From an optimization exercise on the open Yosys and OpenROAD flow, aimed at small area and a short achievable clock period; shortcuts taken in it are not production practice.
Where RTL was checked, it was by simulation tests only, not by an equivalence proof against the original.
Not every run is shown, and edits may drop behaviour that the tests do not exercise.
No functional check of the RTL was part of runs 2 to 4.
Power and IR drop assume default switching activity.

<file path="design/flow/design.v">
module mips(
    input  wire        clk, reset,
    output wire [31:0] pc,
    input  wire [31:0] instruction,
    output wire        mem_write,
    output wire [31:0] writeData,
    input  wire [31:0] readData,
    output wire [31:0] Result
);
wire [5:0]  op  = instruction[31:26];
wire [5:0]  fn  = instruction[5:0];
wire [4:0]  ra1 = instruction[25:21];
wire [4:0]  ra2 = instruction[20:16];
wire [4:0]  rd  = instruction[15:11];
wire [15:0] imm = instruction[15:0];
wire is_r    = ~op[5] & ~op[3] & ~op[2] & ~op[1];    
wire is_beq  = ~op[5] & ~op[3] &  op[2];             
wire is_j    = ~op[5] & ~op[3] & ~op[2] &  op[1];    
wire is_jal  = is_j & op[0];                         
wire is_lw   =  op[5] & ~op[3];                      
wire is_sw   =  op[5] &  op[3];                      
wire is_iop  = ~op[5] &  op[3];                      
wire is_addi = is_iop & ~op[2];                      
wire is_ori  = is_iop &  op[2] & ~op[1];             
wire is_lui  = is_iop &  op[1];                      
wire is_alur = is_r & fn[5];                         
wire is_jr   = is_r & ~fn[5];                        
reg  [31:0] rf [1:31];
wire [31:0] sel1, sel2;
wire [31:0] rs_v, rt_v;
wire [32*31-1:0] rf_flat;
genvar g;
generate
    for (g = 1; g < 32; g = g + 1) begin : flat
        assign rf_flat[32*(g-1) +: 32] = rf[g];
    end
endgenerate
dec5 d1 (.a(ra1), .y(sel1));
dec5 d2 (.a(ra2), .y(sel2));
rdmux m1 (.sel(sel1[31:1]), .d(rf_flat), .y(rs_v));
rdmux m2 (.sel(sel2[31:1]), .d(rf_flat), .y(rt_v));
integer i;
wire        sub  = (is_r & fn[1]) | is_beq;          
wire [31:0] immb = is_r ? 32'd4 : is_ori ? {16'd0, imm} : {{16{imm[15]}}, imm};
wire [31:0] b    = (is_alur | is_beq) ? rt_v : immb;
wire [31:0] sum;
wire        cout, pall;
ks_add32 add (.a(rs_v), .b(b ^ {32{sub}}), .cin(sub), .s(sum), .cout(cout), .pall(pall));
wire        ltu  = ~cout;
wire s_sum = (is_alur & ~fn[2] & ~fn[3]) | is_addi;
wire s_and = is_alur & fn[2] & ~fn[0];
wire s_or  = (is_alur & fn[2] & fn[0]) | is_ori;
wire s_slt = is_alur & fn[3];
wire [31:0] wd = (sum & {32{s_sum}})
               | ((rs_v & b) & {32{s_and}})
               | ((rs_v | b) & {32{s_or}})
               | {31'd0, ltu & s_slt}
               | ({imm, 16'd0} & {32{is_lui}})
               | (readData & {32{is_lw}})
               | (pc & {32{is_jal}});
wire       we = is_alur | is_iop | is_lw | is_jal;
wire [4:0] wa = is_jal ? 5'd31 : is_r ? rd : ra2;
always @(posedge clk)
    for (i = 1; i < 32; i = i + 1)
        if (we && wa == i) rf[i] <= wd;
reg  [31:0] pc_q;
wire [29:0] pc4   = pc_q[31:2] + 30'd1;
wire [29:0] pcbr  = pc4 + {{14{imm[15]}}, imm};
wire        taken = is_beq & pall;
wire [31:0] pc_next = is_j  ? {pc4[29:26], instruction[25:0], 2'b00}
                    : is_jr ? sum
                    : taken ? {pcbr, 2'b00}
                    :         {pc4, 2'b00};
always @(posedge clk, posedge reset)
    if (reset) pc_q <= 32'd0;
    else       pc_q <= pc_next;
assign pc        = pc_q;
assign mem_write = is_sw;
assign writeData = rt_v;
assign Result    = sum;
endmodule
module dec5(input wire [4:0] a, output wire [31:0] y);
genvar g;
generate
    for (g = 0; g < 32; g = g + 1) begin : d
        assign y[g] = (a == g);
    end
endgenerate
endmodule
module rdmux(input wire [30:0] sel, input wire [32*31-1:0] d, output reg [31:0] y);
integer k;
always @(*) begin
    y = 32'd0;
    for (k = 0; k < 31; k = k + 1)
        y = y | (d[32*k +: 32] & {32{sel[k]}});
end
endmodule
module ks_add32(input wire [31:0] a, b, input wire cin,
                output wire [31:0] s, output wire cout, output wire pall);
wire [31:0] p0 = a ^ b;
wire [31:0] g0 = (a & b) | {31'd0, p0[0] & cin};
wire [31:0] g1, p1, g2, p2, g3, p3, g4, p4, g5, p5;
assign g1 = g0 | (p0 & {g0[30:0], 1'b0});
assign p1 = p0 & {p0[30:0], 1'b1};
assign g2 = g1 | (p1 & {g1[29:0], 2'b0});
assign p2 = p1 & {p1[29:0], 2'b11};
assign g3 = g2 | (p2 & {g2[27:0], 4'b0});
assign p3 = p2 & {p2[27:0], 4'hf};
assign g4 = g3 | (p3 & {g3[23:0], 8'b0});
assign p4 = p3 & {p3[23:0], 8'hff};
assign g5 = g4 | (p4 & {g4[15:0], 16'b0});
assign p5 = p4 & {p4[15:0], 16'hffff};
assign s    = p0 ^ {g5[30:0], cin};
assign cout = g5[31];
assign pall = p5[31];
endmodule
</file>
<file path="design/flow/run.sh">
#!/bin/bash
# synth_recipe.tcl (not shown) runs the flow's synth.tcl, then flattens the netlist and writes it again
# the make line also repeats each setting of config.mk as NAME=value (left out here)
make -C /OpenROAD-flow-scripts/flow DESIGN_CONFIG=/design/flow/config.mk WORK_HOME=/design/flow/orfs CLKGATE_MAP_FILE= SYNTH_SCRIPT=/design/flow/synth_recipe.tcl finish
</file>
<file path="design/flow/config.mk">
export PLATFORM = sky130hd
export DESIGN_NAME = mips
export DESIGN_NICKNAME = mips
export VERILOG_FILES = /design/flow/design.v
export SDC_FILE = /design/flow/constraint.sdc
export NUM_CORES = 4
export LEC_CHECK = 0
export CAP_MARGIN = 20
export CORE_MARGIN = 2
export CORE_UTILIZATION = 40
export SETUP_SLACK_MARGIN = 1.5
export SLEW_MARGIN = 20
export SYNTH_HIERARCHICAL = 1
</file>
<file path="design/flow/constraint.sdc">
create_clock -name core_clock -period 10.0 [get_ports {clk}]
set_input_delay 2.0000 -clock core_clock [delete_from_list [all_inputs] [get_ports {clk}]]
set_output_delay 2.0000 -clock core_clock [all_outputs]
set_load 0.01 [all_outputs]
</file>
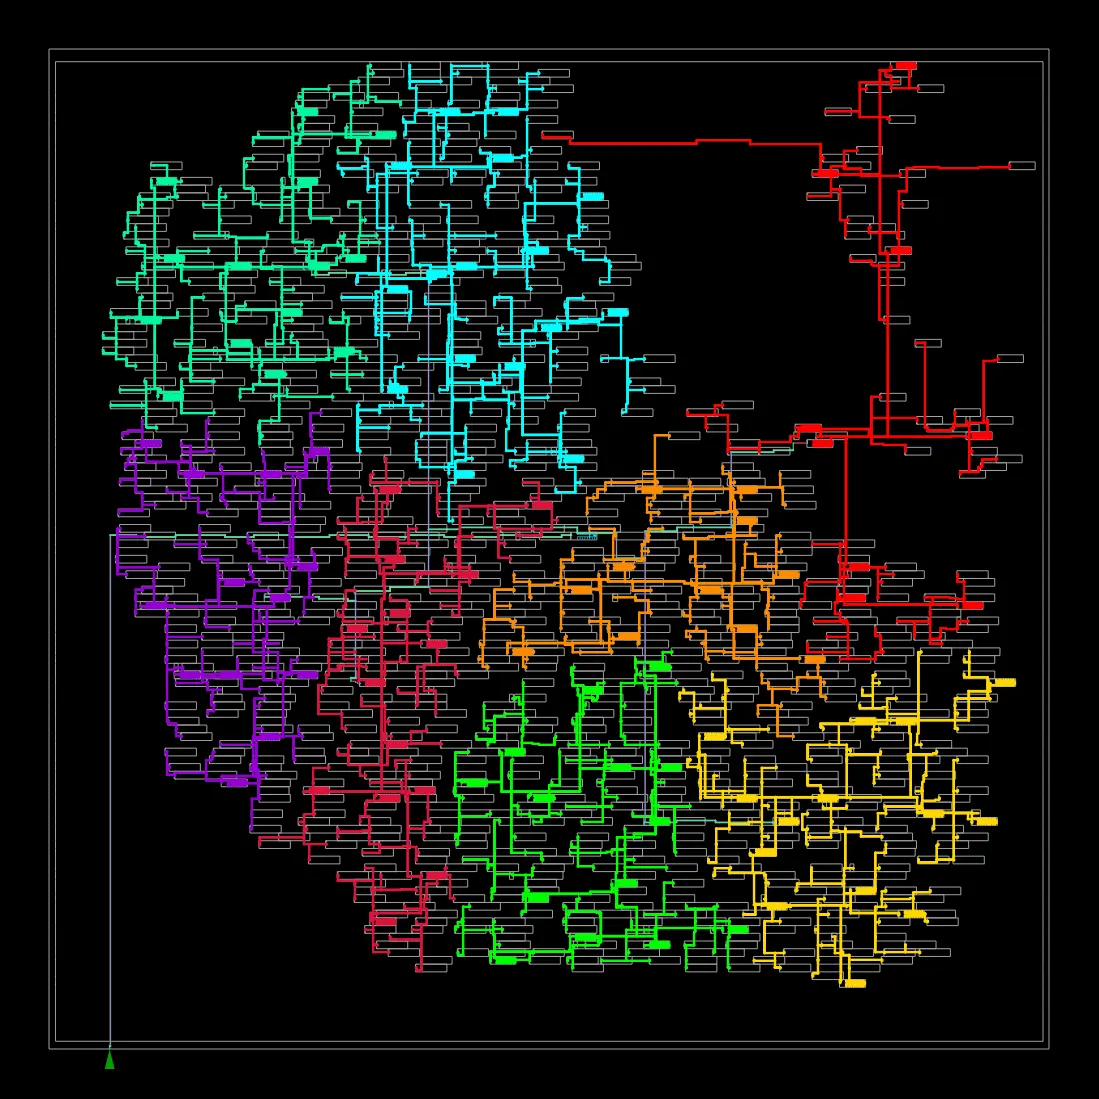
Figure 1: run 1, the clock tree on the layout.
H-tree depth: 3
CTS Buf Count: 106
seq_cells: 1,024

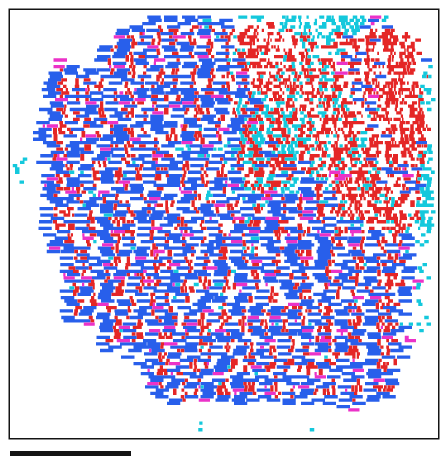
Figure 2: run 1, placed cells, one colour a class.
Scale bar: 100 um.
legend:
  other buffers and delay cells:
    colour: cyan
    cells: 506
    share_of_their_area: 8.1%
  flip-flops:
    colour: blue
    cells: 1,024
    share_of_their_area: 54%
  all other logic:
    colour: red
    cells: 2,360
    share_of_their_area: 33%
  clock drivers and dummy loads:
    colour: magenta
    cells: 193
    share_of_their_area: 5.7%

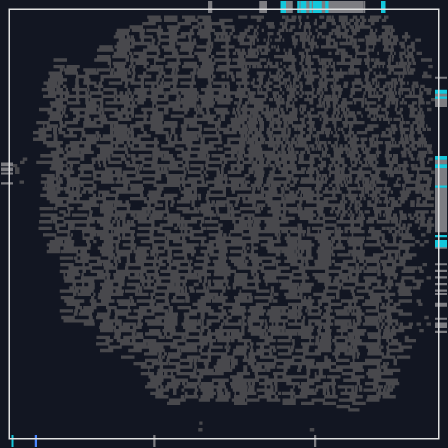
Figure 3: run 1, pin map.
Pins as bars across the die edge, other pins in grey.
legend:
  clk:
    colour: blue
    pins: 1
    direction: input
    edge: bottom
  instruction:
    colour: cyan
    pins: 32
    direction: input
    edge: 18 top, 13 right, 1 bottom
all pins by edge: 77 top, 76 right, 6 left, 4 bottom

==> notes.md, run 1 <==
run status complete, no violations; Setup Fix Bufs, Post-CTS slightly below 60; die height approximately 350 um; Synth Instances 3,636; Critical Path End Type primary output; P per Cell Area 196 nW/um^2; nets@finish 4,136; cts repair resizes 278; Rel. slew slack 0.250; layout overhead on the synthesized area 21.6%; Post-DP Area around 54,000 sq um; Final ANT Viol Nets 0; initial antenna violation count 10; reg2reg end rf[9][20]; R2R cell count 23; final max-slew violation count 0; Iter 0 DRT Violations 6,422; final setup violation count 0; clk latency of the worst-skew pair 0.73 ns; pin count of the biggest net entering global routing 65; DR vias/cell 6.95; global-route wire length before repair 278,000 um; fin crit share 0.861; grt total ovfl 0; CTS root buffer clkbuf_16; Final Cell Area 59,100 sq um; Worst-Margin Slew between 1 and 1.5 ns; first-pass iteration count of the detailed router 9; start of the worst register-to-register path rf[2][0]; crit start category primary input; CP cell instances buf_8 -> buf_6 -> nand3b_1 -> buf_6 -> nor2_4 -> buf_4 -> buf_4 -> a22oi_1 -> nand4_1 -> or4_4 -> a22oi_2 -> xnor2_1 -> ha_1 -> a21oi_2 -> o211ai_1 -> buf_4 -> a31oi_1 -> o21ai_0 -> a31o_4 -> a31o_1 -> a21oi_2 -> buf_2; total power draw 11.6 mW; Hold Crit Class flip-flop to flip-flop; critical path's slowest cell or4_4; CP max stage delay 0.60 ns; number of cells on the worst hold path 3; Filler cells between 10,000 and 15,000; DRC violations left 0; min-delay src pc_q[31]; Critical Path Fanout Max 5; Worst Hold Path EP pc_q[31]; IR drop worst, VDD 0.158 mV; RSZ-0062 raised after global routing yes; WS Path Type primary input to primary output; core area 120,000 sq um; DP Wirelength approximately 130,000 um; CP Buf/Inv Count 7; share of post-route cells with drive strength above 1 0.220; WHS 0.762 ns; port bufs 161; Final min period 8.61 ns; Worst-path clk slew about 0.060 ns; Worst EP arrival between 6 and 7 ns
run 1: power breakdown:
group / leakage (nW) / total, mW / internal (mW) / switching, mW
Sequential: 9.46 / 5.08 / 4.96 / 0.120
Combinational: 8.30 / 2.73 / 1.09 / 1.64
Clock: 1.58 / 3.79 / 2.10 / 1.70
Total: 19.3 / 11.6 / 8.15 / 3.45
run 1: worst max-delay path by stage:
stage / from / endpoint / slack (ns) / cells past startpoint
6_report: instruction[19] / Result[31] / 1.39 / 22
5_1_grt: instruction[19] / Result[26] / 1.31 / 22
4_1_cts: instruction[19] / Result[26] / 1.47 / 22
3_5_place_dp: instruction[20] / Result[18] / -0.13 / 20
3_3_place_gp: instruction[16] / Result[18] / -0.12 / 20
2_1_floorplan: instruction[20] / Result[24] / 1.60 / 19
run 1: cell type report:
type / instances / area (sq um) / share of cell area
sequential: 1024 / 30600 / 0.517
multi-input combinational: 2344 / 18600 / 0.314
timing repair buffer: 506 / 4610 / 0.0780
clock buffer: 127 / 2730 / 0.0462
tap: 1612 / 2020 / 0.0341
clock inverter: 66 / 536 / 0.00906
inverter: 16 / 60.1 / 0.00102
run 1: through the flow:
step                      worst slack [ns]   util  cells
after floorplan                       1.60      -   3636
after global placement              -0.124  0.449   5411
after detailed placement            -0.127  0.449   5411
after CTS                             1.47  0.486   5664
after global routing                  1.31  0.491   5695
final                                 1.39  0.491   5695
run 1: flip-flops by register name (all words and copies together) (netlist names):
| signal | flops |
|---|---|
| rf | 992 |
| pc_q | 32 |
run 1: cells in the final DEF (no fill, tap or decap), types with 15 or more instances in the layout:
master and count:
clkdlybuf4s50_1 129, or4_4 45, a21oi_1 71, clkinv_1 32, a222oi_1 95, ha_1 59
nor2_4 95, xnor2_1 75, buf_12 18, a21o_1 32, o2111ai_2 15, a221oi_2 60
o211ai_1 26, nor2_1 44, and3_1 22, a22o_1 64, nand3_1 150, clkbuf_16 107
a22oi_2 20, buf_6 48, clkinv_2 16, xor2_1 19, nand4_1 144, nand3_2 16
a22oi_1 763, buf_4 276, nand2_1 145, dfrtp_1 32, edfxtp_1 992, or4_1 19
clkbuf_1 21, o21ai_0 88
run 1: per-layer routing:
metal | GRT usage | routed length, um
met2 | 0.471 | 87100
met5 | 0 | 35
met1 | 0.393 | 73400
met3 | 0.0987 | 26100
met4 | 0.174 | 13300
Figure 4. Register map, names as in the netlist (run 1).
Scale bar: 100 um. Other cells in grey.
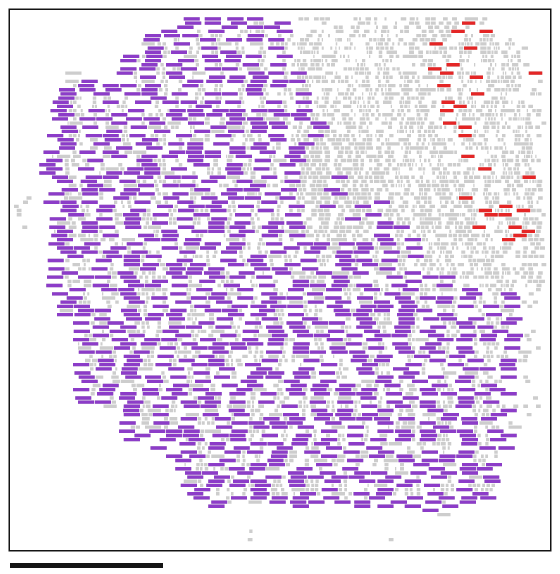

--- run 2 (changed files replaced; the others as in run 1) ---
==> design/flow/design.v <==
module ks_addr(input wire [31:0] a, b, output wire [31:0] s);
wire [31:0] x;
wire [31:0] g0, t0, g1, t1, g2, t2, g3, t3, g4, t4, g5;
genvar i;
generate
    for (i = 0; i < 32; i = i + 1) begin : l0
        c_xor2  ux (.a(a[i]), .b(b[i]), .y(x[i]));
        c_nand2 ug (.a(a[i]), .b(b[i]), .y(g0[i]));
        c_nor2  ut (.a(a[i]), .b(b[i]), .y(t0[i]));
    end
    for (i = 0; i < 32; i = i + 1) begin : l1
        if (i < 1) begin : p
            c_inv ug (.a(g0[i]), .y(g1[i]));
        end else begin : c
            c_o21ai ug (.a1(t0[i]), .a2(g0[i-1]), .b1(g0[i]), .y(g1[i]));
            if (i >= 2) begin : tt
                c_nor2 ut (.a(t0[i]), .b(t0[i-1]), .y(t1[i]));
            end
        end
    end
    for (i = 0; i < 32; i = i + 1) begin : l2
        if (i < 2) begin : p
            c_inv ug (.a(g1[i]), .y(g2[i]));
        end else begin : c
            c_a21oi ug (.a1(t1[i]), .a2(g1[i-2]), .b1(g1[i]), .y(g2[i]));
            if (i >= 4) begin : tt
                c_nand2 ut (.a(t1[i]), .b(t1[i-2]), .y(t2[i]));
            end
        end
    end
    for (i = 0; i < 32; i = i + 1) begin : l3
        if (i < 4) begin : p
            c_inv ug (.a(g2[i]), .y(g3[i]));
        end else begin : c
            c_o21ai ug (.a1(t2[i]), .a2(g2[i-4]), .b1(g2[i]), .y(g3[i]));
            if (i >= 8) begin : tt
                c_nor2 ut (.a(t2[i]), .b(t2[i-4]), .y(t3[i]));
            end
        end
    end
    for (i = 0; i < 32; i = i + 1) begin : l4
        if (i < 8) begin : p
            c_inv ug (.a(g3[i]), .y(g4[i]));
        end else begin : c
            c_a21oi ug (.a1(t3[i]), .a2(g3[i-8]), .b1(g3[i]), .y(g4[i]));
            if (i >= 16) begin : tt
                c_nand2 ut (.a(t3[i]), .b(t3[i-8]), .y(t4[i]));
            end
        end
    end
    for (i = 0; i < 32; i = i + 1) begin : l5
        if (i < 16) begin : p
            c_inv ug (.a(g4[i]), .y(g5[i]));
        end else begin : c
            c_o21ai ug (.a1(t4[i]), .a2(g4[i-16]), .b1(g4[i]), .y(g5[i]));
        end
    end
    assign s[0] = x[0];
    for (i = 1; i < 32; i = i + 1) begin : sm
        c_xor2 us (.a(x[i]), .b(g5[i-1]), .y(s[i]));
    end
endgenerate
endmodule
module mips(
    input  wire        clk, reset,
    output wire [31:0] pc,
    input  wire [31:0] instruction,
    output wire        mem_write,
    output wire [31:0] writeData,
    input  wire [31:0] readData,
    output wire [31:0] Result
);
wire [5:0]  op  = instruction[31:26];
wire [5:0]  fn  = instruction[5:0];
wire [4:0]  ra1 = instruction[25:21];
wire [4:0]  ra2 = instruction[20:16];
wire [4:0]  rd  = instruction[15:11];
wire [15:0] imm = instruction[15:0];
wire is_r    = ~op[5] & ~op[3] & ~op[2] & ~op[1];    
wire is_beq  = ~op[5] & ~op[3] &  op[2];             
wire is_j    = ~op[5] & ~op[3] & ~op[2] &  op[1];    
wire is_jal  = is_j & op[0];                         
wire is_lw   =  op[5] & ~op[3];                      
wire is_sw   =  op[5] &  op[3];                      
wire is_iop  = ~op[5] &  op[3];                      
wire is_addi = is_iop & ~op[2];                      
wire is_ori  = is_iop &  op[2] & ~op[1];             
wire is_lui  = is_iop &  op[1];                      
wire is_alur = is_r & fn[5];                         
wire is_jr   = is_r & ~fn[5];                        
reg  [31:0] rf [1:31];
wire [31:0] rs_v, rt_v;
wire [32*31-1:0] rf_flat;
genvar g;
generate
    for (g = 1; g < 32; g = g + 1) begin : flat
        assign rf_flat[32*(g-1) +: 32] = rf[g];
    end
endgenerate
rport p1 (.ra(ra1), .d(rf_flat), .y(rs_v));
rport p2 (.ra(ra2), .d(rf_flat), .y(rt_v));
integer i;
wire [31:0] immx = is_r ? 32'd4 : {{16{imm[15]}}, imm};
wire [31:0] addr;
ks_addr aadd (.a(rs_v), .b(immx), .s(addr));
wire        sub  = fn[1] | is_beq;                   
wire [31:0] bx   = rt_v ^ {32{sub}};
wire [31:0] sum;
wire        cout, pall;
ks_add32 add (.a(rs_v), .b(bx), .cin(sub), .s(sum), .cout(cout), .pall(pall));
wire        ltu  = ~cout;
wire [31:0] lb  = is_ori ? {16'd0, imm} : rt_v;
wire s_sum  = is_alur & ~fn[2] & ~fn[3];            
wire s_and  = is_alur & fn[2] & ~fn[0];
wire s_or   = (is_alur & fn[2] & fn[0]) | is_ori;
wire s_slt  = is_alur & fn[3];
wire [31:0] wd = (addr & {32{is_addi}})
               | (sum & {32{s_sum}})
               | ((rs_v & rt_v) & {32{s_and}})
               | ((rs_v | lb) & {32{s_or}})
               | {31'd0, ltu & s_slt}
               | ({imm, 16'd0} & {32{is_lui}})
               | (readData & {32{is_lw}})
               | (pc & {32{is_jal}});
wire       we = is_alur | is_iop | is_lw | is_jal;
wire [4:0] wa = is_jal ? 5'd31 : is_r ? rd : ra2;
always @(posedge clk)
    for (i = 1; i < 32; i = i + 1)
        if (we && wa == i) rf[i] <= wd;
reg  [31:0] pc_q;
wire [29:0] pc4   = pc_q[31:2] + 30'd1;
wire [29:0] pcbr  = pc4 + {{14{imm[15]}}, imm};
wire        taken = is_beq & pall;
wire [31:0] pc_next = is_j  ? {pc4[29:26], instruction[25:0], 2'b00}
                    : is_jr ? addr
                    : taken ? {pcbr, 2'b00}
                    :         {pc4, 2'b00};
always @(posedge clk, posedge reset)
    if (reset) pc_q <= 32'd0;
    else       pc_q <= pc_next;
assign pc        = pc_q;
assign mem_write = is_sw;
assign writeData = rt_v;
assign Result    = addr;
endmodule
module ks_add32(input wire [31:0] a, b, input wire cin,
                output wire [31:0] s, output wire cout, output wire pall);
wire [31:0] p0 = a ^ b;
wire [31:0] g0 = (a & b) | {31'd0, p0[0] & cin};
wire [31:0] g1, p1, g2, p2, g3, p3, g4, p4, g5, p5;
assign g1 = g0 | (p0 & {g0[30:0], 1'b0});
assign p1 = p0 & {p0[30:0], 1'b1};
assign g2 = g1 | (p1 & {g1[29:0], 2'b0});
assign p2 = p1 & {p1[29:0], 2'b11};
assign g3 = g2 | (p2 & {g2[27:0], 4'b0});
assign p3 = p2 & {p2[27:0], 4'hf};
assign g4 = g3 | (p3 & {g3[23:0], 8'b0});
assign p4 = p3 & {p3[23:0], 8'hff};
assign g5 = g4 | (p4 & {g4[15:0], 16'b0});
assign p5 = p4 & {p4[15:0], 16'hffff};
assign s    = p0 ^ {g5[30:0], cin};
assign cout = g5[31];
assign pall = p5[31];
endmodule
module c_inv   (input wire a, output wire y); assign y = ~a; endmodule
module c_nand2 (input wire a, b, output wire y); assign y = ~(a & b); endmodule
module c_nand3 (input wire a, b, c, output wire y); assign y = ~(a & b & c); endmodule
module c_nand4 (input wire a, b, c, d, output wire y); assign y = ~(a & b & c & d); endmodule
module c_nor2  (input wire a, b, output wire y); assign y = ~(a | b); endmodule
module c_xor2  (input wire a, b, output wire y); assign y = a ^ b; endmodule
module c_a22oi (input wire a1, a2, b1, b2, output wire y); assign y = ~((a1 & a2) | (b1 & b2)); endmodule
module c_a21oi (input wire a1, a2, b1, output wire y); assign y = ~((a1 & a2) | b1); endmodule
module c_o21ai (input wire a1, a2, b1, output wire y); assign y = ~((a1 | a2) & b1); endmodule
module rport(input wire [4:0] ra, input wire [32*31-1:0] d, output wire [31:0] y);
wire [4:0] ran;
wire [3:0] lo_n;
wire [7:0] hi_n;
wire [31:0] sel;
genvar i, k;
generate
    for (i = 0; i < 5; i = i + 1) begin : iv
        c_inv u (.a(ra[i]), .y(ran[i]));
    end
    for (i = 0; i < 4; i = i + 1) begin : lo
        c_nand2 u (.a(i[0] ? ra[0] : ran[0]), .b(i[1] ? ra[1] : ran[1]), .y(lo_n[i]));
    end
    for (i = 0; i < 8; i = i + 1) begin : hi
        c_nand3 u (.a(i[0] ? ra[2] : ran[2]), .b(i[1] ? ra[3] : ran[3]),
                   .c(i[2] ? ra[4] : ran[4]), .y(hi_n[i]));
    end
    assign sel[0] = 1'b0;
    for (i = 1; i < 32; i = i + 1) begin : sl
        c_nor2 u (.a(lo_n[i % 4]), .b(hi_n[i / 4]), .y(sel[i]));
    end
    for (k = 0; k < 32; k = k + 1) begin : bt
        wire [3:0]  q;    
        wire [1:0]  r;    
        for (i = 0; i < 3; i = i + 1) begin : g8
            aor8 u (.d({d[32*(8*i+7)+k], d[32*(8*i+6)+k], d[32*(8*i+5)+k], d[32*(8*i+4)+k],
                        d[32*(8*i+3)+k], d[32*(8*i+2)+k], d[32*(8*i+1)+k], d[32*(8*i)+k]}),
                    .s(sel[8*i+8:8*i+1]), .y(q[i]));
        end
        aor8 u3 (.d({1'b0, d[32*30+k], d[32*29+k], d[32*28+k], d[32*27+k], d[32*26+k], d[32*25+k], d[32*24+k]}),
                 .s({1'b0, sel[31:25]}), .y(q[3]));
        c_nor2  u16a (.a(q[0]), .b(q[1]), .y(r[0]));
        c_nor2  u16b (.a(q[2]), .b(q[3]), .y(r[1]));
        c_nand2 uo   (.a(r[0]), .b(r[1]), .y(y[k]));
    end
endgenerate
endmodule
module aor8(input wire [7:0] d, s, output wire y);
assign y = |(d & s);
endmodule
==> design/flow/config.mk <==
export PLATFORM = sky130hd
export DESIGN_NAME = mips
export DESIGN_NICKNAME = mips
export VERILOG_FILES = /design/flow/design.v
export SDC_FILE = /design/flow/constraint.sdc
export NUM_CORES = 4
export LEC_CHECK = 0
export CAP_MARGIN = 20
export CORE_MARGIN = 2
export CORE_UTILIZATION = 40
export SETUP_SLACK_MARGIN = 1.5
export SLEW_MARGIN = 20
export SYNTH_HIERARCHICAL = 1
export SYNTH_MINIMUM_KEEP_SIZE = 0
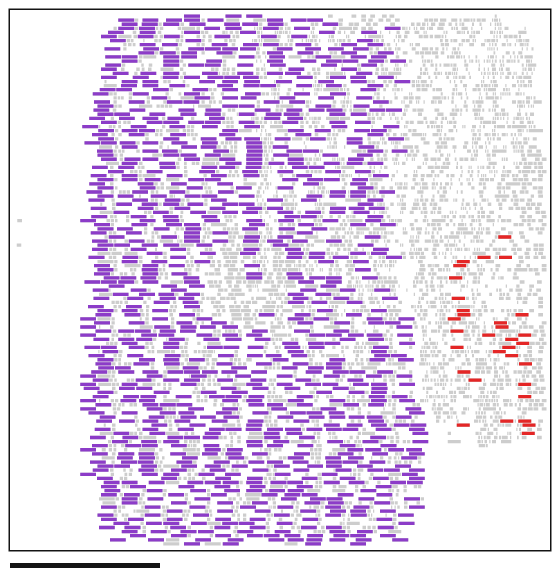
Figure 5: run 2, register map, names as in the netlist.
Scale bar: 100 um. Other cells in grey.
legend:
  pc_q:
    colour: red
    placed_flops: 32
  rf:
    colour: purple
    placed_flops: 992

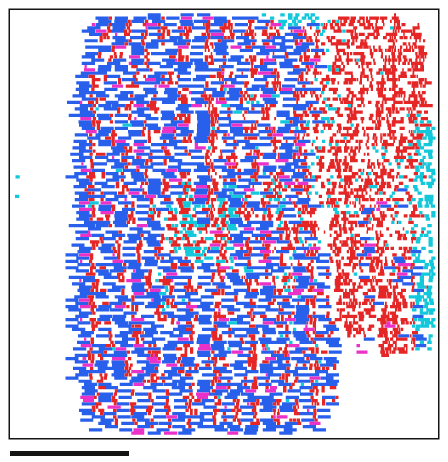
Figure 6: run 2, placed cells, one colour a class.
Scale bar: 100 um.
legend:
  other buffers and delay cells:
    colour: cyan
    cells: 433
    share_of_their_area: 6.9%
  all other logic:
    colour: red
    cells: 3,150
    share_of_their_area: 36%
  flip-flops:
    colour: blue
    cells: 1,024
    share_of_their_area: 52%
  clock drivers and dummy loads:
    colour: magenta
    cells: 190
    share_of_their_area: 6.0%

==> run 2 against run 1 <==
Compared with the run above: maximum frequency up 0.70%; sequential cell count unchanged; count of clock-buffer cells in the layout down 4; hold slack better by 0.020 ns; sequential power about the same; die area up 3.6%; critical path depth down 4; final area up 4.0%; non-clock buffer count down 73; synthesized area up 3.7%; critical path type unchanged.
==> notes.md, run 2 <==
run status complete, no violations; number of flip-flops in the largest register 992; final max-slew violation count 0; Worst-path clk slew ~0.05 ns; Place WS 0.626 ns; first-pass iteration count of the detailed router 10; grt total ovfl 0; DR vias/cell 6.69; Setup Fix Bufs, Post-CTS 33; most frequent cells in the layout a22oi_1 (1,026), edfxtp_1 (992), nand2_1 (347); Hold Crit Class flip-flop to flip-flop; Filler cells 11,009; most common cell after layout, fill and taps aside a22oi_1; share of post-route cells with drive strength above 1 0.149; WS Path Type primary input to primary output; Rel. slew slack 0.245; Final Util 0.490; number of cells on the worst hold path 3; initial antenna violation count 9; core area 125,000 sq um; Post-DP Area 57,000 sq um; RSZ-0062 raised after global routing yes; Final ANT Viol Nets 0; DRC violations left 0; DP Wirelength between 100,000 and 150,000 um; Critical Path Fanout Max 32; min setup slack post-route around 1.4 ns; CTS Buf Count between 100 and 150; Critical Path End Type primary output
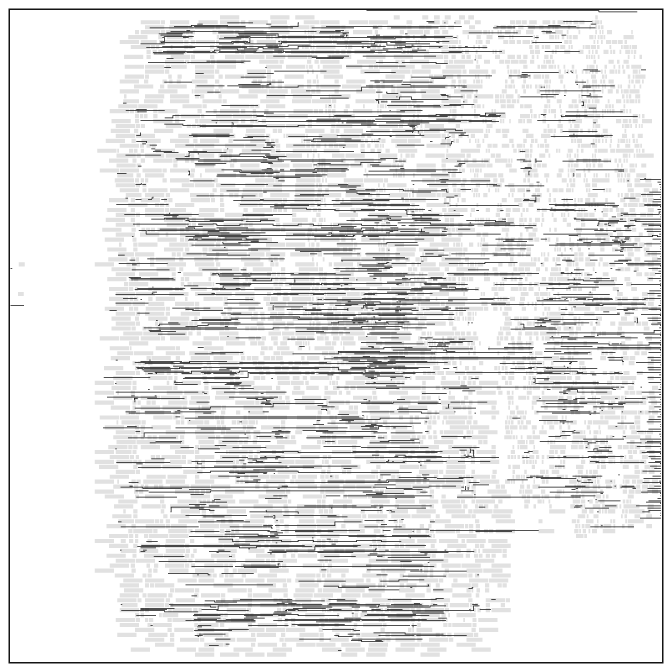
Figure 7: run 2, M3 wires.
Cells faint in the background.
wire length on this layer: 25.9 mm
longest straight run: 155 um
share of all routed wire: 12%
nets with wire on the layer: 911

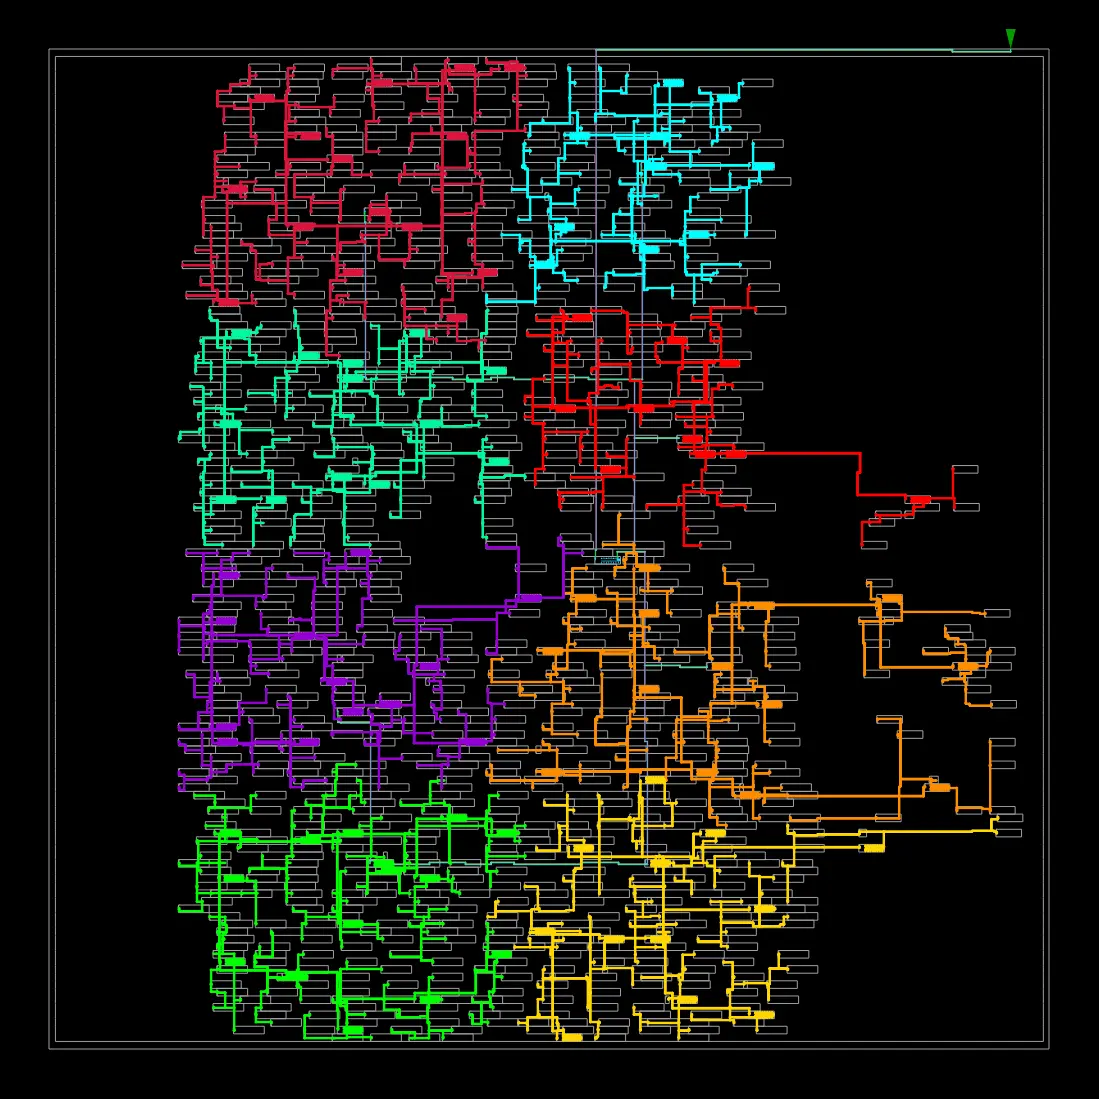
Figure 8: run 2, the clock tree on the layout.
clk sinks: 1,024
CTS root buffer: clkbuf_16

==> run 2: cell families (layout without fill, tap and decap cells) <==
group           after synthesis  count (layout)  synth area share
compound gates             1502            1502             0.219
simple gates               1214            1214             0.114
flops                      1024            1024             0.607
xor+xnor                    169             169            0.0297
buf+inv                     129             684            0.0115
fa+ha+maj                    72              72            0.0183
mux                           4               4          0.000794
other cells                   2             133          0.000149
==> run 2: through the flow <==
step	hold slack (ns)	instances	total power [mW]
3_3_place_gp	0.756	6220	8.12
6_report	0.782	6452	12.4
3_5_place_dp	0.778	6220	8.14
2_1_floorplan	0.701	4242	6.72
5_1_grt	0.861	6447	12.7
4_1_cts	0.786	6443	12.3
==> run 2: critical path, cell delays in order <==
cell	delay, ns
clkdlybuf4s50_1	0.64
inv_2	0.16
nand3_2	0.24
nor2_4	0.07
buf_12	0.19
a22oi_1	0.22
nand4_1	0.28
nor2_1	0.54
nand2_1	0.33
buf_4	0.27
nand2_1	0.10
o21ai_1	0.08
a21oi_2	0.13
o21ai_1	0.10
a21oi_2	0.10
o21ai_1	0.10
xor2_2	0.35
clkdlybuf4s50_1	0.62
==> run 2: power by group <==
part | switching [mW] | internal (mW)
Clock | 1.72 | 2.41
Combinational | 2.06 | 1.08
Sequential | 0.160 | 4.94
Total | 3.94 | 8.43
==> run 2: path summary, 6_finish.rpt <==
check | startpoint | end | slack [ns]
setup / recovery | instruction[25] | Result[31] | 1.45
min in group asynchronous | reset | pc_q[10] | 1.67
hold reg to reg | pc_q[31] | pc_q[31] | 0.78
hold / removal | pc_q[31] | pc_q[31] | 0.78
setup reg to reg | rf[6][0] | rf[4][26] | 4.25
max in group asynchronous | reset | pc_q[0] | 7.94
==> run 2: final cells by class <==
cell class                      count  area, sq um  share of cell area
Sequential cell                  1024        30600               0.498
Multi-Input combinational cell   3089        20900               0.339
Timing Repair Buffer              433         4120              0.0671
Clock buffer                      123         2670              0.0435
Tap cell                         1650         2060              0.0336
Clock inverter                     67          905              0.0147
Inverter                           61          229             0.00373
Antenna cell                        5         12.5            0.000204
==> run 2: layer usage <==
layer	global-route usage	wire, um	vias to the layer above
met3	0.0840	25900	485
met2	0.482	92700	2938
met1	0.417	80000	21652
met5	0	50	-
met4	0.201	16000	8
li1	-	-	18063
Figure 9. Pin map (run 2).
Pins as bars across the die edge, other pins in grey.
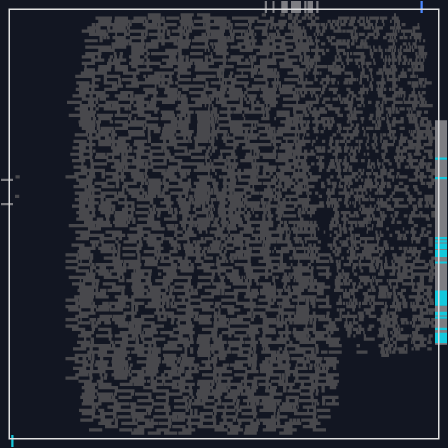

==> run 3, diff against run 2 <==
==> design/flow/flow/run.sh (new file) <==
#!/bin/bash
# The standard layout (standard synthesis unchanged), with three changes:
# the resizer may swap cells of any footprint, non-critical gates are
# downsized after global routing, and ports get small buffers that the
# resizer upsizes where timing needs it. make's full output goes to make.log;
# every step's own log stays under orfs/logs.
set -euo pipefail
bash standard.sh MATCH_CELL_FOOTPRINT=0 RECOVER_POWER=100 \
    "BUFFER_PORTS_ARGS=-buffer_cell sky130_fd_sc_hd__buf_1" finish > make.log 2>&1
==> design/flow/standard.sh (new file) <==
#!/bin/bash
# synth_recipe.tcl (not shown) runs the flow's synth.tcl, then flattens the netlist and writes it again
# the make line also repeats each setting of config.mk as NAME=value (left out here)
make -C /OpenROAD-flow-scripts/flow DESIGN_CONFIG=/design/flow/config.mk WORK_HOME=/design/flow/orfs CLKGATE_MAP_FILE= SYNTH_SCRIPT=/design/flow/synth_recipe.tcl "${@:-finish}"
--- a/design/flow/config.mk
+++ b/design/flow/config.mk
@@ -10,3 +10,3 @@
 export CORE_UTILIZATION = 40
-export SETUP_SLACK_MARGIN = 1.5
+export SETUP_SLACK_MARGIN = 2.5
 export SLEW_MARGIN = 20
removed: design/flow/run.sh
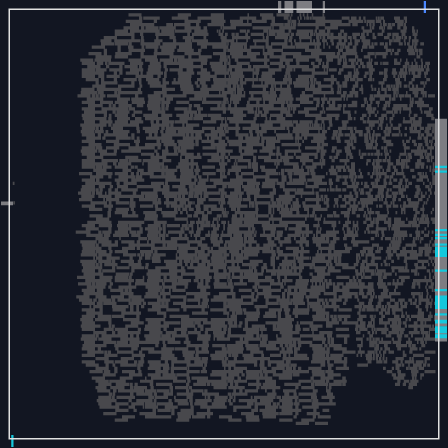
Figure 10: run 3, pin map.
Pins as bars across the die edge, other pins in grey.
legend:
  clk:
    colour: blue
    pins: 1
    direction: input
    edge: top
  instruction:
    colour: cyan
    pins: 32
    direction: input
    edge: 31 right, 1 bottom
all pins by edge: 137 right, 23 top, 2 left, 1 bottom

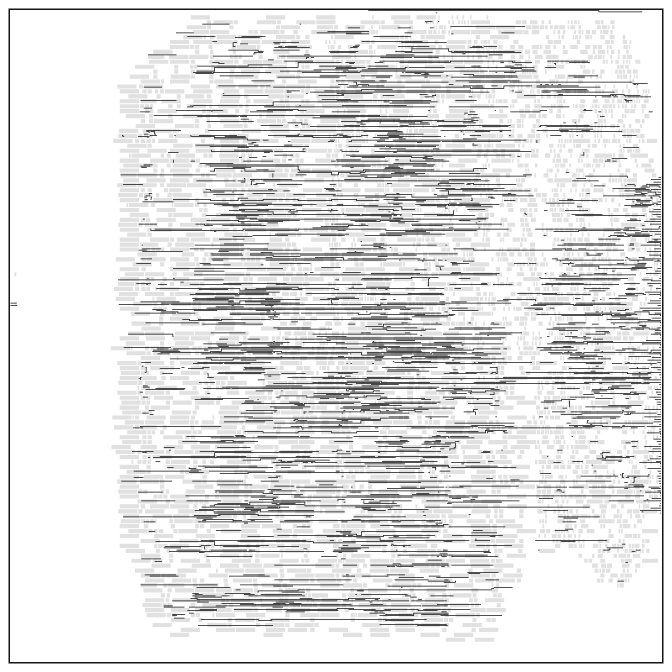
Figure 11: run 3, M3 wires.
Cells faint in the background.
main direction: horizontal
wire length on this layer: 28.1 mm
share of all routed wire: 13%

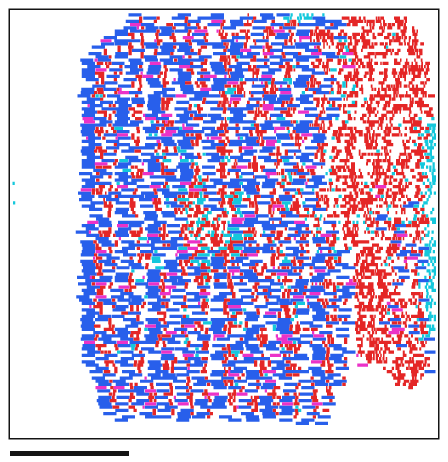
Figure 12: run 3, placed cells, one colour a class.
Scale bar: 100 um.
legend:
  clock drivers and dummy loads:
    colour: magenta
    cells: 187
    share_of_their_area: 5.6%
  all other logic:
    colour: red
    cells: 3,151
    share_of_their_area: 37%
  flip-flops:
    colour: blue
    cells: 1,024
    share_of_their_area: 53%
  other buffers and delay cells:
    colour: cyan
    cells: 432
    share_of_their_area: 5.3%

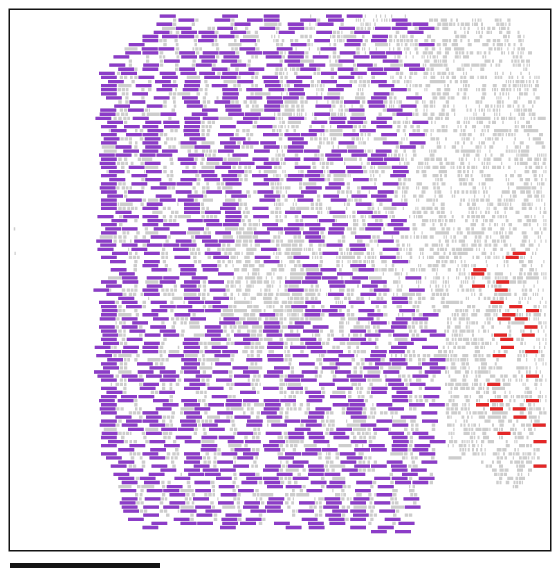
Figure 13: run 3, register map, names as in the netlist.
Scale bar: 100 um. Other cells in grey.
legend:
  pc_q:
    colour: red
    placed_flops: 32
  rf:
    colour: purple
    placed_flops: 992

==> run 3 against run 2 <==
Compared with the run above: the layout now fails its checks (max-capacitance violations, max-slew violations); first-iteration DRC count rose by 9.2%; final area fell by 1.9%; routed wire length fell by 0.21%; sequential power barely moved; sequential share of layout area rose by 0.98 points; combinational power fell by 6.4%; sequential cell count did not move; synthesized area did not move; setup slack got worse by 0.30 ns.
==> notes.md, run 3 <==
clk sinks 1,024; total power draw around 12 mW; Filler cells 11,172; Hold Crit Class flip-flop to flip-flop; SO Faults max-capacitance violations, max-slew violations; Critical Path End Type flip-flop; Max-cap violations 40; CTS root buffer clkbuf_16; Final Util 0.481; CP max stage delay 0.87 ns; Final Cell Area 60,300 sq um; Iter 0 DRT Violations 7,161; top flop regs rf x992, pc_q x32; Worst-Margin Slew between 2 and 3 ns; Final ANT Viol Nets 0; fin crit share 0.885; share of post-route cells with drive strength above 1 0.143; grt total ovfl 0; WHS 0.856 ns; pin count of the biggest net entering global routing 44; final max-slew violation count 1,283; final setup violation count 0; Post-Layout Cell Count 6,450; initial antenna violation count 4; DP Wirelength 138,000 um; run status finished with violations; core area 125,000 sq um; sequential cell area 30,600 sq um; P per Cell Area just under 200 nW/um^2; port bufs 161; clk latency of the worst-skew pair 0.70 ns; Critical Path Fanout Max 31; Worst-path clk slew 0.06 ns; Multi-input gate area 21,100 sq um; WS Path Type primary input to flip-flop; most frequent cells in the layout a22oi_1 (1,026), edfxtp_1 (992), nand2_1 (336); global-route wire length before repair 295,000 um; most common cell after layout, fill and taps aside a22oi_1; number of cells on the worst hold path 3; first-pass iteration count of the detailed router 7; R2R cell count 15; crit start category primary input
run 3: final timing paths:
kind | startpoint | to | slack, ns
min in group asynchronous | reset | pc_q[13] | 1.98
max in group asynchronous | reset | pc_q[30] | 6.87
hold / removal | pc_q[31] | pc_q[31] | 0.86
hold reg to reg | pc_q[31] | pc_q[31] | 0.86
setup / recovery | instruction[17] | rf[4][31] | 1.15
setup reg to reg | rf[6][0] | rf[4][6] | 4.21
run 3: timing repair:
action                                  CTS  global route
endpoints found under the setup margin  614           589
pin swaps                                51            38
setup buffers                            75            13
cloned                                    1             0
resized for setup                       185            76
endpoints found under the hold margin     0             0
run 3: metal layers:
| layer | vias to the layer above | wire [um] | track usage | part of all wire |
|---|---|---|---|---|
| li1 | 18093 | - | - | - |
| met1 | 21566 | 77900 | 0.421 | 0.36 |
| met4 | 2 | 16500 | 0.193 | 0.077 |
| met2 | 3286 | 91800 | 0.477 | 0.43 |
| met3 | 540 | 28100 | 0.0766 | 0.13 |
| met5 | - | 11 | 0 | 0.000051 |
run 3: cell type report:
class	instances	area share
diodes	6	0.000249
clock buffers	140	0.0465
clock inverters	47	0.00710
inverters	61	0.00388
flip-flops and latches	1024	0.508
repair buffers	432	0.0511
multi-input cells	3090	0.349
well taps	1650	0.0343
run 3: worst max-delay path, delay by kind of cell:
family	cells	cell delay, ns
adder cells (fa/ha/maj)	1	0.40
XOR/XNOR	1	0.23
buffers and inverters	6	2.28
AND/OR/NAND/NOR	10	2.60
AO/OA/AOI/OAI	6	1.57
run 3: cell families after synthesis:
kind of cell               synth area share
AOI/OAI and AO/OA                     0.219
and+or+nand+nor                       0.114
muxes                              0.000794
DFF                                   0.607
other                              0.000149
xor gates and xnor gates             0.0297
adders and majority gates            0.0183
buffers and inverters                0.0115
run 3: per-module statistics from Yosys (local to each module, per instance):
| module | cells | copies in the design |
|---|---|---|
| rport | 1 | 2 |
| ks_addr | 1 | 1 |
| aor8 | 5 | 256 |
| c_xor2 | 1 | 63 |
| c_nor2 | 1 | 272 |
| c_o21ai | 1 | 72 |
| ks_add32 | 257 | 1 |
| c_nand2 | 1 | 145 |
| mips | 1915 | 1 |
| c_nand3 | 1 | 16 |
| c_a21oi | 1 | 52 |
| c_inv | 1 | 41 |
run 3: power by group:
group	leakage, nW	switching (mW)	total [mW]	internal, mW
Sequential	9.48	0.148	5.10	4.95
Combinational	8.61	2.04	2.93	0.888
Clock	1.57	1.64	3.78	2.14
Figure 14. The clock tree on the layout (run 3).
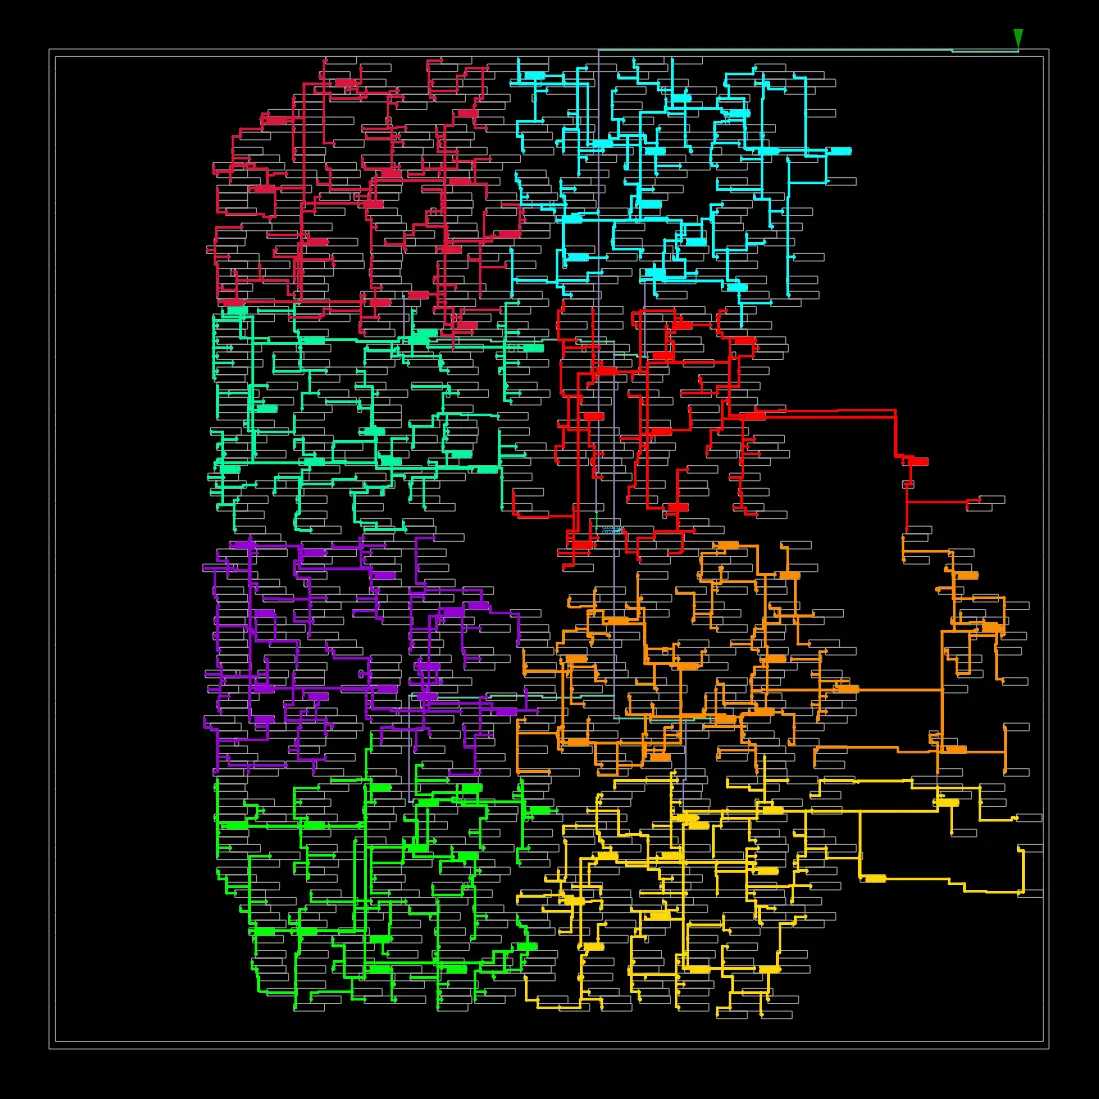

==> run 4, diff against run 3 <==
--- a/design/flow/design.v
+++ b/design/flow/design.v
@@ -202,4 +202,4 @@
         end
-        aor8 u3 (.d({1'b0, d[32*30+k], d[32*29+k], d[32*28+k], d[32*27+k], d[32*26+k], d[32*25+k], d[32*24+k]}),
-                 .s({1'b0, sel[31:25]}), .y(q[3]));
+        aor7 u3 (.d({d[32*30+k], d[32*29+k], d[32*28+k], d[32*27+k], d[32*26+k], d[32*25+k], d[32*24+k]}),
+                 .s(sel[31:25]), .y(q[3]));
         c_nor2  u16a (.a(q[0]), .b(q[1]), .y(r[0]));
@@ -213 +213,4 @@
 endmodule
+module aor7(input wire [6:0] d, s, output wire y);
+assign y = |(d & s);
+endmodule
--- a/design/flow/config.mk
+++ b/design/flow/config.mk
@@ -10,2 +10,4 @@
 export CORE_UTILIZATION = 40
+export CTS_CLUSTER_DIAMETER = 80
+export CTS_CLUSTER_SIZE = 24
 export SETUP_SLACK_MARGIN = 2.5
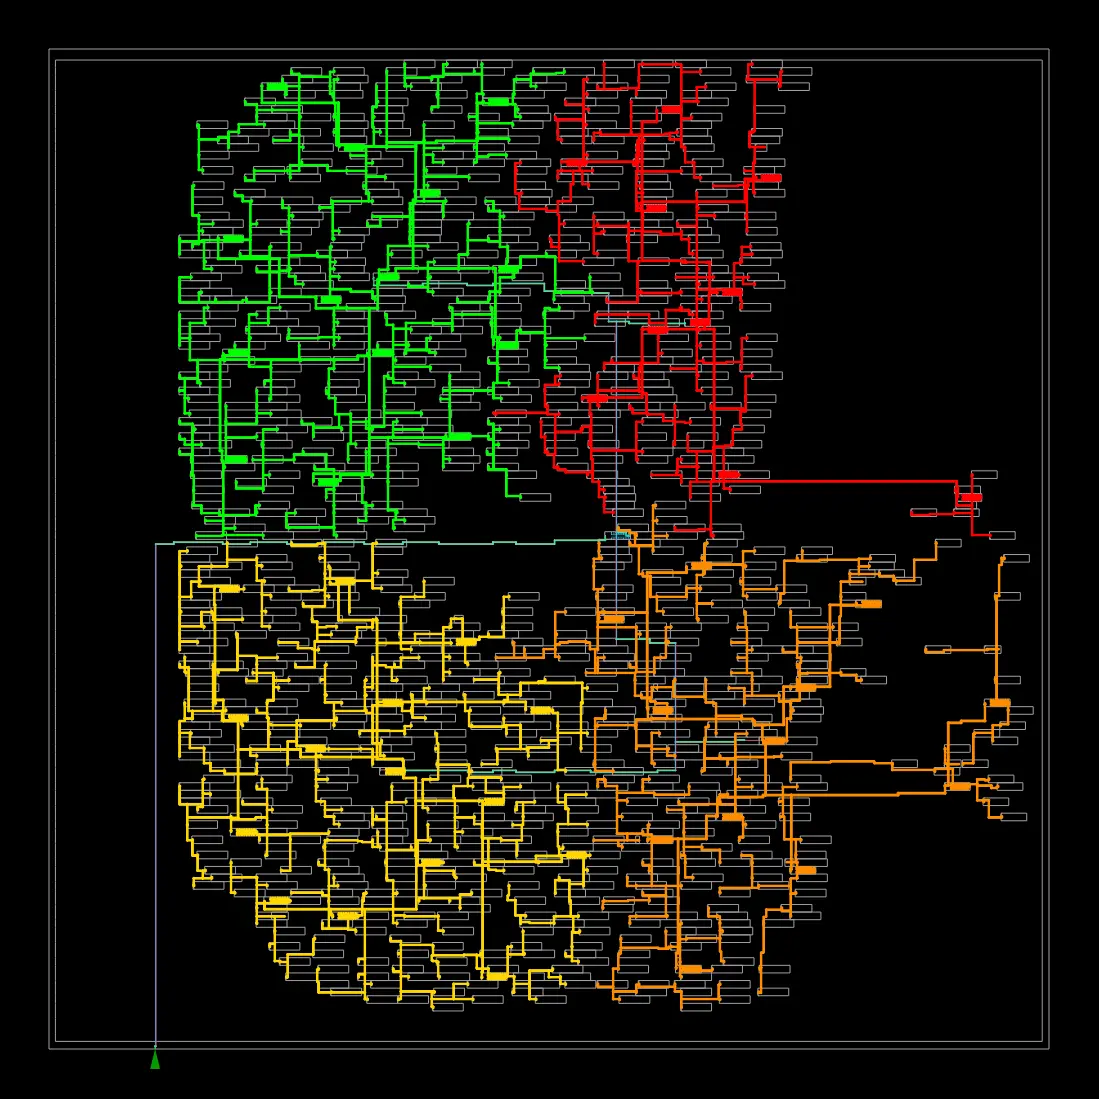
Figure 15: run 4, the clock tree on the layout.
CTS Buf Count: 52
H-tree depth: 2

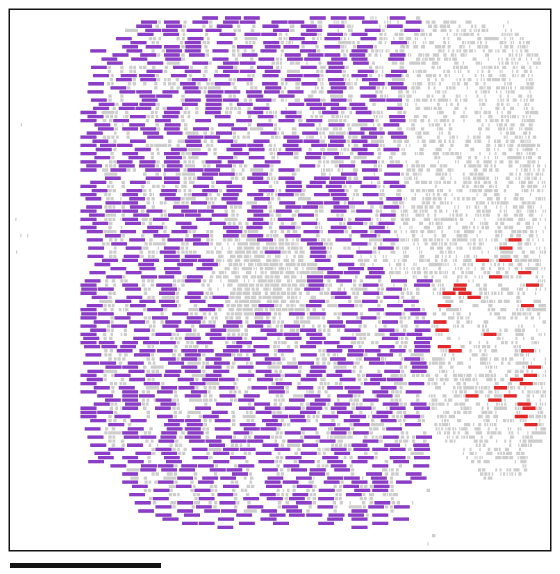
Figure 16: run 4, register map, names as in the netlist.
Scale bar: 100 um. Other cells in grey.
legend:
  rf:
    colour: purple
    placed_flops: 992
  pc_q:
    colour: red
    placed_flops: 32
    where: middle right

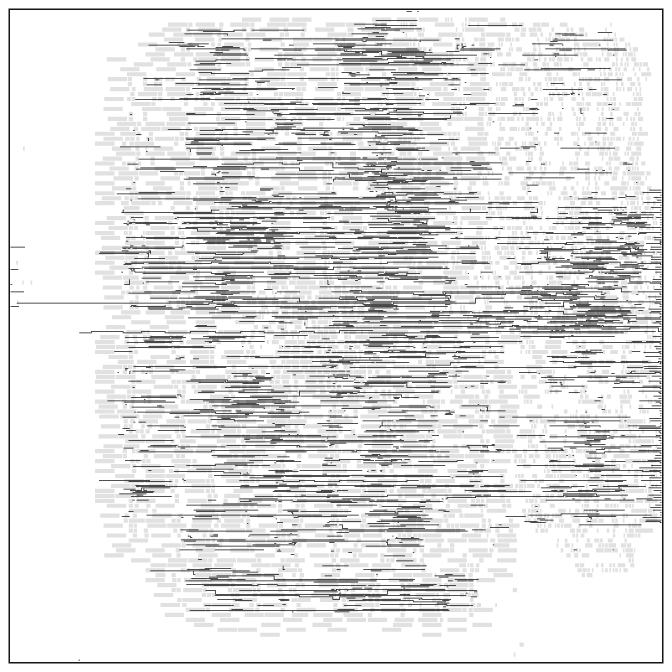
Figure 17: run 4, M3 wires.
Cells faint in the background.
longest straight run: 142 um
main direction: horizontal
wire length on this layer: 29.6 mm
share of all routed wire: 13%

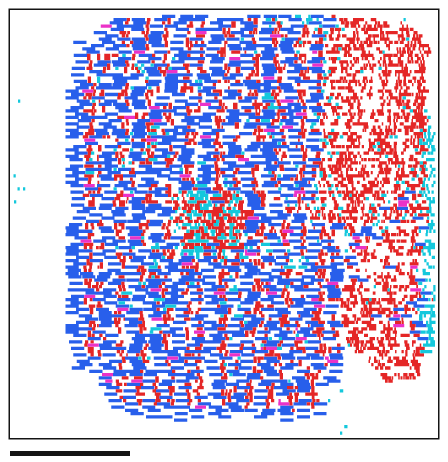
Figure 18: run 4, placed cells, one colour a class.
Scale bar: 100 um.
legend:
  clock drivers and dummy loads:
    colour: magenta
    cells: 70
    share_of_their_area: 2.7%
  other buffers and delay cells:
    colour: cyan
    cells: 511
    share_of_their_area: 6.6%
  flip-flops:
    colour: blue
    cells: 1,024
    share_of_their_area: 54%
  all other logic:
    colour: red
    cells: 2,980
    share_of_their_area: 37%

==> run 4 against run 3 <==
Compared with the run above: still fails the layout checks on max-capacitance violations, max-slew violations; register-to-register slack got worse by 0.09 ns; count of clock-buffer cells in the layout shrank 81; cell count down 3.4%; highest routed layer unchanged; synthesized area down 0.81%; sequential share of layout area up 1.2 points; hold slack better by 0.015 ns; clock skew down 0.0025 ns; final area down 2.3%; die area shrank 0.80%.
==> notes.md, run 4 <==
CP cell instances buf_1 -> buf_4 -> inv_1 -> nand3_1 -> nor2_1 -> a22oi_1 -> nand4_1 -> nor2_1 -> nand2_1 -> xnor2_1 -> fa_1 -> fa_1 -> a211oi_1 -> o21ai_0 -> a31o_2 -> a21o_1 -> xor2_1 -> nand2_1 -> nand3_1 -> a221o_1; Filler cells 11,259; Worst EP arrival around 9 ns; DRC violations left 0; Critical Path End Type flip-flop; SO Faults max-capacitance violations, max-slew violations; fin crit share 0.875; run status finished with violations; global-route wire length before repair 298,000 um; clk sinks just over 1,000; grt total ovfl 0; clk latency of the worst-skew pair 0.72 ns; min-delay src pc_q[2]; Max-cap violations 41; number of cells on the worst hold path 3; P per Cell Area between 150 and 200 nW/um^2; Critical Path Fanout Max 31; Post-Layout Cell Count 6,228; highest routed layer met5; Worst Hold Path EP pc_q[2]; layout overhead on the synthesized area 17.8%; start of the worst register-to-register path rf[9][16]; top flop regs rf x992, pc_q x32; initial antenna violation count 4; final max-slew violation count between 1,000 and 1,500; number of flip-flops in the largest register 992; Inst Count DP approximately 6,000
==> run 4: final cells by class <==
type,count,area (sq um),share of cell area
Inverter,61,245,0.00416
Tap cell,1637,2050,0.0348
Sequential cell,1024,30600,0.520
Clock buffer,59,1360,0.0231
Multi-Input combinational cell,2919,20700,0.352
Timing Repair Buffer,511,3730,0.0634
Antenna cell,6,15.0,0.000255
Clock inverter,11,168,0.00285
==> run 4: cells by family (layout without fill, tap and decap cells) <==
| group | after synthesis | count (layout) | share of synthesized area |
|---|---|---|---|
| AOI/OAI and AO/OA | 1438 | 1438 | 0.214 |
| xor gates and xnor gates | 169 | 169 | 0.0299 |
| adders and majority gates | 72 | 72 | 0.0185 |
| buffers and inverters | 129 | 642 | 0.0116 |
| DFF | 1024 | 1024 | 0.612 |
| muxes | 4 | 4 | 0.000801 |
| other | 0 | 6 | 0 |
| and+or+nand+nor | 1214 | 1236 | 0.113 |
==> run 4: Yosys stat by module (local to each module, per instance), excerpt <==
module / copies in the design / area, sq um
c_a21oi: 52 / 8.76
mips: 1 / 36100
aor8: 192 / 36.3
ks_add32: 1 / 1870
c_nand3: 16 / 5.00
c_xor2: 63 / 8.76
c_o21ai: 72 / 5.00
==> run 4: timing repair <==
action | CTS | global route
resized for setup | 218 | 182
pin swaps | 75 | 94
endpoints found under the setup margin | 623 | 493
buffers inserted | 70 | 85
gates cloned | 15 | 11
hold buffers | 0 | 0
==> run 4: how the worst max path moves through the flow <==
stage | end | slack, ns | depth (start not counted)
floorplan | rf[10][0] | 2.63 | 19
global placement | Result[30] | 1.09 | 17
detailed placement | Result[30] | 1.06 | 17
CTS | Result[14] | 2.50 | 20
global route | Result[8] | 1.24 | 19
finish | rf[13][8] | 1.25 | 20
==> run 4: stage by stage <==
step	power (mW)	worst slack (ns)	instance area (sq um)	utilization
global placement	7.91	1.09	54600	0.441
floorplan	6.70	2.63	50000	-
global route	10.9	1.24	58900	0.476
CTS	10.4	2.50	57800	0.467
detailed placement	7.92	1.06	54600	0.441
finish	10.6	1.25	58900	0.476
==> run 4: per-layer routing <==
layer | up-vias | track usage
li1 | 17743 | -
met2 | 3287 | 0.494
met1 | 21692 | 0.430
met3 | 651 | 0.0870
met5 | - | 0
met4 | 2 | 0.207
==> run 4: report_power, final <==
group,switching (mW),internal [mW],total [mW]
logic,2.16,0.938,3.09
clock network,1.43,0.997,2.43
registers,0.162,4.94,5.10
Figure 19. Pin map (run 4).
Pins as bars across the die edge, other pins in grey.
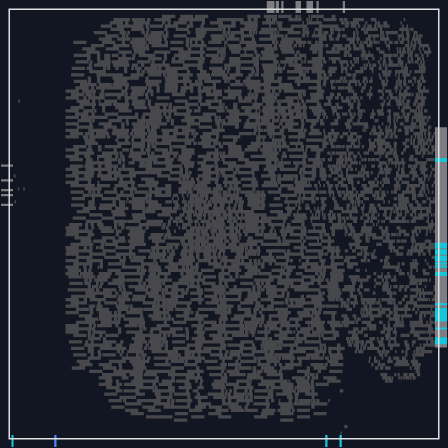

==> run 5, diff against run 4 <==
--- a/design/flow/design.v
+++ b/design/flow/design.v
@@ -1,2 +1,3 @@
-module ks_addr(input wire [31:0] a, b, output wire [31:0] s);
+module ks32 #(parameter HAS_CIN = 0)
+            (input wire [31:0] a, b, input wire cin, output wire [31:0] s, output wire co);
 wire [31:0] x;
@@ -7,3 +8,7 @@
         c_xor2  ux (.a(a[i]), .b(b[i]), .y(x[i]));
-        c_nand2 ug (.a(a[i]), .b(b[i]), .y(g0[i]));
+        if (i == 0 && HAS_CIN) begin : gc
+            c_majn ug (.a(a[i]), .b(b[i]), .c(cin), .y(g0[i]));
+        end else begin : gg
+            c_nand2 ug (.a(a[i]), .b(b[i]), .y(g0[i]));
+        end
         c_nor2  ut (.a(a[i]), .b(b[i]), .y(t0[i]));
@@ -57,3 +62,8 @@
     end
-    assign s[0] = x[0];
+    if (HAS_CIN) begin : s0c
+        c_xor2 us (.a(x[0]), .b(cin), .y(s[0]));
+    end else begin : s0
+        assign s[0] = x[0];
+    end
+    assign co = g5[31];
     for (i = 1; i < 32; i = i + 1) begin : sm
@@ -62,2 +72,5 @@
 endgenerate
+endmodule
+module eq32(input wire [31:0] a, b, output wire y);
+assign y = (a == b);
 endmodule
@@ -104,4 +117,5 @@
 wire [31:0] addr;
-ks_addr aadd (.a(rs_v), .b(immx), .s(addr));
-wire        sub  = fn[1] | is_beq;                   
+wire        aco;
+ks32 #(.HAS_CIN(0)) aadd (.a(rs_v), .b(immx), .cin(1'b0), .s(addr), .co(aco));
+wire        sub  = fn[1];                            
 wire [31:0] bx   = rt_v ^ {32{sub}};
@@ -109,3 +123,4 @@
 wire        cout, pall;
-ks_add32 add (.a(rs_v), .b(bx), .cin(sub), .s(sum), .cout(cout), .pall(pall));
+ks32 #(.HAS_CIN(1)) add (.a(rs_v), .b(bx), .cin(sub), .s(sum), .co(cout));
+eq32 cmp (.a(rs_v), .b(rt_v), .y(pall));
 wire        ltu  = ~cout;
@@ -145,21 +160,2 @@
 endmodule
-module ks_add32(input wire [31:0] a, b, input wire cin,
-                output wire [31:0] s, output wire cout, output wire pall);
-wire [31:0] p0 = a ^ b;
-wire [31:0] g0 = (a & b) | {31'd0, p0[0] & cin};
-wire [31:0] g1, p1, g2, p2, g3, p3, g4, p4, g5, p5;
-assign g1 = g0 | (p0 & {g0[30:0], 1'b0});
-assign p1 = p0 & {p0[30:0], 1'b1};
-assign g2 = g1 | (p1 & {g1[29:0], 2'b0});
-assign p2 = p1 & {p1[29:0], 2'b11};
-assign g3 = g2 | (p2 & {g2[27:0], 4'b0});
-assign p3 = p2 & {p2[27:0], 4'hf};
-assign g4 = g3 | (p3 & {g3[23:0], 8'b0});
-assign p4 = p3 & {p3[23:0], 8'hff};
-assign g5 = g4 | (p4 & {g4[15:0], 16'b0});
-assign p5 = p4 & {p4[15:0], 16'hffff};
-assign s    = p0 ^ {g5[30:0], cin};
-assign cout = g5[31];
-assign pall = p5[31];
-endmodule
 module c_inv   (input wire a, output wire y); assign y = ~a; endmodule
@@ -173,2 +169,3 @@
 module c_o21ai (input wire a1, a2, b1, output wire y); assign y = ~((a1 | a2) & b1); endmodule
+module c_majn  (input wire a, b, c, output wire y); assign y = ~((a & b) | (c & (a | b))); endmodule
 module rport(input wire [4:0] ra, input wire [32*31-1:0] d, output wire [31:0] y);
==> design/flow/flow/run.sh (replaced) <==
#!/bin/bash
# The standard layout (standard synthesis unchanged), with two changes:
# the resizer may swap cells of any footprint, and ports get small buffers
# that the resizer upsizes where timing needs it. make's full output goes to make.log;
# every step's own log stays under orfs/logs.
set -euo pipefail
bash standard.sh MATCH_CELL_FOOTPRINT=0 \
    "BUFFER_PORTS_ARGS=-buffer_cell sky130_fd_sc_hd__buf_1" finish > make.log 2>&1
--- a/design/flow/config.mk
+++ b/design/flow/config.mk
@@ -10,5 +10,3 @@
 export CORE_UTILIZATION = 40
-export CTS_CLUSTER_DIAMETER = 80
-export CTS_CLUSTER_SIZE = 24
-export SETUP_SLACK_MARGIN = 2.5
+export SETUP_SLACK_MARGIN = 3.5
 export SLEW_MARGIN = 20
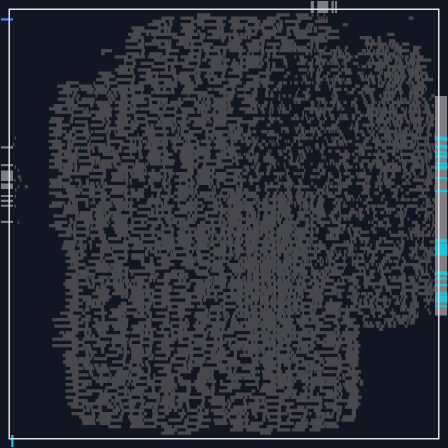
Figure 20: run 5, pin map.
Pins as bars across the die edge, other pins in grey.
legend:
  instruction:
    colour: cyan
    pins: 32
    direction: input
    edge: 31 right, 1 bottom
  clk:
    colour: blue
    pins: 1
    direction: input
    edge: left
all pins by edge: 135 right, 16 left, 11 top, 1 bottom

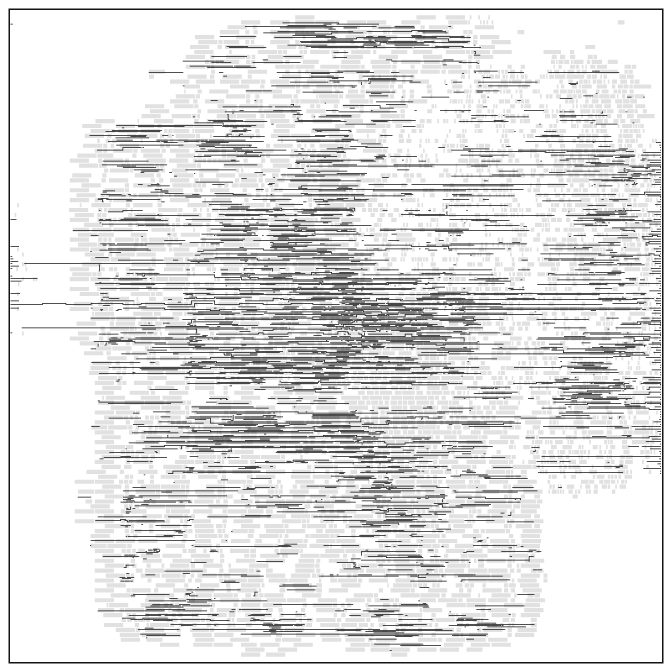
Figure 21: run 5, M3 wires.
Cells faint in the background.
nets with wire on the layer: 1,042
wire length on this layer: 29.9 mm
share of all routed wire: 13%

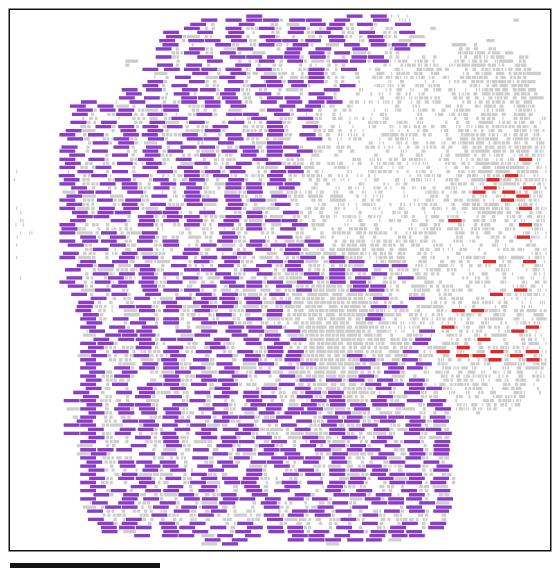
Figure 22: run 5, register map, names as in the netlist.
Scale bar: 100 um. Other cells in grey.
legend:
  pc_q:
    colour: red
    placed_flops: 32
    where: middle right
  rf:
    colour: purple
    placed_flops: 992

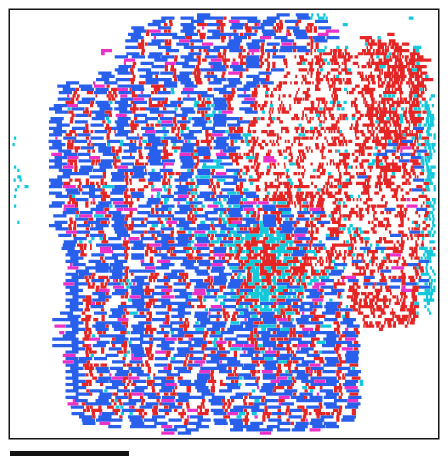
Figure 23: run 5, placed cells, one colour a class.
Scale bar: 100 um.
legend:
  flip-flops:
    colour: blue
    cells: 1,024
    share_of_their_area: 49%
  clock drivers and dummy loads:
    colour: magenta
    cells: 195
    share_of_their_area: 5.6%
  all other logic:
    colour: red
    cells: 3,088
    share_of_their_area: 37%
  other buffers and delay cells:
    colour: cyan
    cells: 643
    share_of_their_area: 8.7%

==> run 5 against run 4 <==
Compared with the run above: the run now finishes clean; core utilization increased by 3.9 points; setup slack better by 1.6 ns; cell count rose by 6.0%; hold slack worse by 0.090 ns; sequential share of layout area shrank 4.6 points; sequential cell count stayed put; critical path depth decreased by 1; largest cell class unchanged; synthesized area grew 0.83%; critical path type is now primary input to primary output.
==> notes.md, run 5 <==
final max-slew violation count 0; global-route wire length before repair 313,000 um; CTS root buffer clkbuf_16; Critical Path Fanout Max 10; min-delay src pc_q[11]; start of the worst register-to-register path rf[25][4]; CTS Buf Count approximately 110; most common cell after layout, fill and taps aside edfxtp_1; Final ANT Viol Nets 0; Top delay family on crit path simple AND/OR/NAND/NOR gates; WS Path Type primary input to primary output; crit start category primary input; core area 125,000 sq um; Filler cells 10,763; CP cell instances buf_12 -> inv_8 -> nand3_4 -> buf_12 -> nor2_4 -> buf_12 -> buf_6 -> a22oi_1 -> nand4_1 -> nor2_4 -> nand2_4 -> nor2_4 -> o21ai_2 -> a21oi_2 -> o21ai_2 -> a21oi_2 -> o21ai_2 -> xor2_2 -> buf_2; first-pass iteration count of the detailed router 12; Worst EP arrival 5.18 ns; Post-Layout Cell Count 6,600; antenna cells 0; WHS 0.781 ns; DRC violations left 0; RSZ-0062 raised after global routing yes; Iter 0 DRT Violations 7,513; layout overhead on the synthesized area 28.0%; Inst Count DP 6,134; Critical Path End Type primary output; clk latency of the worst-skew pair 0.75 ns; grt total ovfl 0; DP Wirelength 143,000 um; Hold Crit Class flip-flop to flip-flop; critical path's slowest cell nor2_4; final setup violation count 0; top flop regs rf x992, pc_q x32; die height approximately 360 um; fin crit share 0.718; clk sinks 1,024; DR vias/cell 6.83; crit path from instruction[23]; IR drop worst, VDD 0.148 mV; Final Util 0.515; Clock Tree Buf Depth 3; pin count of the biggest net entering global routing 50; nets@finish about 5,000; share of post-route cells with drive strength above 1 0.273; H-tree depth 3; most frequent cells in the layout edfxtp_1 (992), a22oi_1 (878), buf_4 (379); P per Cell Area 194 nW/um^2; Worst-Margin Slew 1.07 ns; initial antenna violation count 6; port bufs 161; run status complete, no violations; Top reg by flops rf; Worst-path clk slew 0.06 ns
==> run 5: final cells by class <==
class	instances	area [sq um]	share of cell area
Sequential cell	1024	30600	0.474
Clock inverter	70	797	0.0123
Clock buffer	125	2700	0.0419
Inverter	82	359	0.00556
Tap cell	1650	2060	0.0320
Multi-Input combinational cell	3006	22600	0.350
Timing Repair Buffer	643	5410	0.0839
==> run 5: what timing repair did <==
item,4_1_cts,5_1_grt
resized for setup,662,143
hold endpoints to repair,0,0
setup endpoints to repair,1022,464
pin swaps,173,79
cloned,12,5
setup buffers,195,59
==> run 5: power by group <==
part | switching, mW | internal [mW]
Sequential | 0.116 | 4.93
Clock | 1.74 | 2.30
Combinational | 2.32 | 1.10
==> run 5: metrics by stage <==
stage               worst slack [ns]  instance area (sq um)
floorplan                       3.53                  50700
global placement                1.06                  55300
detailed placement              1.02                  55400
CTS                             3.00                  63300
global route                    2.79                  64500
finish                          2.82                  64500
==> run 5: final timing paths <==
kind | to | slack [ns] | cells past startpoint
max | Result[21] | 2.82 | 19
min | pc_q[11] | 0.78 | 3
max reg2reg | rf[12][29] | 5.19 | 19
min reg2reg | pc_q[11] | 0.78 | 3
max in group asynchronous | pc_q[5] | 8.29 | 3
min in group asynchronous | pc_q[22] | 1.34 | 3
==> run 5: tightest hold or removal path, cell delays in order, from the launching register on <==
cell	delay, ns
dfrtp_1	0.45
xor2_1	0.14
nand2_1	0.07
a31oi_1	0.07
==> run 5: routing by layer <==
layer  global-route usage  vias to the layer above  share of wire
met2                0.510                     3578           0.43
met4                0.233                       12          0.080
met1                0.427                    22293           0.36
met3               0.0926                      746           0.13
met5              0.00703                        -        0.00070
li1                     -                    18428              -
Figure 24. The clock tree on the layout (run 5).
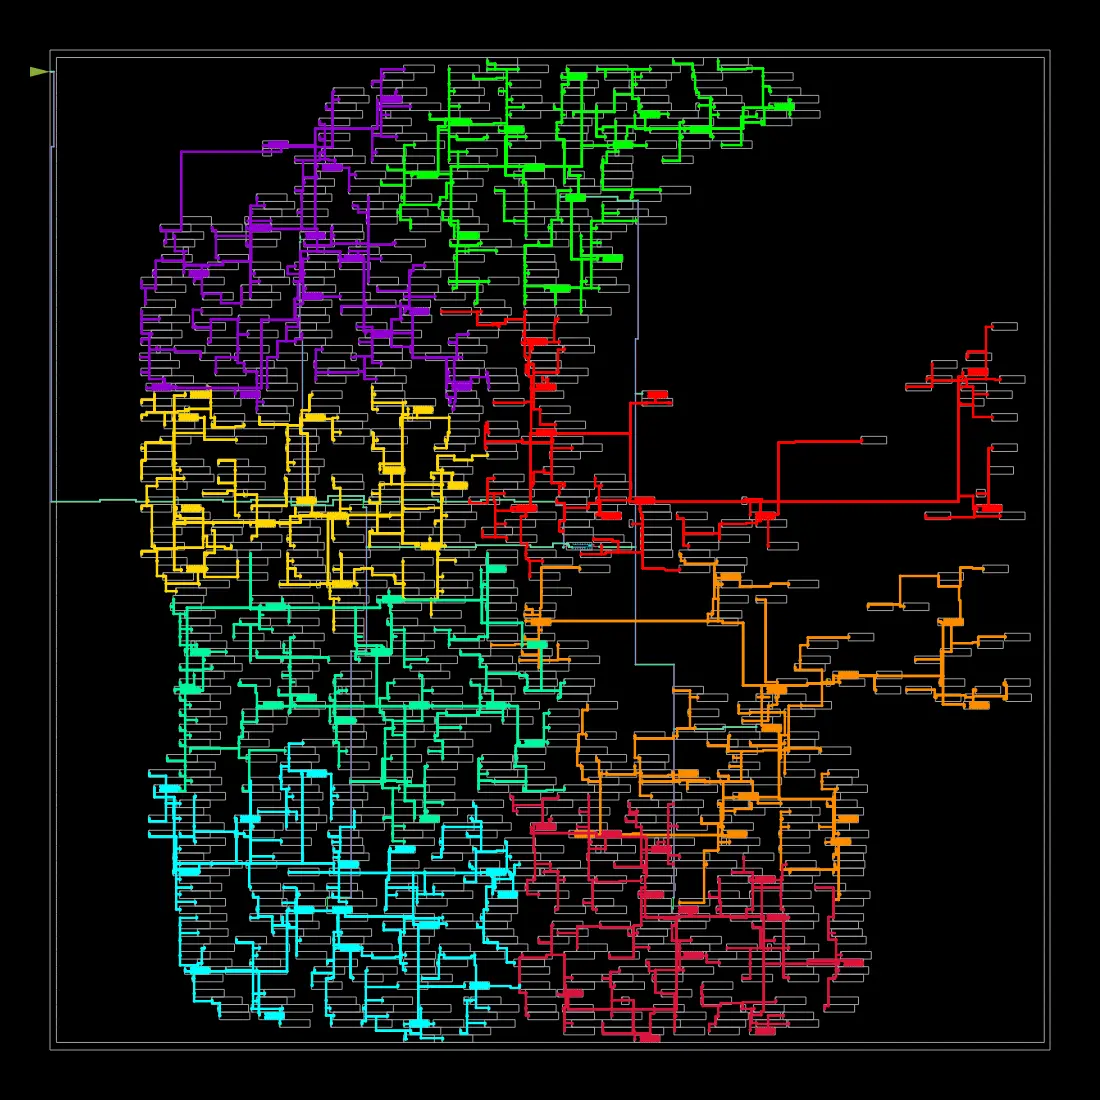

==> run 6, diff against run 5 <==
--- a/design/flow/config.mk
+++ b/design/flow/config.mk
@@ -10,2 +10,4 @@
 export CORE_UTILIZATION = 40
+export CTS_CLUSTER_DIAMETER = 80
+export CTS_CLUSTER_SIZE = 24
 export SETUP_SLACK_MARGIN = 3.5
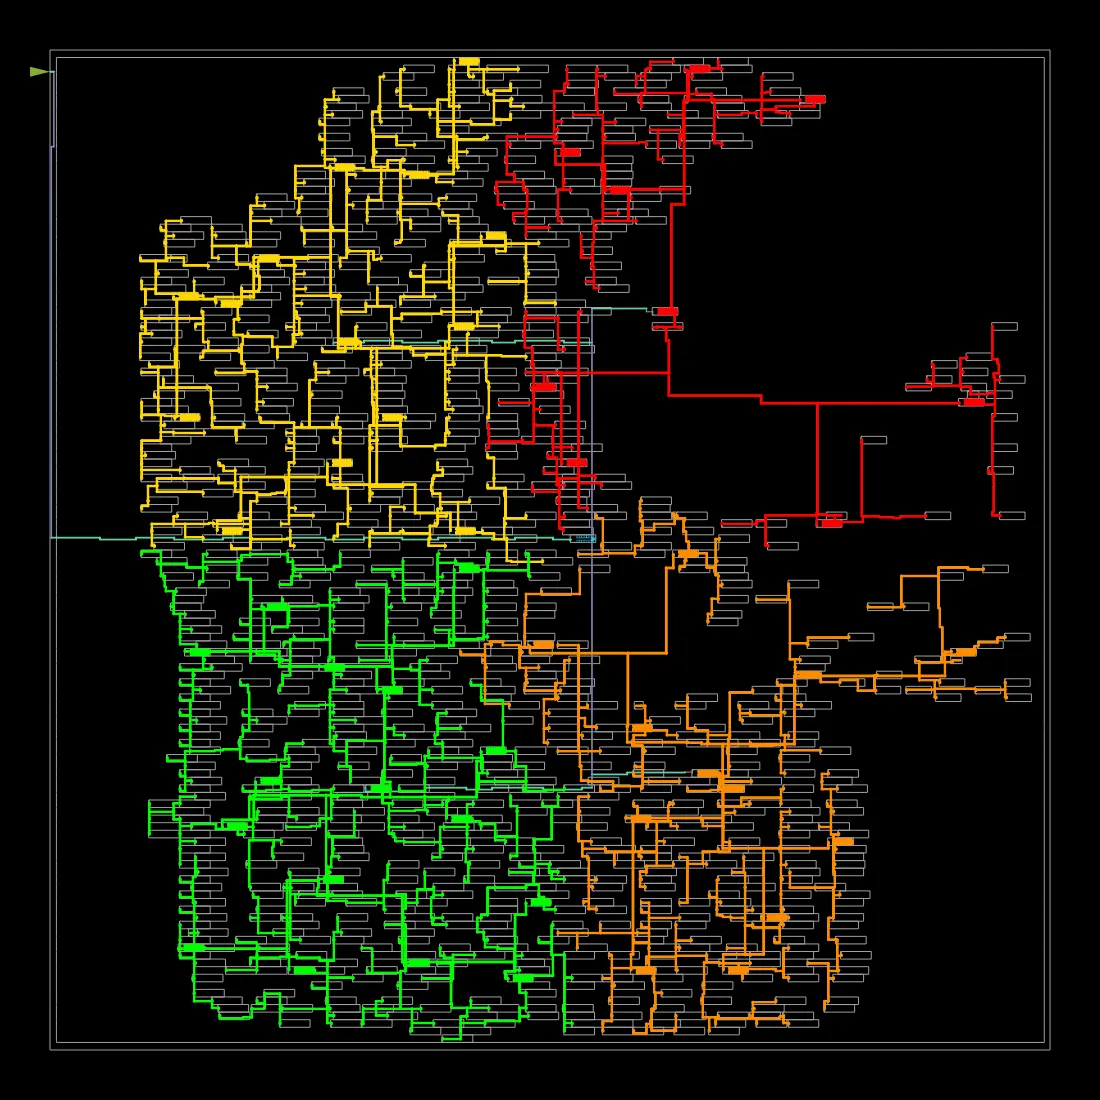
Figure 25: run 6, the clock tree on the layout.

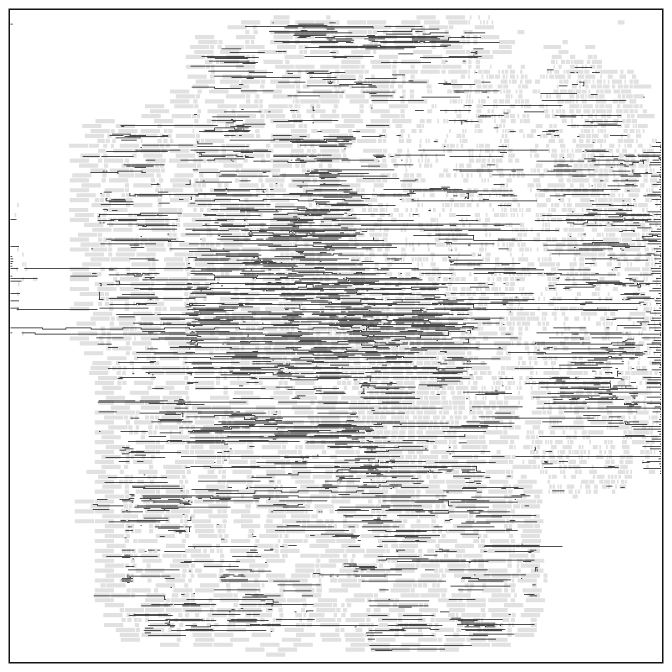
Figure 26: run 6, M3 wires.
Cells faint in the background.
main direction: horizontal
wire length on this layer: 28.8 mm
share of all routed wire: 13%
nets with wire on the layer: 1,049
longest straight run: 195 um

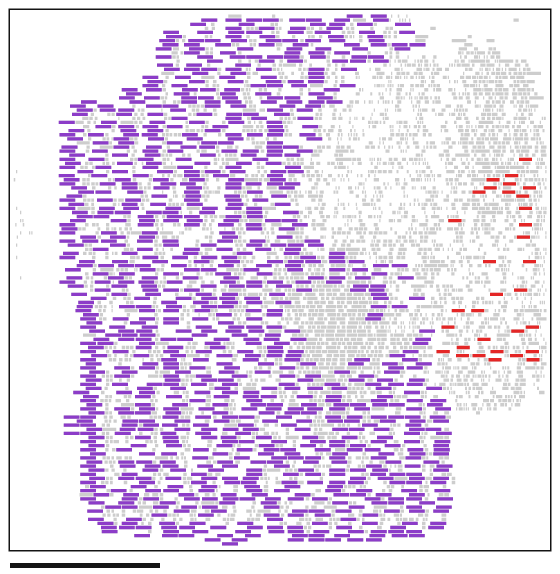
Figure 27: run 6, register map, names as in the netlist.
Scale bar: 100 um. Other cells in grey.
legend:
  pc_q:
    colour: red
    placed_flops: 32
    where: middle right
  rf:
    colour: purple
    placed_flops: 992

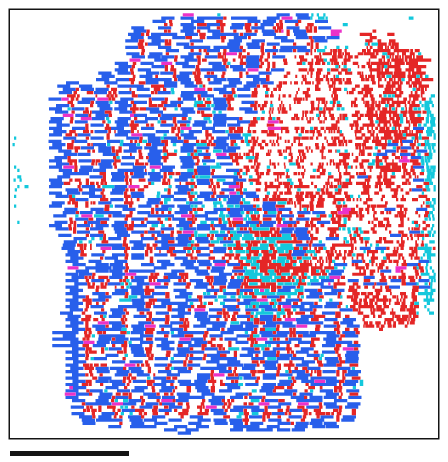
Figure 28: run 6, placed cells, one colour a class.
Scale bar: 100 um.
legend:
  flip-flops:
    colour: blue
    cells: 1,024
    share_of_their_area: 51%
  other buffers and delay cells:
    colour: cyan
    cells: 642
    share_of_their_area: 8.9%
  clock drivers and dummy loads:
    colour: magenta
    cells: 66
    share_of_their_area: 2.5%
  all other logic:
    colour: red
    cells: 3,088
    share_of_their_area: 38%

==> run 6 against run 5 <==
Compared with the run above: critical endpoint unchanged; setup slack got worse by 0.027 ns; combinational power about the same; first-iteration DRC count decreased by 1.0%; highest routed layer unchanged.
==> notes.md, run 6 <==
run status complete, no violations; Synth Instances 4,160; # hold bufs at CTS 0; DRC violations left 0; CTS root buffer clkbuf_16; most frequent cells in the layout edfxtp_1 (992), a22oi_1 (880), buf_4 (383); initial antenna violation count 5; Rel. slew slack 0.277; IR drop worst, VDD 0.142 mV; number of flip-flops in the largest register 992; Worst EP arrival 5.20 ns; share of post-route cells with drive strength above 1 0.256; Final min period 7.20 ns; clk sinks 1,024; RSZ-0062 raised after global routing yes; global-route wire length before repair 311,000 um; clk latency of the worst-skew pair 0.73 ns; WS Path Type primary input to primary output; CP max stage delay 0.33 ns; Top reg by flops rf; DR vias/cell approximately 6.9; Worst-path clk slew 0.08 ns; nets@finish around 5,000; final max-slew violation count 0; Critical Path Fanout Max 19; Top delay family on crit path simple AND/OR/NAND/NOR gates; grt total ovfl 0; crit start category primary input; Worst-Margin Slew 1.08 ns; number of cells on the worst hold path 3; CTS Buf Count 52; fin crit share 0.720; core area 125,000 sq um; Final ANT Viol Nets 0; Clock Tree Buf Depth 3; R2R cell count 18; total power draw 10.9 mW; most common cell after layout, fill and taps aside edfxtp_1; die height 359 um; first-pass iteration count of the detailed router 9
## run 6: metal layers
layer / global-route usage / vias up / wire length [um] / part of all wire
met5: 0 / - / 40 / 0.00018
met4: 0.228 / 6 / 18500 / 0.081
met3: 0.0902 / 708 / 28800 / 0.13
met2: 0.506 / 3380 / 97800 / 0.43
met1: 0.429 / 22067 / 82900 / 0.36
li1: - / 18269 / - / -
## run 6: what timing repair did
item | 4_1_cts | 5_1_grt
pin swaps | 203 | 49
setup buffers | 205 | 48
gates cloned | 13 | 4
gates resized for setup | 692 | 102
setup endpoints to repair | 1023 | 423
## run 6: worst reg2reg max path, cell delays in order, from the launching register on
cell	delay, ns
edfxtp_1	0.39
a222oi_1	0.41
nand3_1	0.21
nor2_4	0.37
nand2_4	0.15
nor2_4	0.18
nor2_2	0.07
a21oi_2	0.21
o21ai_2	0.12
buf_4	0.16
a21oi_4	0.18
o21ai_4	0.08
xor2_2	0.16
buf_4	0.19
a222oi_1	0.43
nand2_1	0.22
a221oi_1	0.28
nand2_1	0.26
buf_4	0.33
## run 6: report_power, final
part           internal (mW)  switching, mW  total (mW)
clock                  0.970           1.43        2.40
sequential              4.92          0.115        5.03
combinational           1.11           2.32        3.42
## run 6: final timing paths
path,slack (ns),end,startpoint
max,2.80,Result[21],instruction[24]
min,0.77,pc_q[11],pc_q[11]
max reg2reg,5.30,rf[2][29],rf[25][4]
min reg2reg,0.77,pc_q[11],pc_q[11]
max in group asynchronous,8.24,pc_q[2],reset
min in group asynchronous,1.37,pc_q[18],reset
## run 6: metrics by stage
| stage | hold slack, ns | cells | instance area (sq um) | setup slack, ns | util |
|---|---|---|---|---|---|
| 2_1_floorplan | 0.682 | 4160 | 50700 | 3.53 | - |
| 3_3_place_gp | 0.743 | 6133 | 55300 | 1.06 | 0.441 |
| 3_5_place_dp | 0.753 | 6134 | 55400 | 1.02 | 0.441 |
| 4_1_cts | 0.769 | 6418 | 61500 | 2.99 | 0.490 |
| 5_1_grt | 0.805 | 6471 | 62400 | 2.79 | 0.498 |
| 6_report | 0.775 | 6472 | 62400 | 2.80 | 0.498 |
## run 6: layout make-up
class,instances,area [sq um]
timing repair buffer,642,5390
tap,1650,2060
inverter,82,362
clock buffer,53,1310
clock inverter,13,179
sequential,1024,30600
antenna,2,5.00
fill,10915,63000
multi-input combinational,3006,22500
Figure 29. Pin map (run 6).
Pins as bars across the die edge, other pins in grey.
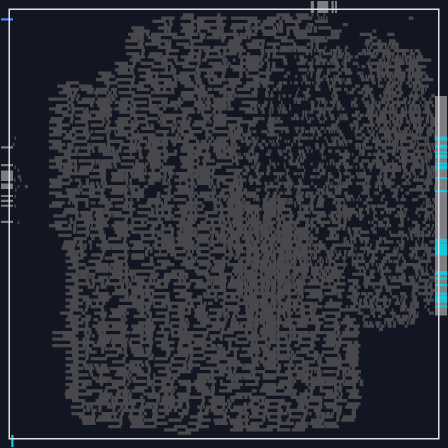

==> run 7, diff against run 6 <==
--- a/design/flow/design.v
+++ b/design/flow/design.v
@@ -104,3 +104,3 @@
 reg  [31:0] rf [1:31];
-wire [31:0] rs_v, rt_v;
+wire [31:0] rs_v, rt_v, rs_a, rt_a;
 wire [32*31-1:0] rf_flat;
@@ -112,4 +112,4 @@
 endgenerate
-rport p1 (.ra(ra1), .d(rf_flat), .y(rs_v));
-rport p2 (.ra(ra2), .d(rf_flat), .y(rt_v));
+rport p1 (.ra(ra1), .d(rf_flat), .y(rs_v), .ya(rs_a));
+rport p2 (.ra(ra2), .d(rf_flat), .y(rt_v), .ya(rt_a));
 integer i;
@@ -118,3 +118,3 @@
 wire        aco;
-ks32 #(.HAS_CIN(0)) aadd (.a(rs_v), .b(immx), .cin(1'b0), .s(addr), .co(aco));
+ks32 #(.HAS_CIN(0)) aadd (.a(rs_a), .b(immx), .cin(1'b0), .s(addr), .co(aco));
 wire        sub  = fn[1];                            
@@ -157,3 +157,3 @@
 assign mem_write = is_sw;
-assign writeData = rt_v;
+assign writeData = rt_a;
 assign Result    = addr;
@@ -170,3 +170,3 @@
 module c_majn  (input wire a, b, c, output wire y); assign y = ~((a & b) | (c & (a | b))); endmodule
-module rport(input wire [4:0] ra, input wire [32*31-1:0] d, output wire [31:0] y);
+module rport(input wire [4:0] ra, input wire [32*31-1:0] d, output wire [31:0] y, ya);
 wire [4:0] ran;
@@ -174,3 +174,3 @@
 wire [7:0] hi_n;
-wire [31:0] sel;
+wire [31:1] sel, selh;
 genvar i, k;
@@ -187,5 +187,5 @@
     end
-    assign sel[0] = 1'b0;
     for (i = 1; i < 32; i = i + 1) begin : sl
-        c_nor2 u (.a(lo_n[i % 4]), .b(hi_n[i / 4]), .y(sel[i]));
+        c_nor2 ul (.a(lo_n[i % 4]), .b(hi_n[i / 4]), .y(sel[i]));
+        c_nor2 uh (.a(lo_n[i % 4]), .b(hi_n[i / 4]), .y(selh[i]));
     end
@@ -197,6 +197,6 @@
                         d[32*(8*i+3)+k], d[32*(8*i+2)+k], d[32*(8*i+1)+k], d[32*(8*i)+k]}),
-                    .s(sel[8*i+8:8*i+1]), .y(q[i]));
+                    .s(k < 16 ? sel[8*i+8:8*i+1] : selh[8*i+8:8*i+1]), .y(q[i]));
         end
         aor7 u3 (.d({d[32*30+k], d[32*29+k], d[32*28+k], d[32*27+k], d[32*26+k], d[32*25+k], d[32*24+k]}),
-                 .s(sel[31:25]), .y(q[3]));
+                 .s(k < 16 ? sel[31:25] : selh[31:25]), .y(q[3]));
         c_nor2  u16a (.a(q[0]), .b(q[1]), .y(r[0]));
@@ -204,2 +204,3 @@
         c_nand2 uo   (.a(r[0]), .b(r[1]), .y(y[k]));
+        c_nand2 uoa  (.a(r[0]), .b(r[1]), .y(ya[k]));
     end
--- a/design/flow/config.mk
+++ b/design/flow/config.mk
@@ -9,3 +9,3 @@
 export CORE_MARGIN = 2
-export CORE_UTILIZATION = 40
+export CORE_UTILIZATION = 48
 export CTS_CLUSTER_DIAMETER = 80
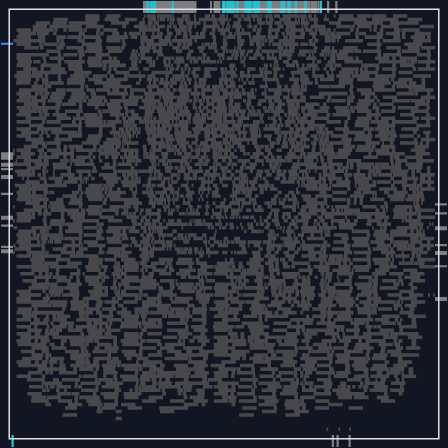
Figure 30: run 7, pin map.
Pins as bars across the die edge, other pins in grey.
legend:
  instruction:
    colour: cyan
    pins: 32
    direction: input
    edge: 31 top, 1 bottom
  clk:
    colour: blue
    pins: 1
    direction: input
    edge: left
all pins by edge: 132 top, 17 left, 10 right, 4 bottom

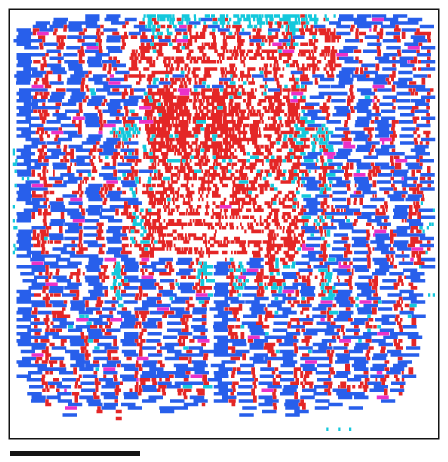
Figure 31: run 7, placed cells, one colour a class.
Scale bar: 100 um.
legend:
  all other logic:
    colour: red
    cells: 3,209
    share_of_their_area: 39%
  other buffers and delay cells:
    colour: cyan
    cells: 497
    share_of_their_area: 6.3%
  clock drivers and dummy loads:
    colour: magenta
    cells: 79
    share_of_their_area: 2.7%
  flip-flops:
    colour: blue
    cells: 1,024
    share_of_their_area: 52%

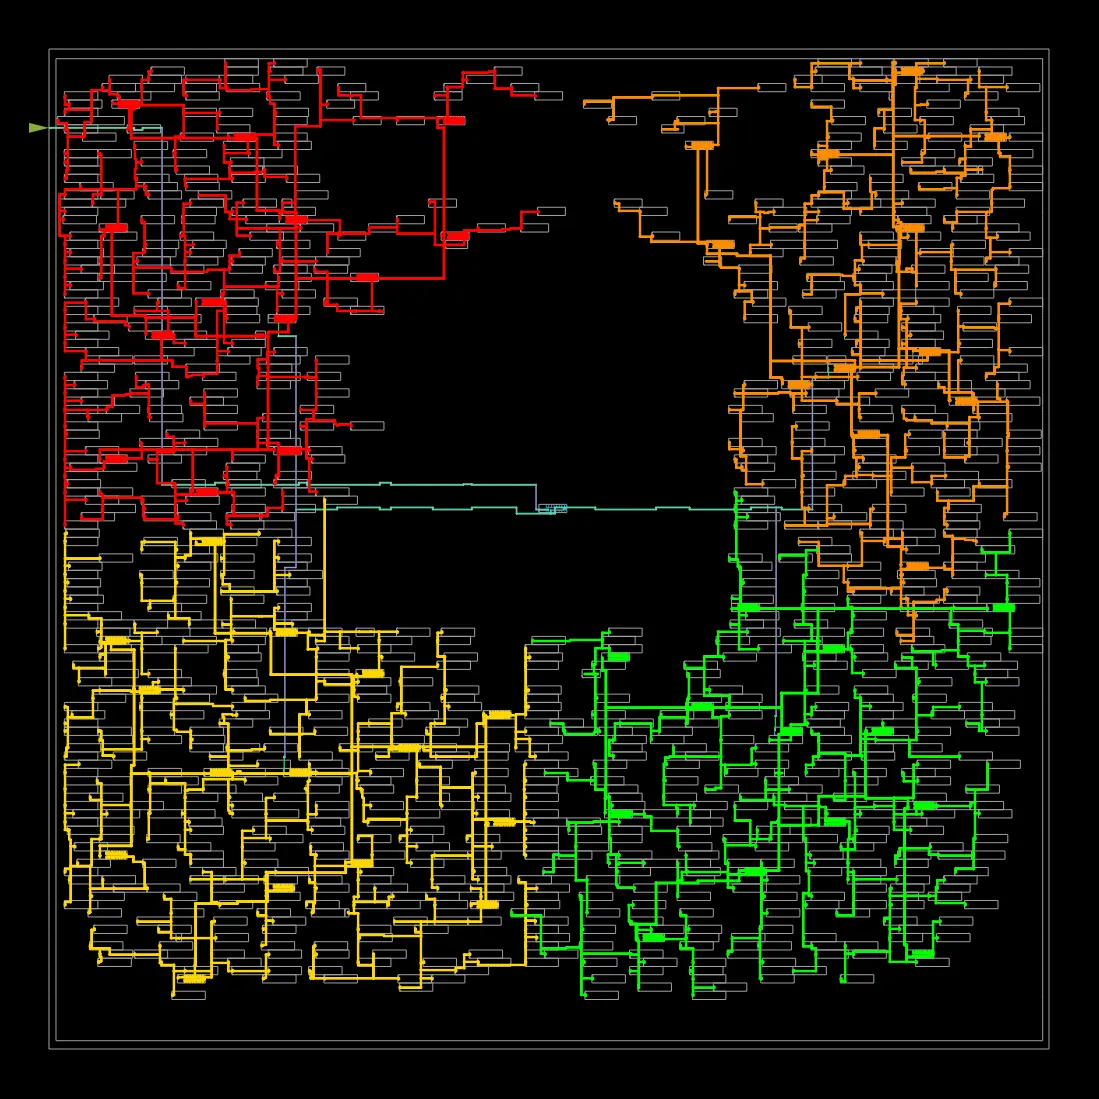
Figure 32: run 7, the clock tree on the layout.
CTS Buf Count: 54

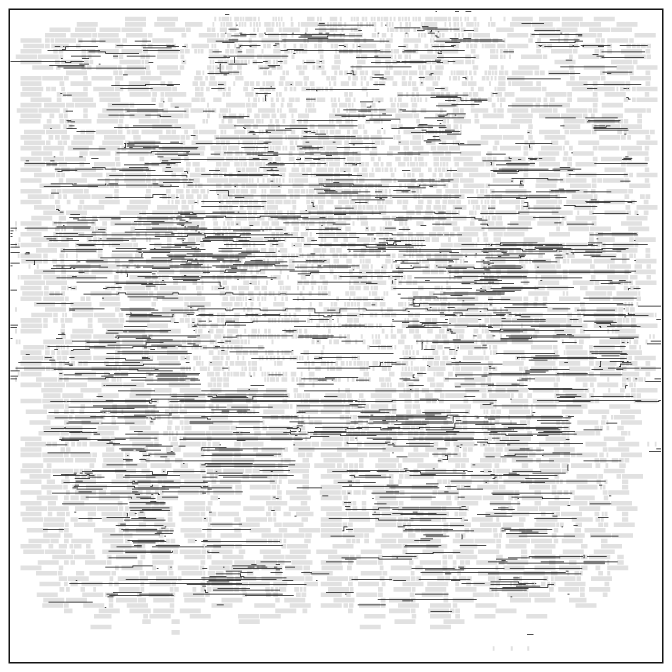
Figure 33: run 7, M3 wires.
Cells faint in the background.
nets with wire on the layer: 857
share of all routed wire: 11%

==> run 7 against run 6 <==
Compared with the run above: sequential share of layout area is 1.1 points higher; clock power is 3% higher; via count is 2.2% lower; final area is 2.2% lower; highest routed layer is now met4; first-iteration DRC count is 14% lower; largest cell class unchanged.
==> notes.md, run 7 <==
run status complete, no violations; crit path from instruction[23]; Critical Path End Type primary output; H-tree depth 2; CP Depth 18; initial antenna violation count 2; Place WS 1.43 ns; DP Wirelength 130,000 um; Top reg by flops rf; critical path's slowest cell nor2_1; top flop regs rf x992, pc_q x32; CP cell instances buf_12 -> clkinvlp_4 -> nand3_4 -> buf_6 -> nor2_4 -> buf_12 -> a22oi_2 -> nand4_1 -> nor2_4 -> nand2_4 -> nor2_4 -> nor2_2 -> nand2_1 -> nor2_1 -> nand2_1 -> o21ai_2 -> xor2_2 -> buf_2; most common cell after layout, fill and taps aside edfxtp_1; Rel. slew slack 0.269; Worst-path clk slew 0.09 ns; # hold bufs at CTS 0; number of cells on the worst hold path 3; P per Cell Area 175 nW/um^2; start of the worst register-to-register path pc_q[8]; Clock Tree Buf Depth 3; Sequential Power Share 0.469; Final ANT Viol Nets 0; Max-cap violations 0; Gate power share 0.301; Post-Layout Cell Count 6,203; Worst EP arrival 5.26 ns; clk latency of the worst-skew pair 0.72 ns; Hold Crit Class flip-flop to flip-flop; Sw Share 0.346; Synth Instances 4,286; share of post-route cells with drive strength above 1 0.229; Crit path top cell by count nor2_4; WL final 207,000 um; sw power 3.70 mW; Clock Power Share 0.230; Critical Path Fanout Max 8; layout overhead on the synthesized area 20.0%; port bufs 161; CP max stage delay 0.27 ns; global-route wire length before repair 283,000 um; crit start category primary input; DR vias/cell 7.00; grt total ovfl 0; clk sinks 1,024; core area 105,000 sq um; R2R cell count 14; CP Buf/Inv Count 5; RSZ-0062 raised after global routing yes; Inst Count DP approximately 6,000; min setup slack post-route approximately 2.7 ns; WS Path Type primary input to primary output; CTS root buffer clkbuf_16; final max-slew violation count 0; Worst-Margin Slew 1.10 ns; number of flip-flops in the largest register between 900 and 1,000; Netlist Area Pre-Place 50,900 sq um
run 7: cell count changes in the layout (fill, tap and decap cells not counted), moves of 15 or more:
cell / delta
nand2_1: +69
buf_12: -38
buf_6: +15
buf_4: -114
a22oi_2: +25
a22oi_1: -25
o21ai_2: -15
nor2_1: +79
nor2_4: -30
run 7: power by group through the flow:
stage | combinational [mW] | clock (mW) | sequential, mW
after global placement | 2.59 | 0 | 5.11
final | 3.22 | 2.47 | 5.02
after detailed placement | 2.60 | 0 | 5.11
after CTS | 2.95 | 2.49 | 5.01
after global routing | 3.39 | 2.63 | 5.02
after floorplan | 1.63 | 0 | 5.11
run 7: metrics by stage:
| stage | hold slack [ns] | instance area (sq um) | total power, mW | utilization |
|---|---|---|---|---|
| floorplan | 0.682 | 50900 | 6.74 | - |
| global placement | 0.707 | 54900 | 7.70 | 0.521 |
| detailed placement | 0.702 | 54900 | 7.71 | 0.521 |
| CTS | 0.717 | 59500 | 10.4 | 0.565 |
| global route | 0.760 | 61000 | 11.0 | 0.580 |
| finish | 0.726 | 61000 | 10.7 | 0.580 |
run 7: final cells by class:
cell class / instances / area (sq um)
Multi-Input combinational cell: 3127 / 23000
Timing Repair Buffer: 497 / 3730
Fill cell: 8680 / 44200
Sequential cell: 1024 / 30600
Antenna cell: 3 / 7.51
Tap cell: 1391 / 1740
Clock inverter: 16 / 214
Inverter: 82 / 330
Clock buffer: 63 / 1400
run 7: final timing paths:
check | end | slack, ns
min in group asynchronous | pc_q[29] | 1.40
worst min register to register | pc_q[22] | 0.73
max in group asynchronous | pc_q[31] | 8.22
worst min-delay path | pc_q[22] | 0.73
worst max-delay path | Result[17] | 2.74
worst max register to register | pc_q[31] | 5.55
run 7: tightest hold or removal path, stage by stage, from the launching register on:
cell and delay, ns:
dfrtp_1 0.42, xnor2_1 0.12, nand2_1 0.06, a31oi_1 0.08
run 7: layer usage:
metal	share of wire	wire length, um	global-route usage
met1	0.37	76600	0.489
met3	0.11	22500	0.0659
met2	0.45	92300	0.553
met4	0.074	15400	0.232
met5	0	0	0
run 7: timing repair:
action / CTS / global route
endpoints found under the setup margin: 931 / 564
gates cloned: 14 / 5
resized for setup: 660 / 232
setup buffers: 69 / 38
pin swaps: 189 / 133
Figure 34. Register map, names as in the netlist (run 7).
Scale bar: 100 um. Other cells in grey.
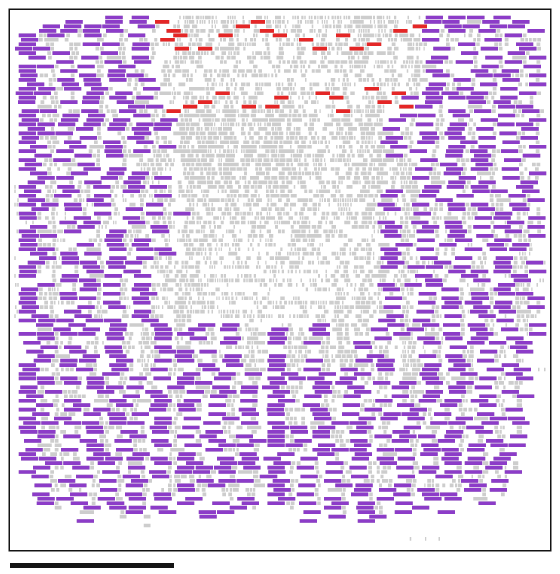

==> run 8, diff against run 7 <==
--- a/design/flow/config.mk
+++ b/design/flow/config.mk
@@ -9,6 +9,6 @@
 export CORE_MARGIN = 2
-export CORE_UTILIZATION = 48
+export CORE_UTILIZATION = 40
 export CTS_CLUSTER_DIAMETER = 80
 export CTS_CLUSTER_SIZE = 24
-export SETUP_SLACK_MARGIN = 3.5
+export SETUP_SLACK_MARGIN = 4.2
 export SLEW_MARGIN = 20
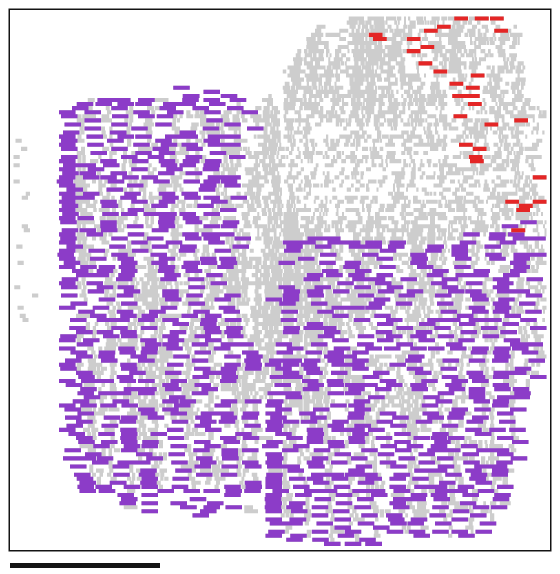
Figure 35: run 8, register map, names as in the netlist.
Scale bar: 100 um. Other cells in grey.
legend:
  rf:
    colour: purple
    placed_flops: 992
  pc_q:
    colour: red
    placed_flops: 32
    where: upper right

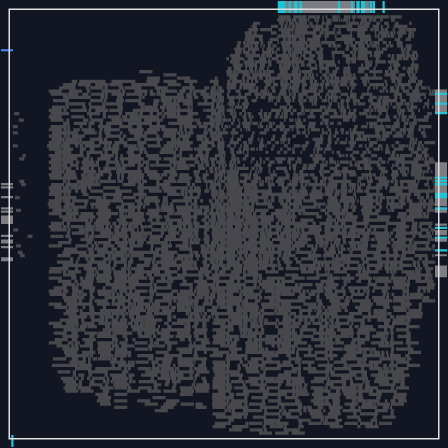
Figure 36: run 8, pin map.
Pins as bars across the die edge, other pins in grey.
legend:
  clk:
    colour: blue
    pins: 1
    direction: input
    edge: left
  instruction:
    colour: cyan
    pins: 32
    direction: input
    edge: 18 top, 13 right, 1 bottom

==> run 8 against run 7 <==
Compared with the run above: still clean; sequential share of layout area down 4.1 points; via count up 4.9%; routed wire length up 8.7%; final area up 8.9%; sequential power about the same; synthesized area unchanged; clock skew up 0.0059 ns; combinational power up 15%.
==> notes.md, run 8 <==
run status complete, no violations; first-pass iteration count of the detailed router 9; WHS 0.800 ns; Sw Share 0.352; RSZ-0062 raised after global routing yes; total power draw 11.2 mW; Max-cap violations 0; H-tree depth 2; Power Internal slightly above 7 mW; Top reg by flops rf; Synth Instances 4,286; nets@finish about 5,200; WS Path Type primary input to primary output; Critical Path Fanout Max 8; Gate power share 0.331; Final Cell Area 66,500 sq um; CTS Buf Count between 50 and 60; Clock Tree Buf Depth 3; Seq power roughly 5 mW; final setup violation count 0; Worst-Margin Slew 1.25 ns; sw power 3.95 mW; number of flip-flops in the largest register ~990; Iter 0 DRT Violations 8,146; Netlist Area Pre-Place 50,900 sq um; grt total ovfl 0; Worst EP arrival 5.29 ns; top flop regs rf x992, pc_q x32; Post-DP Area 55,400 sq um; Critical Path End Type primary output; pin count of the biggest net entering global routing 42; DP Wirelength 141,000 um; Worst-path clk slew around 0.08 ns
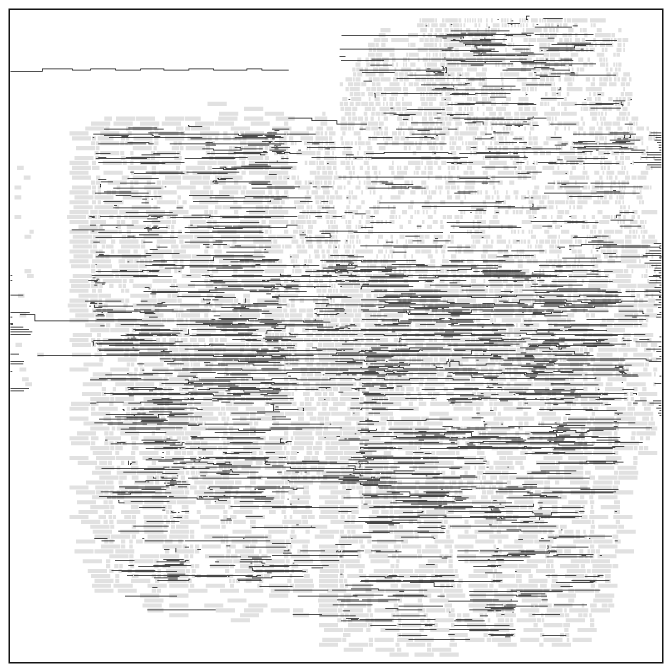
Figure 37: run 8, M3 wires.
Cells faint in the background.
longest straight run: 117 um
share of all routed wire: 13%
nets with wire on the layer: 1,139

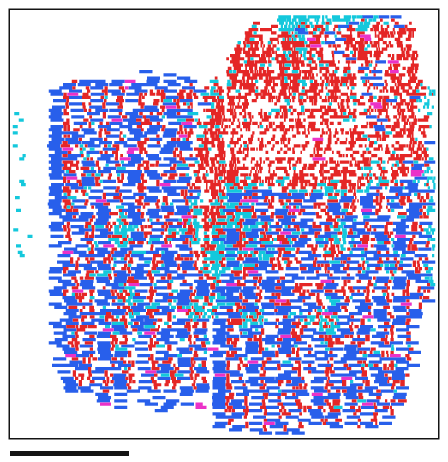
Figure 38: run 8, placed cells, one colour a class.
Scale bar: 100 um.
legend:
  clock drivers and dummy loads:
    colour: magenta
    cells: 67
    share_of_their_area: 2.4%
  all other logic:
    colour: red
    cells: 3,211
    share_of_their_area: 39%
  flip-flops:
    colour: blue
    cells: 1,024
    share_of_their_area: 47%
  other buffers and delay cells:
    colour: cyan
    cells: 779
    share_of_their_area: 12%

-- run 8: cell count changes in the layout (fill, tap and decap cells not counted), moves of 33 or more --
cell,change
buf_4,+111
nor2_2,+69
nor2_4,+58
buf_6,+101
a22oi_1,-102
buf_12,+51
o21ai_2,+39
nor2_1,-120
buf_1,-33
nand2_1,-44
a22oi_2,+102
-- run 8: path summary, 6_finish.rpt --
check                                start          to  slack (ns)  depth (start not counted)
max                        instruction[23]  Result[28]        2.71                         19
min                               pc_q[22]    pc_q[22]        0.80                          3
max in group asynchronous            reset     pc_q[3]        8.27                          3
max reg2reg                      rf[17][9]   rf[1][12]        5.49                         16
min reg2reg                       pc_q[22]    pc_q[22]        0.80                          3
min in group asynchronous            reset    pc_q[31]        1.36                          3
-- run 8: cell type report --
cell class	count	area (sq um)
multi-input cells	3129	24500
clock inverters	12	219
diodes	4	10.0
flip-flops and latches	1024	30600
clock buffers	55	1330
inverters	82	359
fillers	10647	59400
well taps	1650	2060
repair buffers	779	7470
-- run 8: layer usage --
| layer | global-route usage | routed length [um] |
|---|---|---|
| met5 | 0 | 46 |
| met3 | 0.0781 | 29100 |
| met4 | 0.171 | 14800 |
| met2 | 0.491 | 97800 |
| met1 | 0.438 | 83000 |
-- run 8: worst max-delay path, stage by stage --
cell and delay (ns):
buf_12 0.12, clkinvlp_4 0.15, nand3_4 0.25, buf_12 0.22, nor2_4 0.19, buf_8 0.20
a22oi_1 0.09, nand4_1 0.21, nor2_4 0.06, buf_12 0.15, nand2_4 0.11, nor2_4 0.06
nor2_2 0.19, nand2_1 0.13, nor2_1 0.28, a21oi_4 0.12, o21ai_2 0.29, xor2_2 0.26
buf_2 0.18
-- run 8: timing repair --
| action | 4_1_cts | 5_1_grt |
|---|---|---|
| setup endpoints to repair | 1086 | 943 |
| cloned | 40 | 17 |
| hold endpoints to repair | 0 | 0 |
| buffers inserted | 242 | 96 |
| hold buffers | 0 | 0 |
| pin swaps | 335 | 242 |
| gates resized for setup | 1132 | 470 |
-- run 8: stage by stage --
stage          cells  utilization
5_1_grt         6734        0.528
3_5_place_dp    6268        0.440
6_report        6735        0.528
2_1_floorplan   4286            -
4_1_cts         6617        0.504
3_3_place_gp    6264        0.440
Figure 39. The clock tree on the layout (run 8).
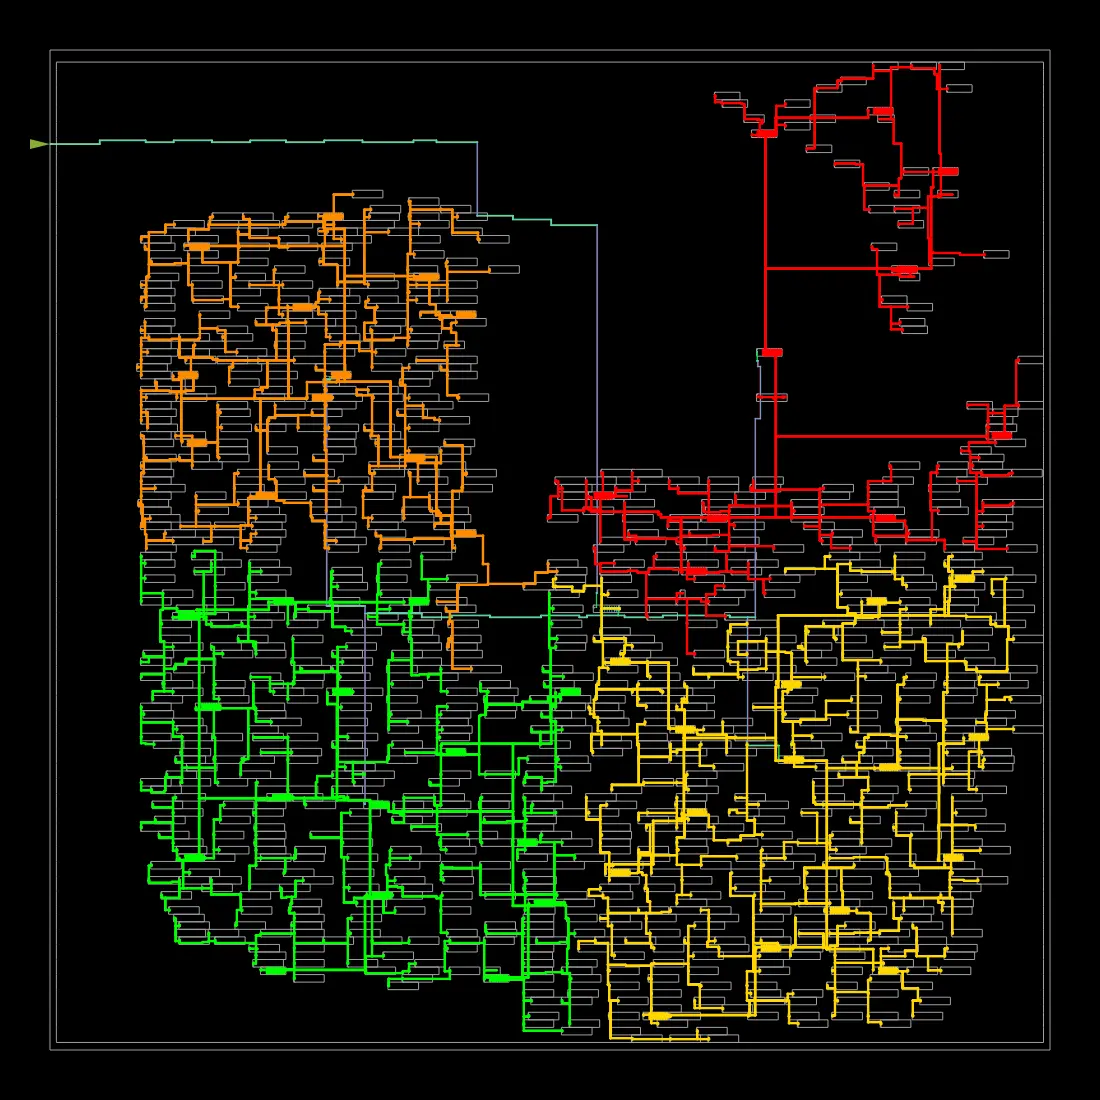

==> run 9, diff against run 8 <==
--- a/design/flow/config.mk
+++ b/design/flow/config.mk
@@ -12,3 +12,4 @@
 export CTS_CLUSTER_SIZE = 24
-export SETUP_SLACK_MARGIN = 4.2
+export GPL_TIMING_DRIVEN = 0
+export SETUP_SLACK_MARGIN = 3.5
 export SLEW_MARGIN = 20
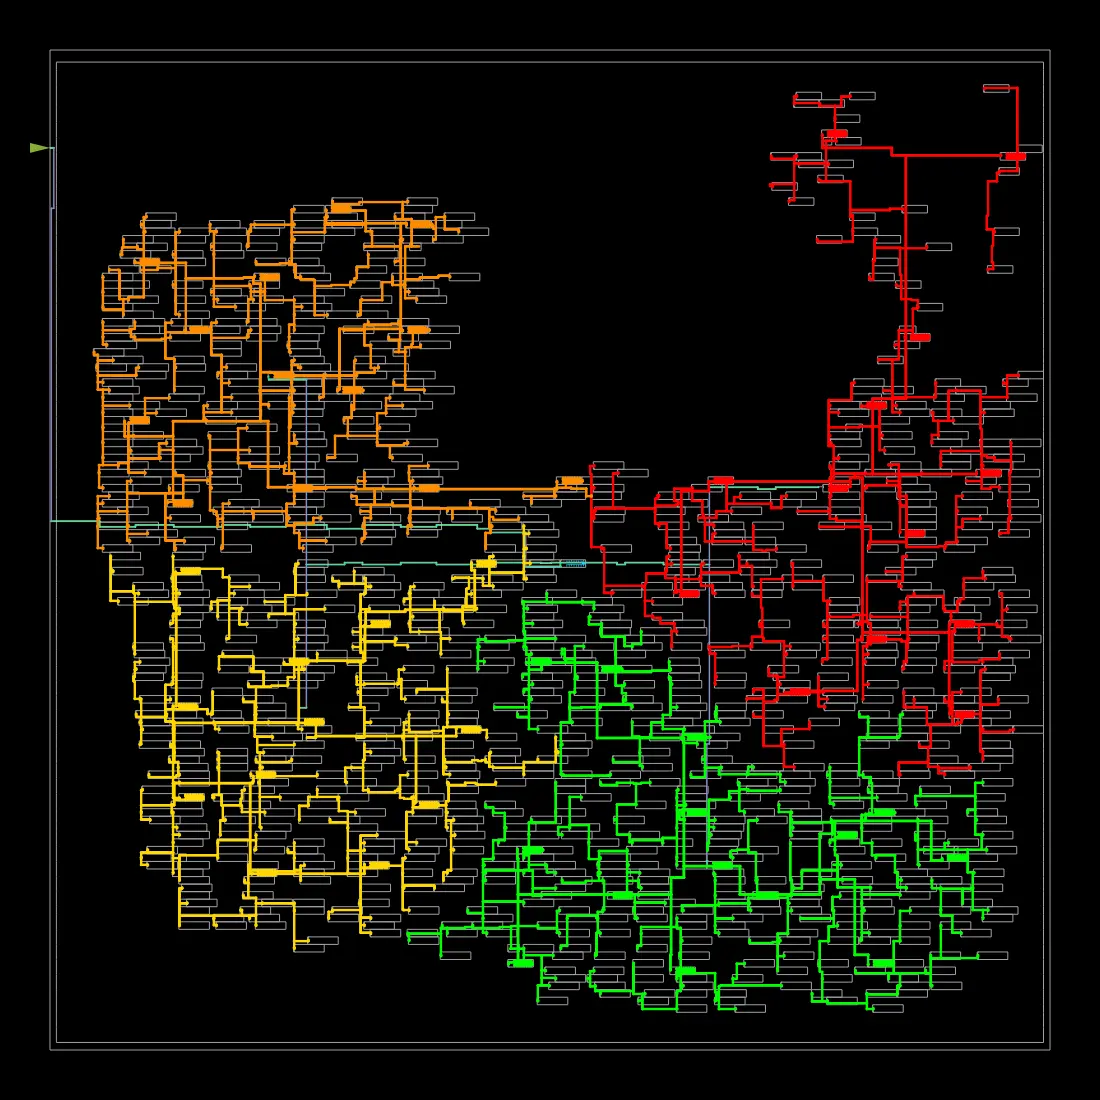
Figure 40: run 9, the clock tree on the layout.
CTS Buf Count: 53

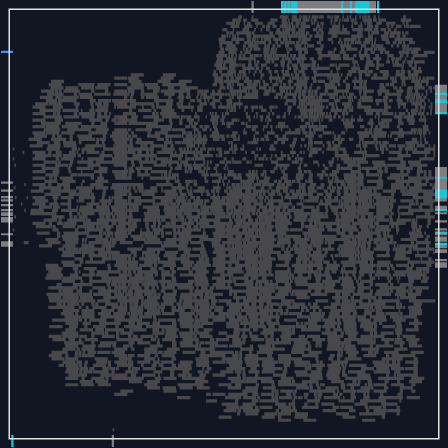
Figure 41: run 9, pin map.
Pins as bars across the die edge, other pins in grey.
legend:
  clk:
    colour: blue
    pins: 1
    direction: input
    edge: left
  instruction:
    colour: cyan
    pins: 32
    direction: input
    edge: 18 top, 13 right, 1 bottom
all pins by edge: 86 top, 59 right, 16 left, 2 bottom

==> run 9 against run 8 <==
Compared with the run above: still clean on timing, DRC and antenna; synthesized area unchanged; via count is 0.59% lower; register-to-register slack got worse by 0.17 ns; sequential share of layout area is 1.5 points higher; non-clock buffer count shrank 135; largest cell class unchanged.
==> notes.md, run 9 <==
run status complete, no violations; crit start category primary input; DP Wirelength 154,000 um; Sequential Power Share 0.460; CP cell instances clkbuf_2 -> clkbuf_4 -> clkbuf_2 -> nor2b_1 -> nand2_2 -> o21ai_4 -> a21oi_4 -> o21ai_2 -> a21oi_4 -> o21ai_4 -> xor2_4 -> buf_6; final setup violation count 0; Sw Share 0.352; Top reg by flops rf; # hold bufs at CTS 0; sequential cell area about 31,000 sq um; Post-Layout Cell Count between 6,000 and 7,000; Gate power share 0.311; Iter 0 DRT Violations 7,899; initial antenna violation count 14; clk sinks 1,024; CP max stage delay a little under 0.6 ns; Synth Instances 4,286; port bufs 161; Final ANT Viol Nets 0; WL final approximately 220,000 um; most frequent cells in the layout edfxtp_1 (992), a22oi_1 (860), nand2_1 (357); Critical Path End Type primary output; Power Internal 7.11 mW; number of flip-flops in the largest register between 900 and 1,000; grt total ovfl 0; Clock Tree Buf Depth 3; DRC violations left 0; clk latency of the worst-skew pair 0.73 ns; CTS root buffer clkbuf_16; Worst-path clk slew 0.08 ns; nets@finish 5,048; WS Path Type primary input to primary output; share of post-route cells with drive strength above 1 0.259; Hold Crit Class flip-flop to flip-flop; DR vias/cell 6.84; critical path's slowest cell nor2b_1; Worst EP arrival ~5.3 ns; IR drop worst, VDD 0.156 mV; H-tree depth 2; first-pass iteration count of the detailed router 8; Multi-input gate area around 24,000 sq um; layout overhead on the synthesized area 26.6%
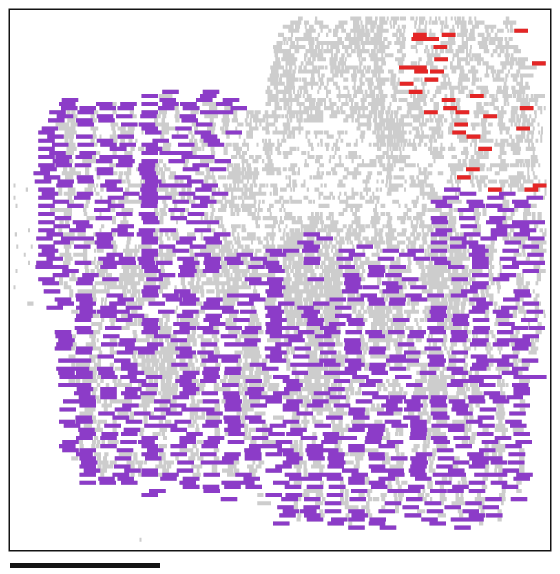
Figure 42: run 9, register map, names as in the netlist.
Scale bar: 100 um. Other cells in grey.
legend:
  rf:
    colour: purple
    placed_flops: 992
  pc_q:
    colour: red
    placed_flops: 32
    where: upper right

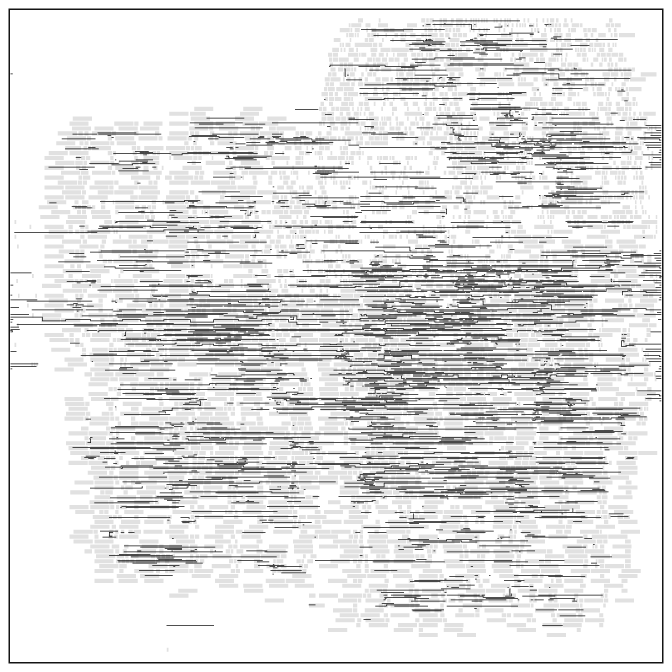
Figure 43: run 9, M3 wires.
Cells faint in the background.
longest straight run: 139 um
share of all routed wire: 13%
main direction: horizontal
wire length on this layer: 28.9 mm

-- run 9: power groups by stage --
stage / sequential (mW) / combinational [mW] / clock (mW)
floorplan: 5.11 / 1.63 / 0
global route: 5.04 / 3.55 / 2.65
detailed placement: 5.13 / 2.74 / 0
finish: 5.04 / 3.41 / 2.51
global placement: 5.15 / 2.63 / 0
CTS: 5.03 / 3.15 / 2.52
-- run 9: routing by layer --
metal | share of wire | track usage | routed length, um | up-vias
li1 | - | - | - | 18719
met1 | 0.37 | 0.435 | 83400 | 22295
met2 | 0.43 | 0.493 | 97500 | 3611
met3 | 0.13 | 0.0802 | 28900 | 672
met4 | 0.067 | 0.182 | 15100 | 10
met5 | 0.00027 | 0 | 61 | -
-- run 9: stage by stage --
stage / worst slack [ns] / utilization / setup TNS [ns] / hold slack [ns] / area [sq um]
global placement: -0.0447 / 0.425 / -1.39 / 0.772 / 53600
CTS: 2.89 / 0.499 / 0 / 0.786 / 62900
global route: 2.66 / 0.511 / 0 / 0.864 / 64400
floorplan: 3.55 / - / 0 / 0.682 / 50900
finish: 2.68 / 0.512 / 0 / 0.795 / 64400
detailed placement: 0.708 / 0.448 / 0 / 0.775 / 56500
-- run 9: final cells by class --
type | instances | area share
well taps | 1650 | 0.0321
multi-input cells | 3139 | 0.366
flip-flops and latches | 1024 | 0.475
repair buffers | 585 | 0.0929
clock inverters | 14 | 0.00332
plain buffers | 59 | 0.00387
inverters | 82 | 0.00517
diodes | 7 | 0.000272
clock buffers | 62 | 0.0219
-- run 9: final timing paths --
path | start | end | slack [ns] | cells after the start
max reg2reg | rf[25][7] | rf[17][29] | 5.32 | 14
max in group asynchronous | reset | pc_q[22] | 8.46 | 3
min | pc_q[22] | pc_q[22] | 0.80 | 3
max | instruction[1] | Result[31] | 2.68 | 12
min reg2reg | pc_q[22] | pc_q[22] | 0.80 | 3
min in group asynchronous | reset | pc_q[21] | 1.14 | 2
-- run 9: what timing repair did --
item | CTS | global route
hold endpoints to repair | 0 | 0
gates cloned | 12 | 8
gates resized for setup | 687 | 165
buffers inserted | 192 | 72
pin swaps | 173 | 104
setup endpoints to repair | 1070 | 656
-- run 9: tightest hold or removal path: stages (launching register included) --
cell and delay, ns:
dfrtp_1 0.47, xnor2_1 0.14, nand2_1 0.07, a31oi_1 0.07

[what the ideal ports hide]
Ports are ideal in the flow. The routed layouts listed here were re-timed in OpenROAD. Step 1 assumes that a clkbuf_16 drives the clock port and a buf_2 every other input. Step 2 also shifts input and output timing later by t, the mid clock arrival at the registers, as if the neighbouring blocks saw the same clock. Three values: ideal, step 1, step 2; two values: the first two.
| run | t, ns | slack for setup (ns) | worst setup path after step 2 | latest minus earliest clock arrival (ns) | pins driven straight from the clock port |
|---|---|---|---|---|---|
| run 1 | 0.786 | 1.389 / 1.336 / 1.336 | input to output | 0.053 / 0.053 | 1 |
| run 2 | 0.783 | 1.449 / 1.419 / 0.837 | input to register | 0.074 / 0.073 | 1 |
| run 3 | 0.748 | 1.152 / 1.199 / 0.451 | input to register | 0.048 / 0.047 | 1 |
| run 4 | 0.775 | 1.252 / 1.219 / 0.532 | input to register | 0.045 / 0.046 | 1 |
| run 5 | 0.811 | 2.825 / 2.750 / 2.681 | input to register | 0.040 / 0.039 | 1 |
| run 6 | 0.770 | 2.798 / 2.739 / 2.739 | input to output | 0.069 / 0.069 | 1 |
| run 7 | 0.770 | 2.744 / 2.695 / 2.695 | input to output | 0.045 / 0.045 | 1 |
| run 8 | 0.790 | 2.712 / 2.656 / 2.656 | input to output | 0.051 / 0.051 | 1 |
| run 9 | 0.774 | 2.677 / 2.583 / 2.524 | input to register | 0.057 / 0.057 | 1 |
The setup slack of run 4, which loses most, moves by -0.033 ns with the drivers and by -0.720 ns with both steps.
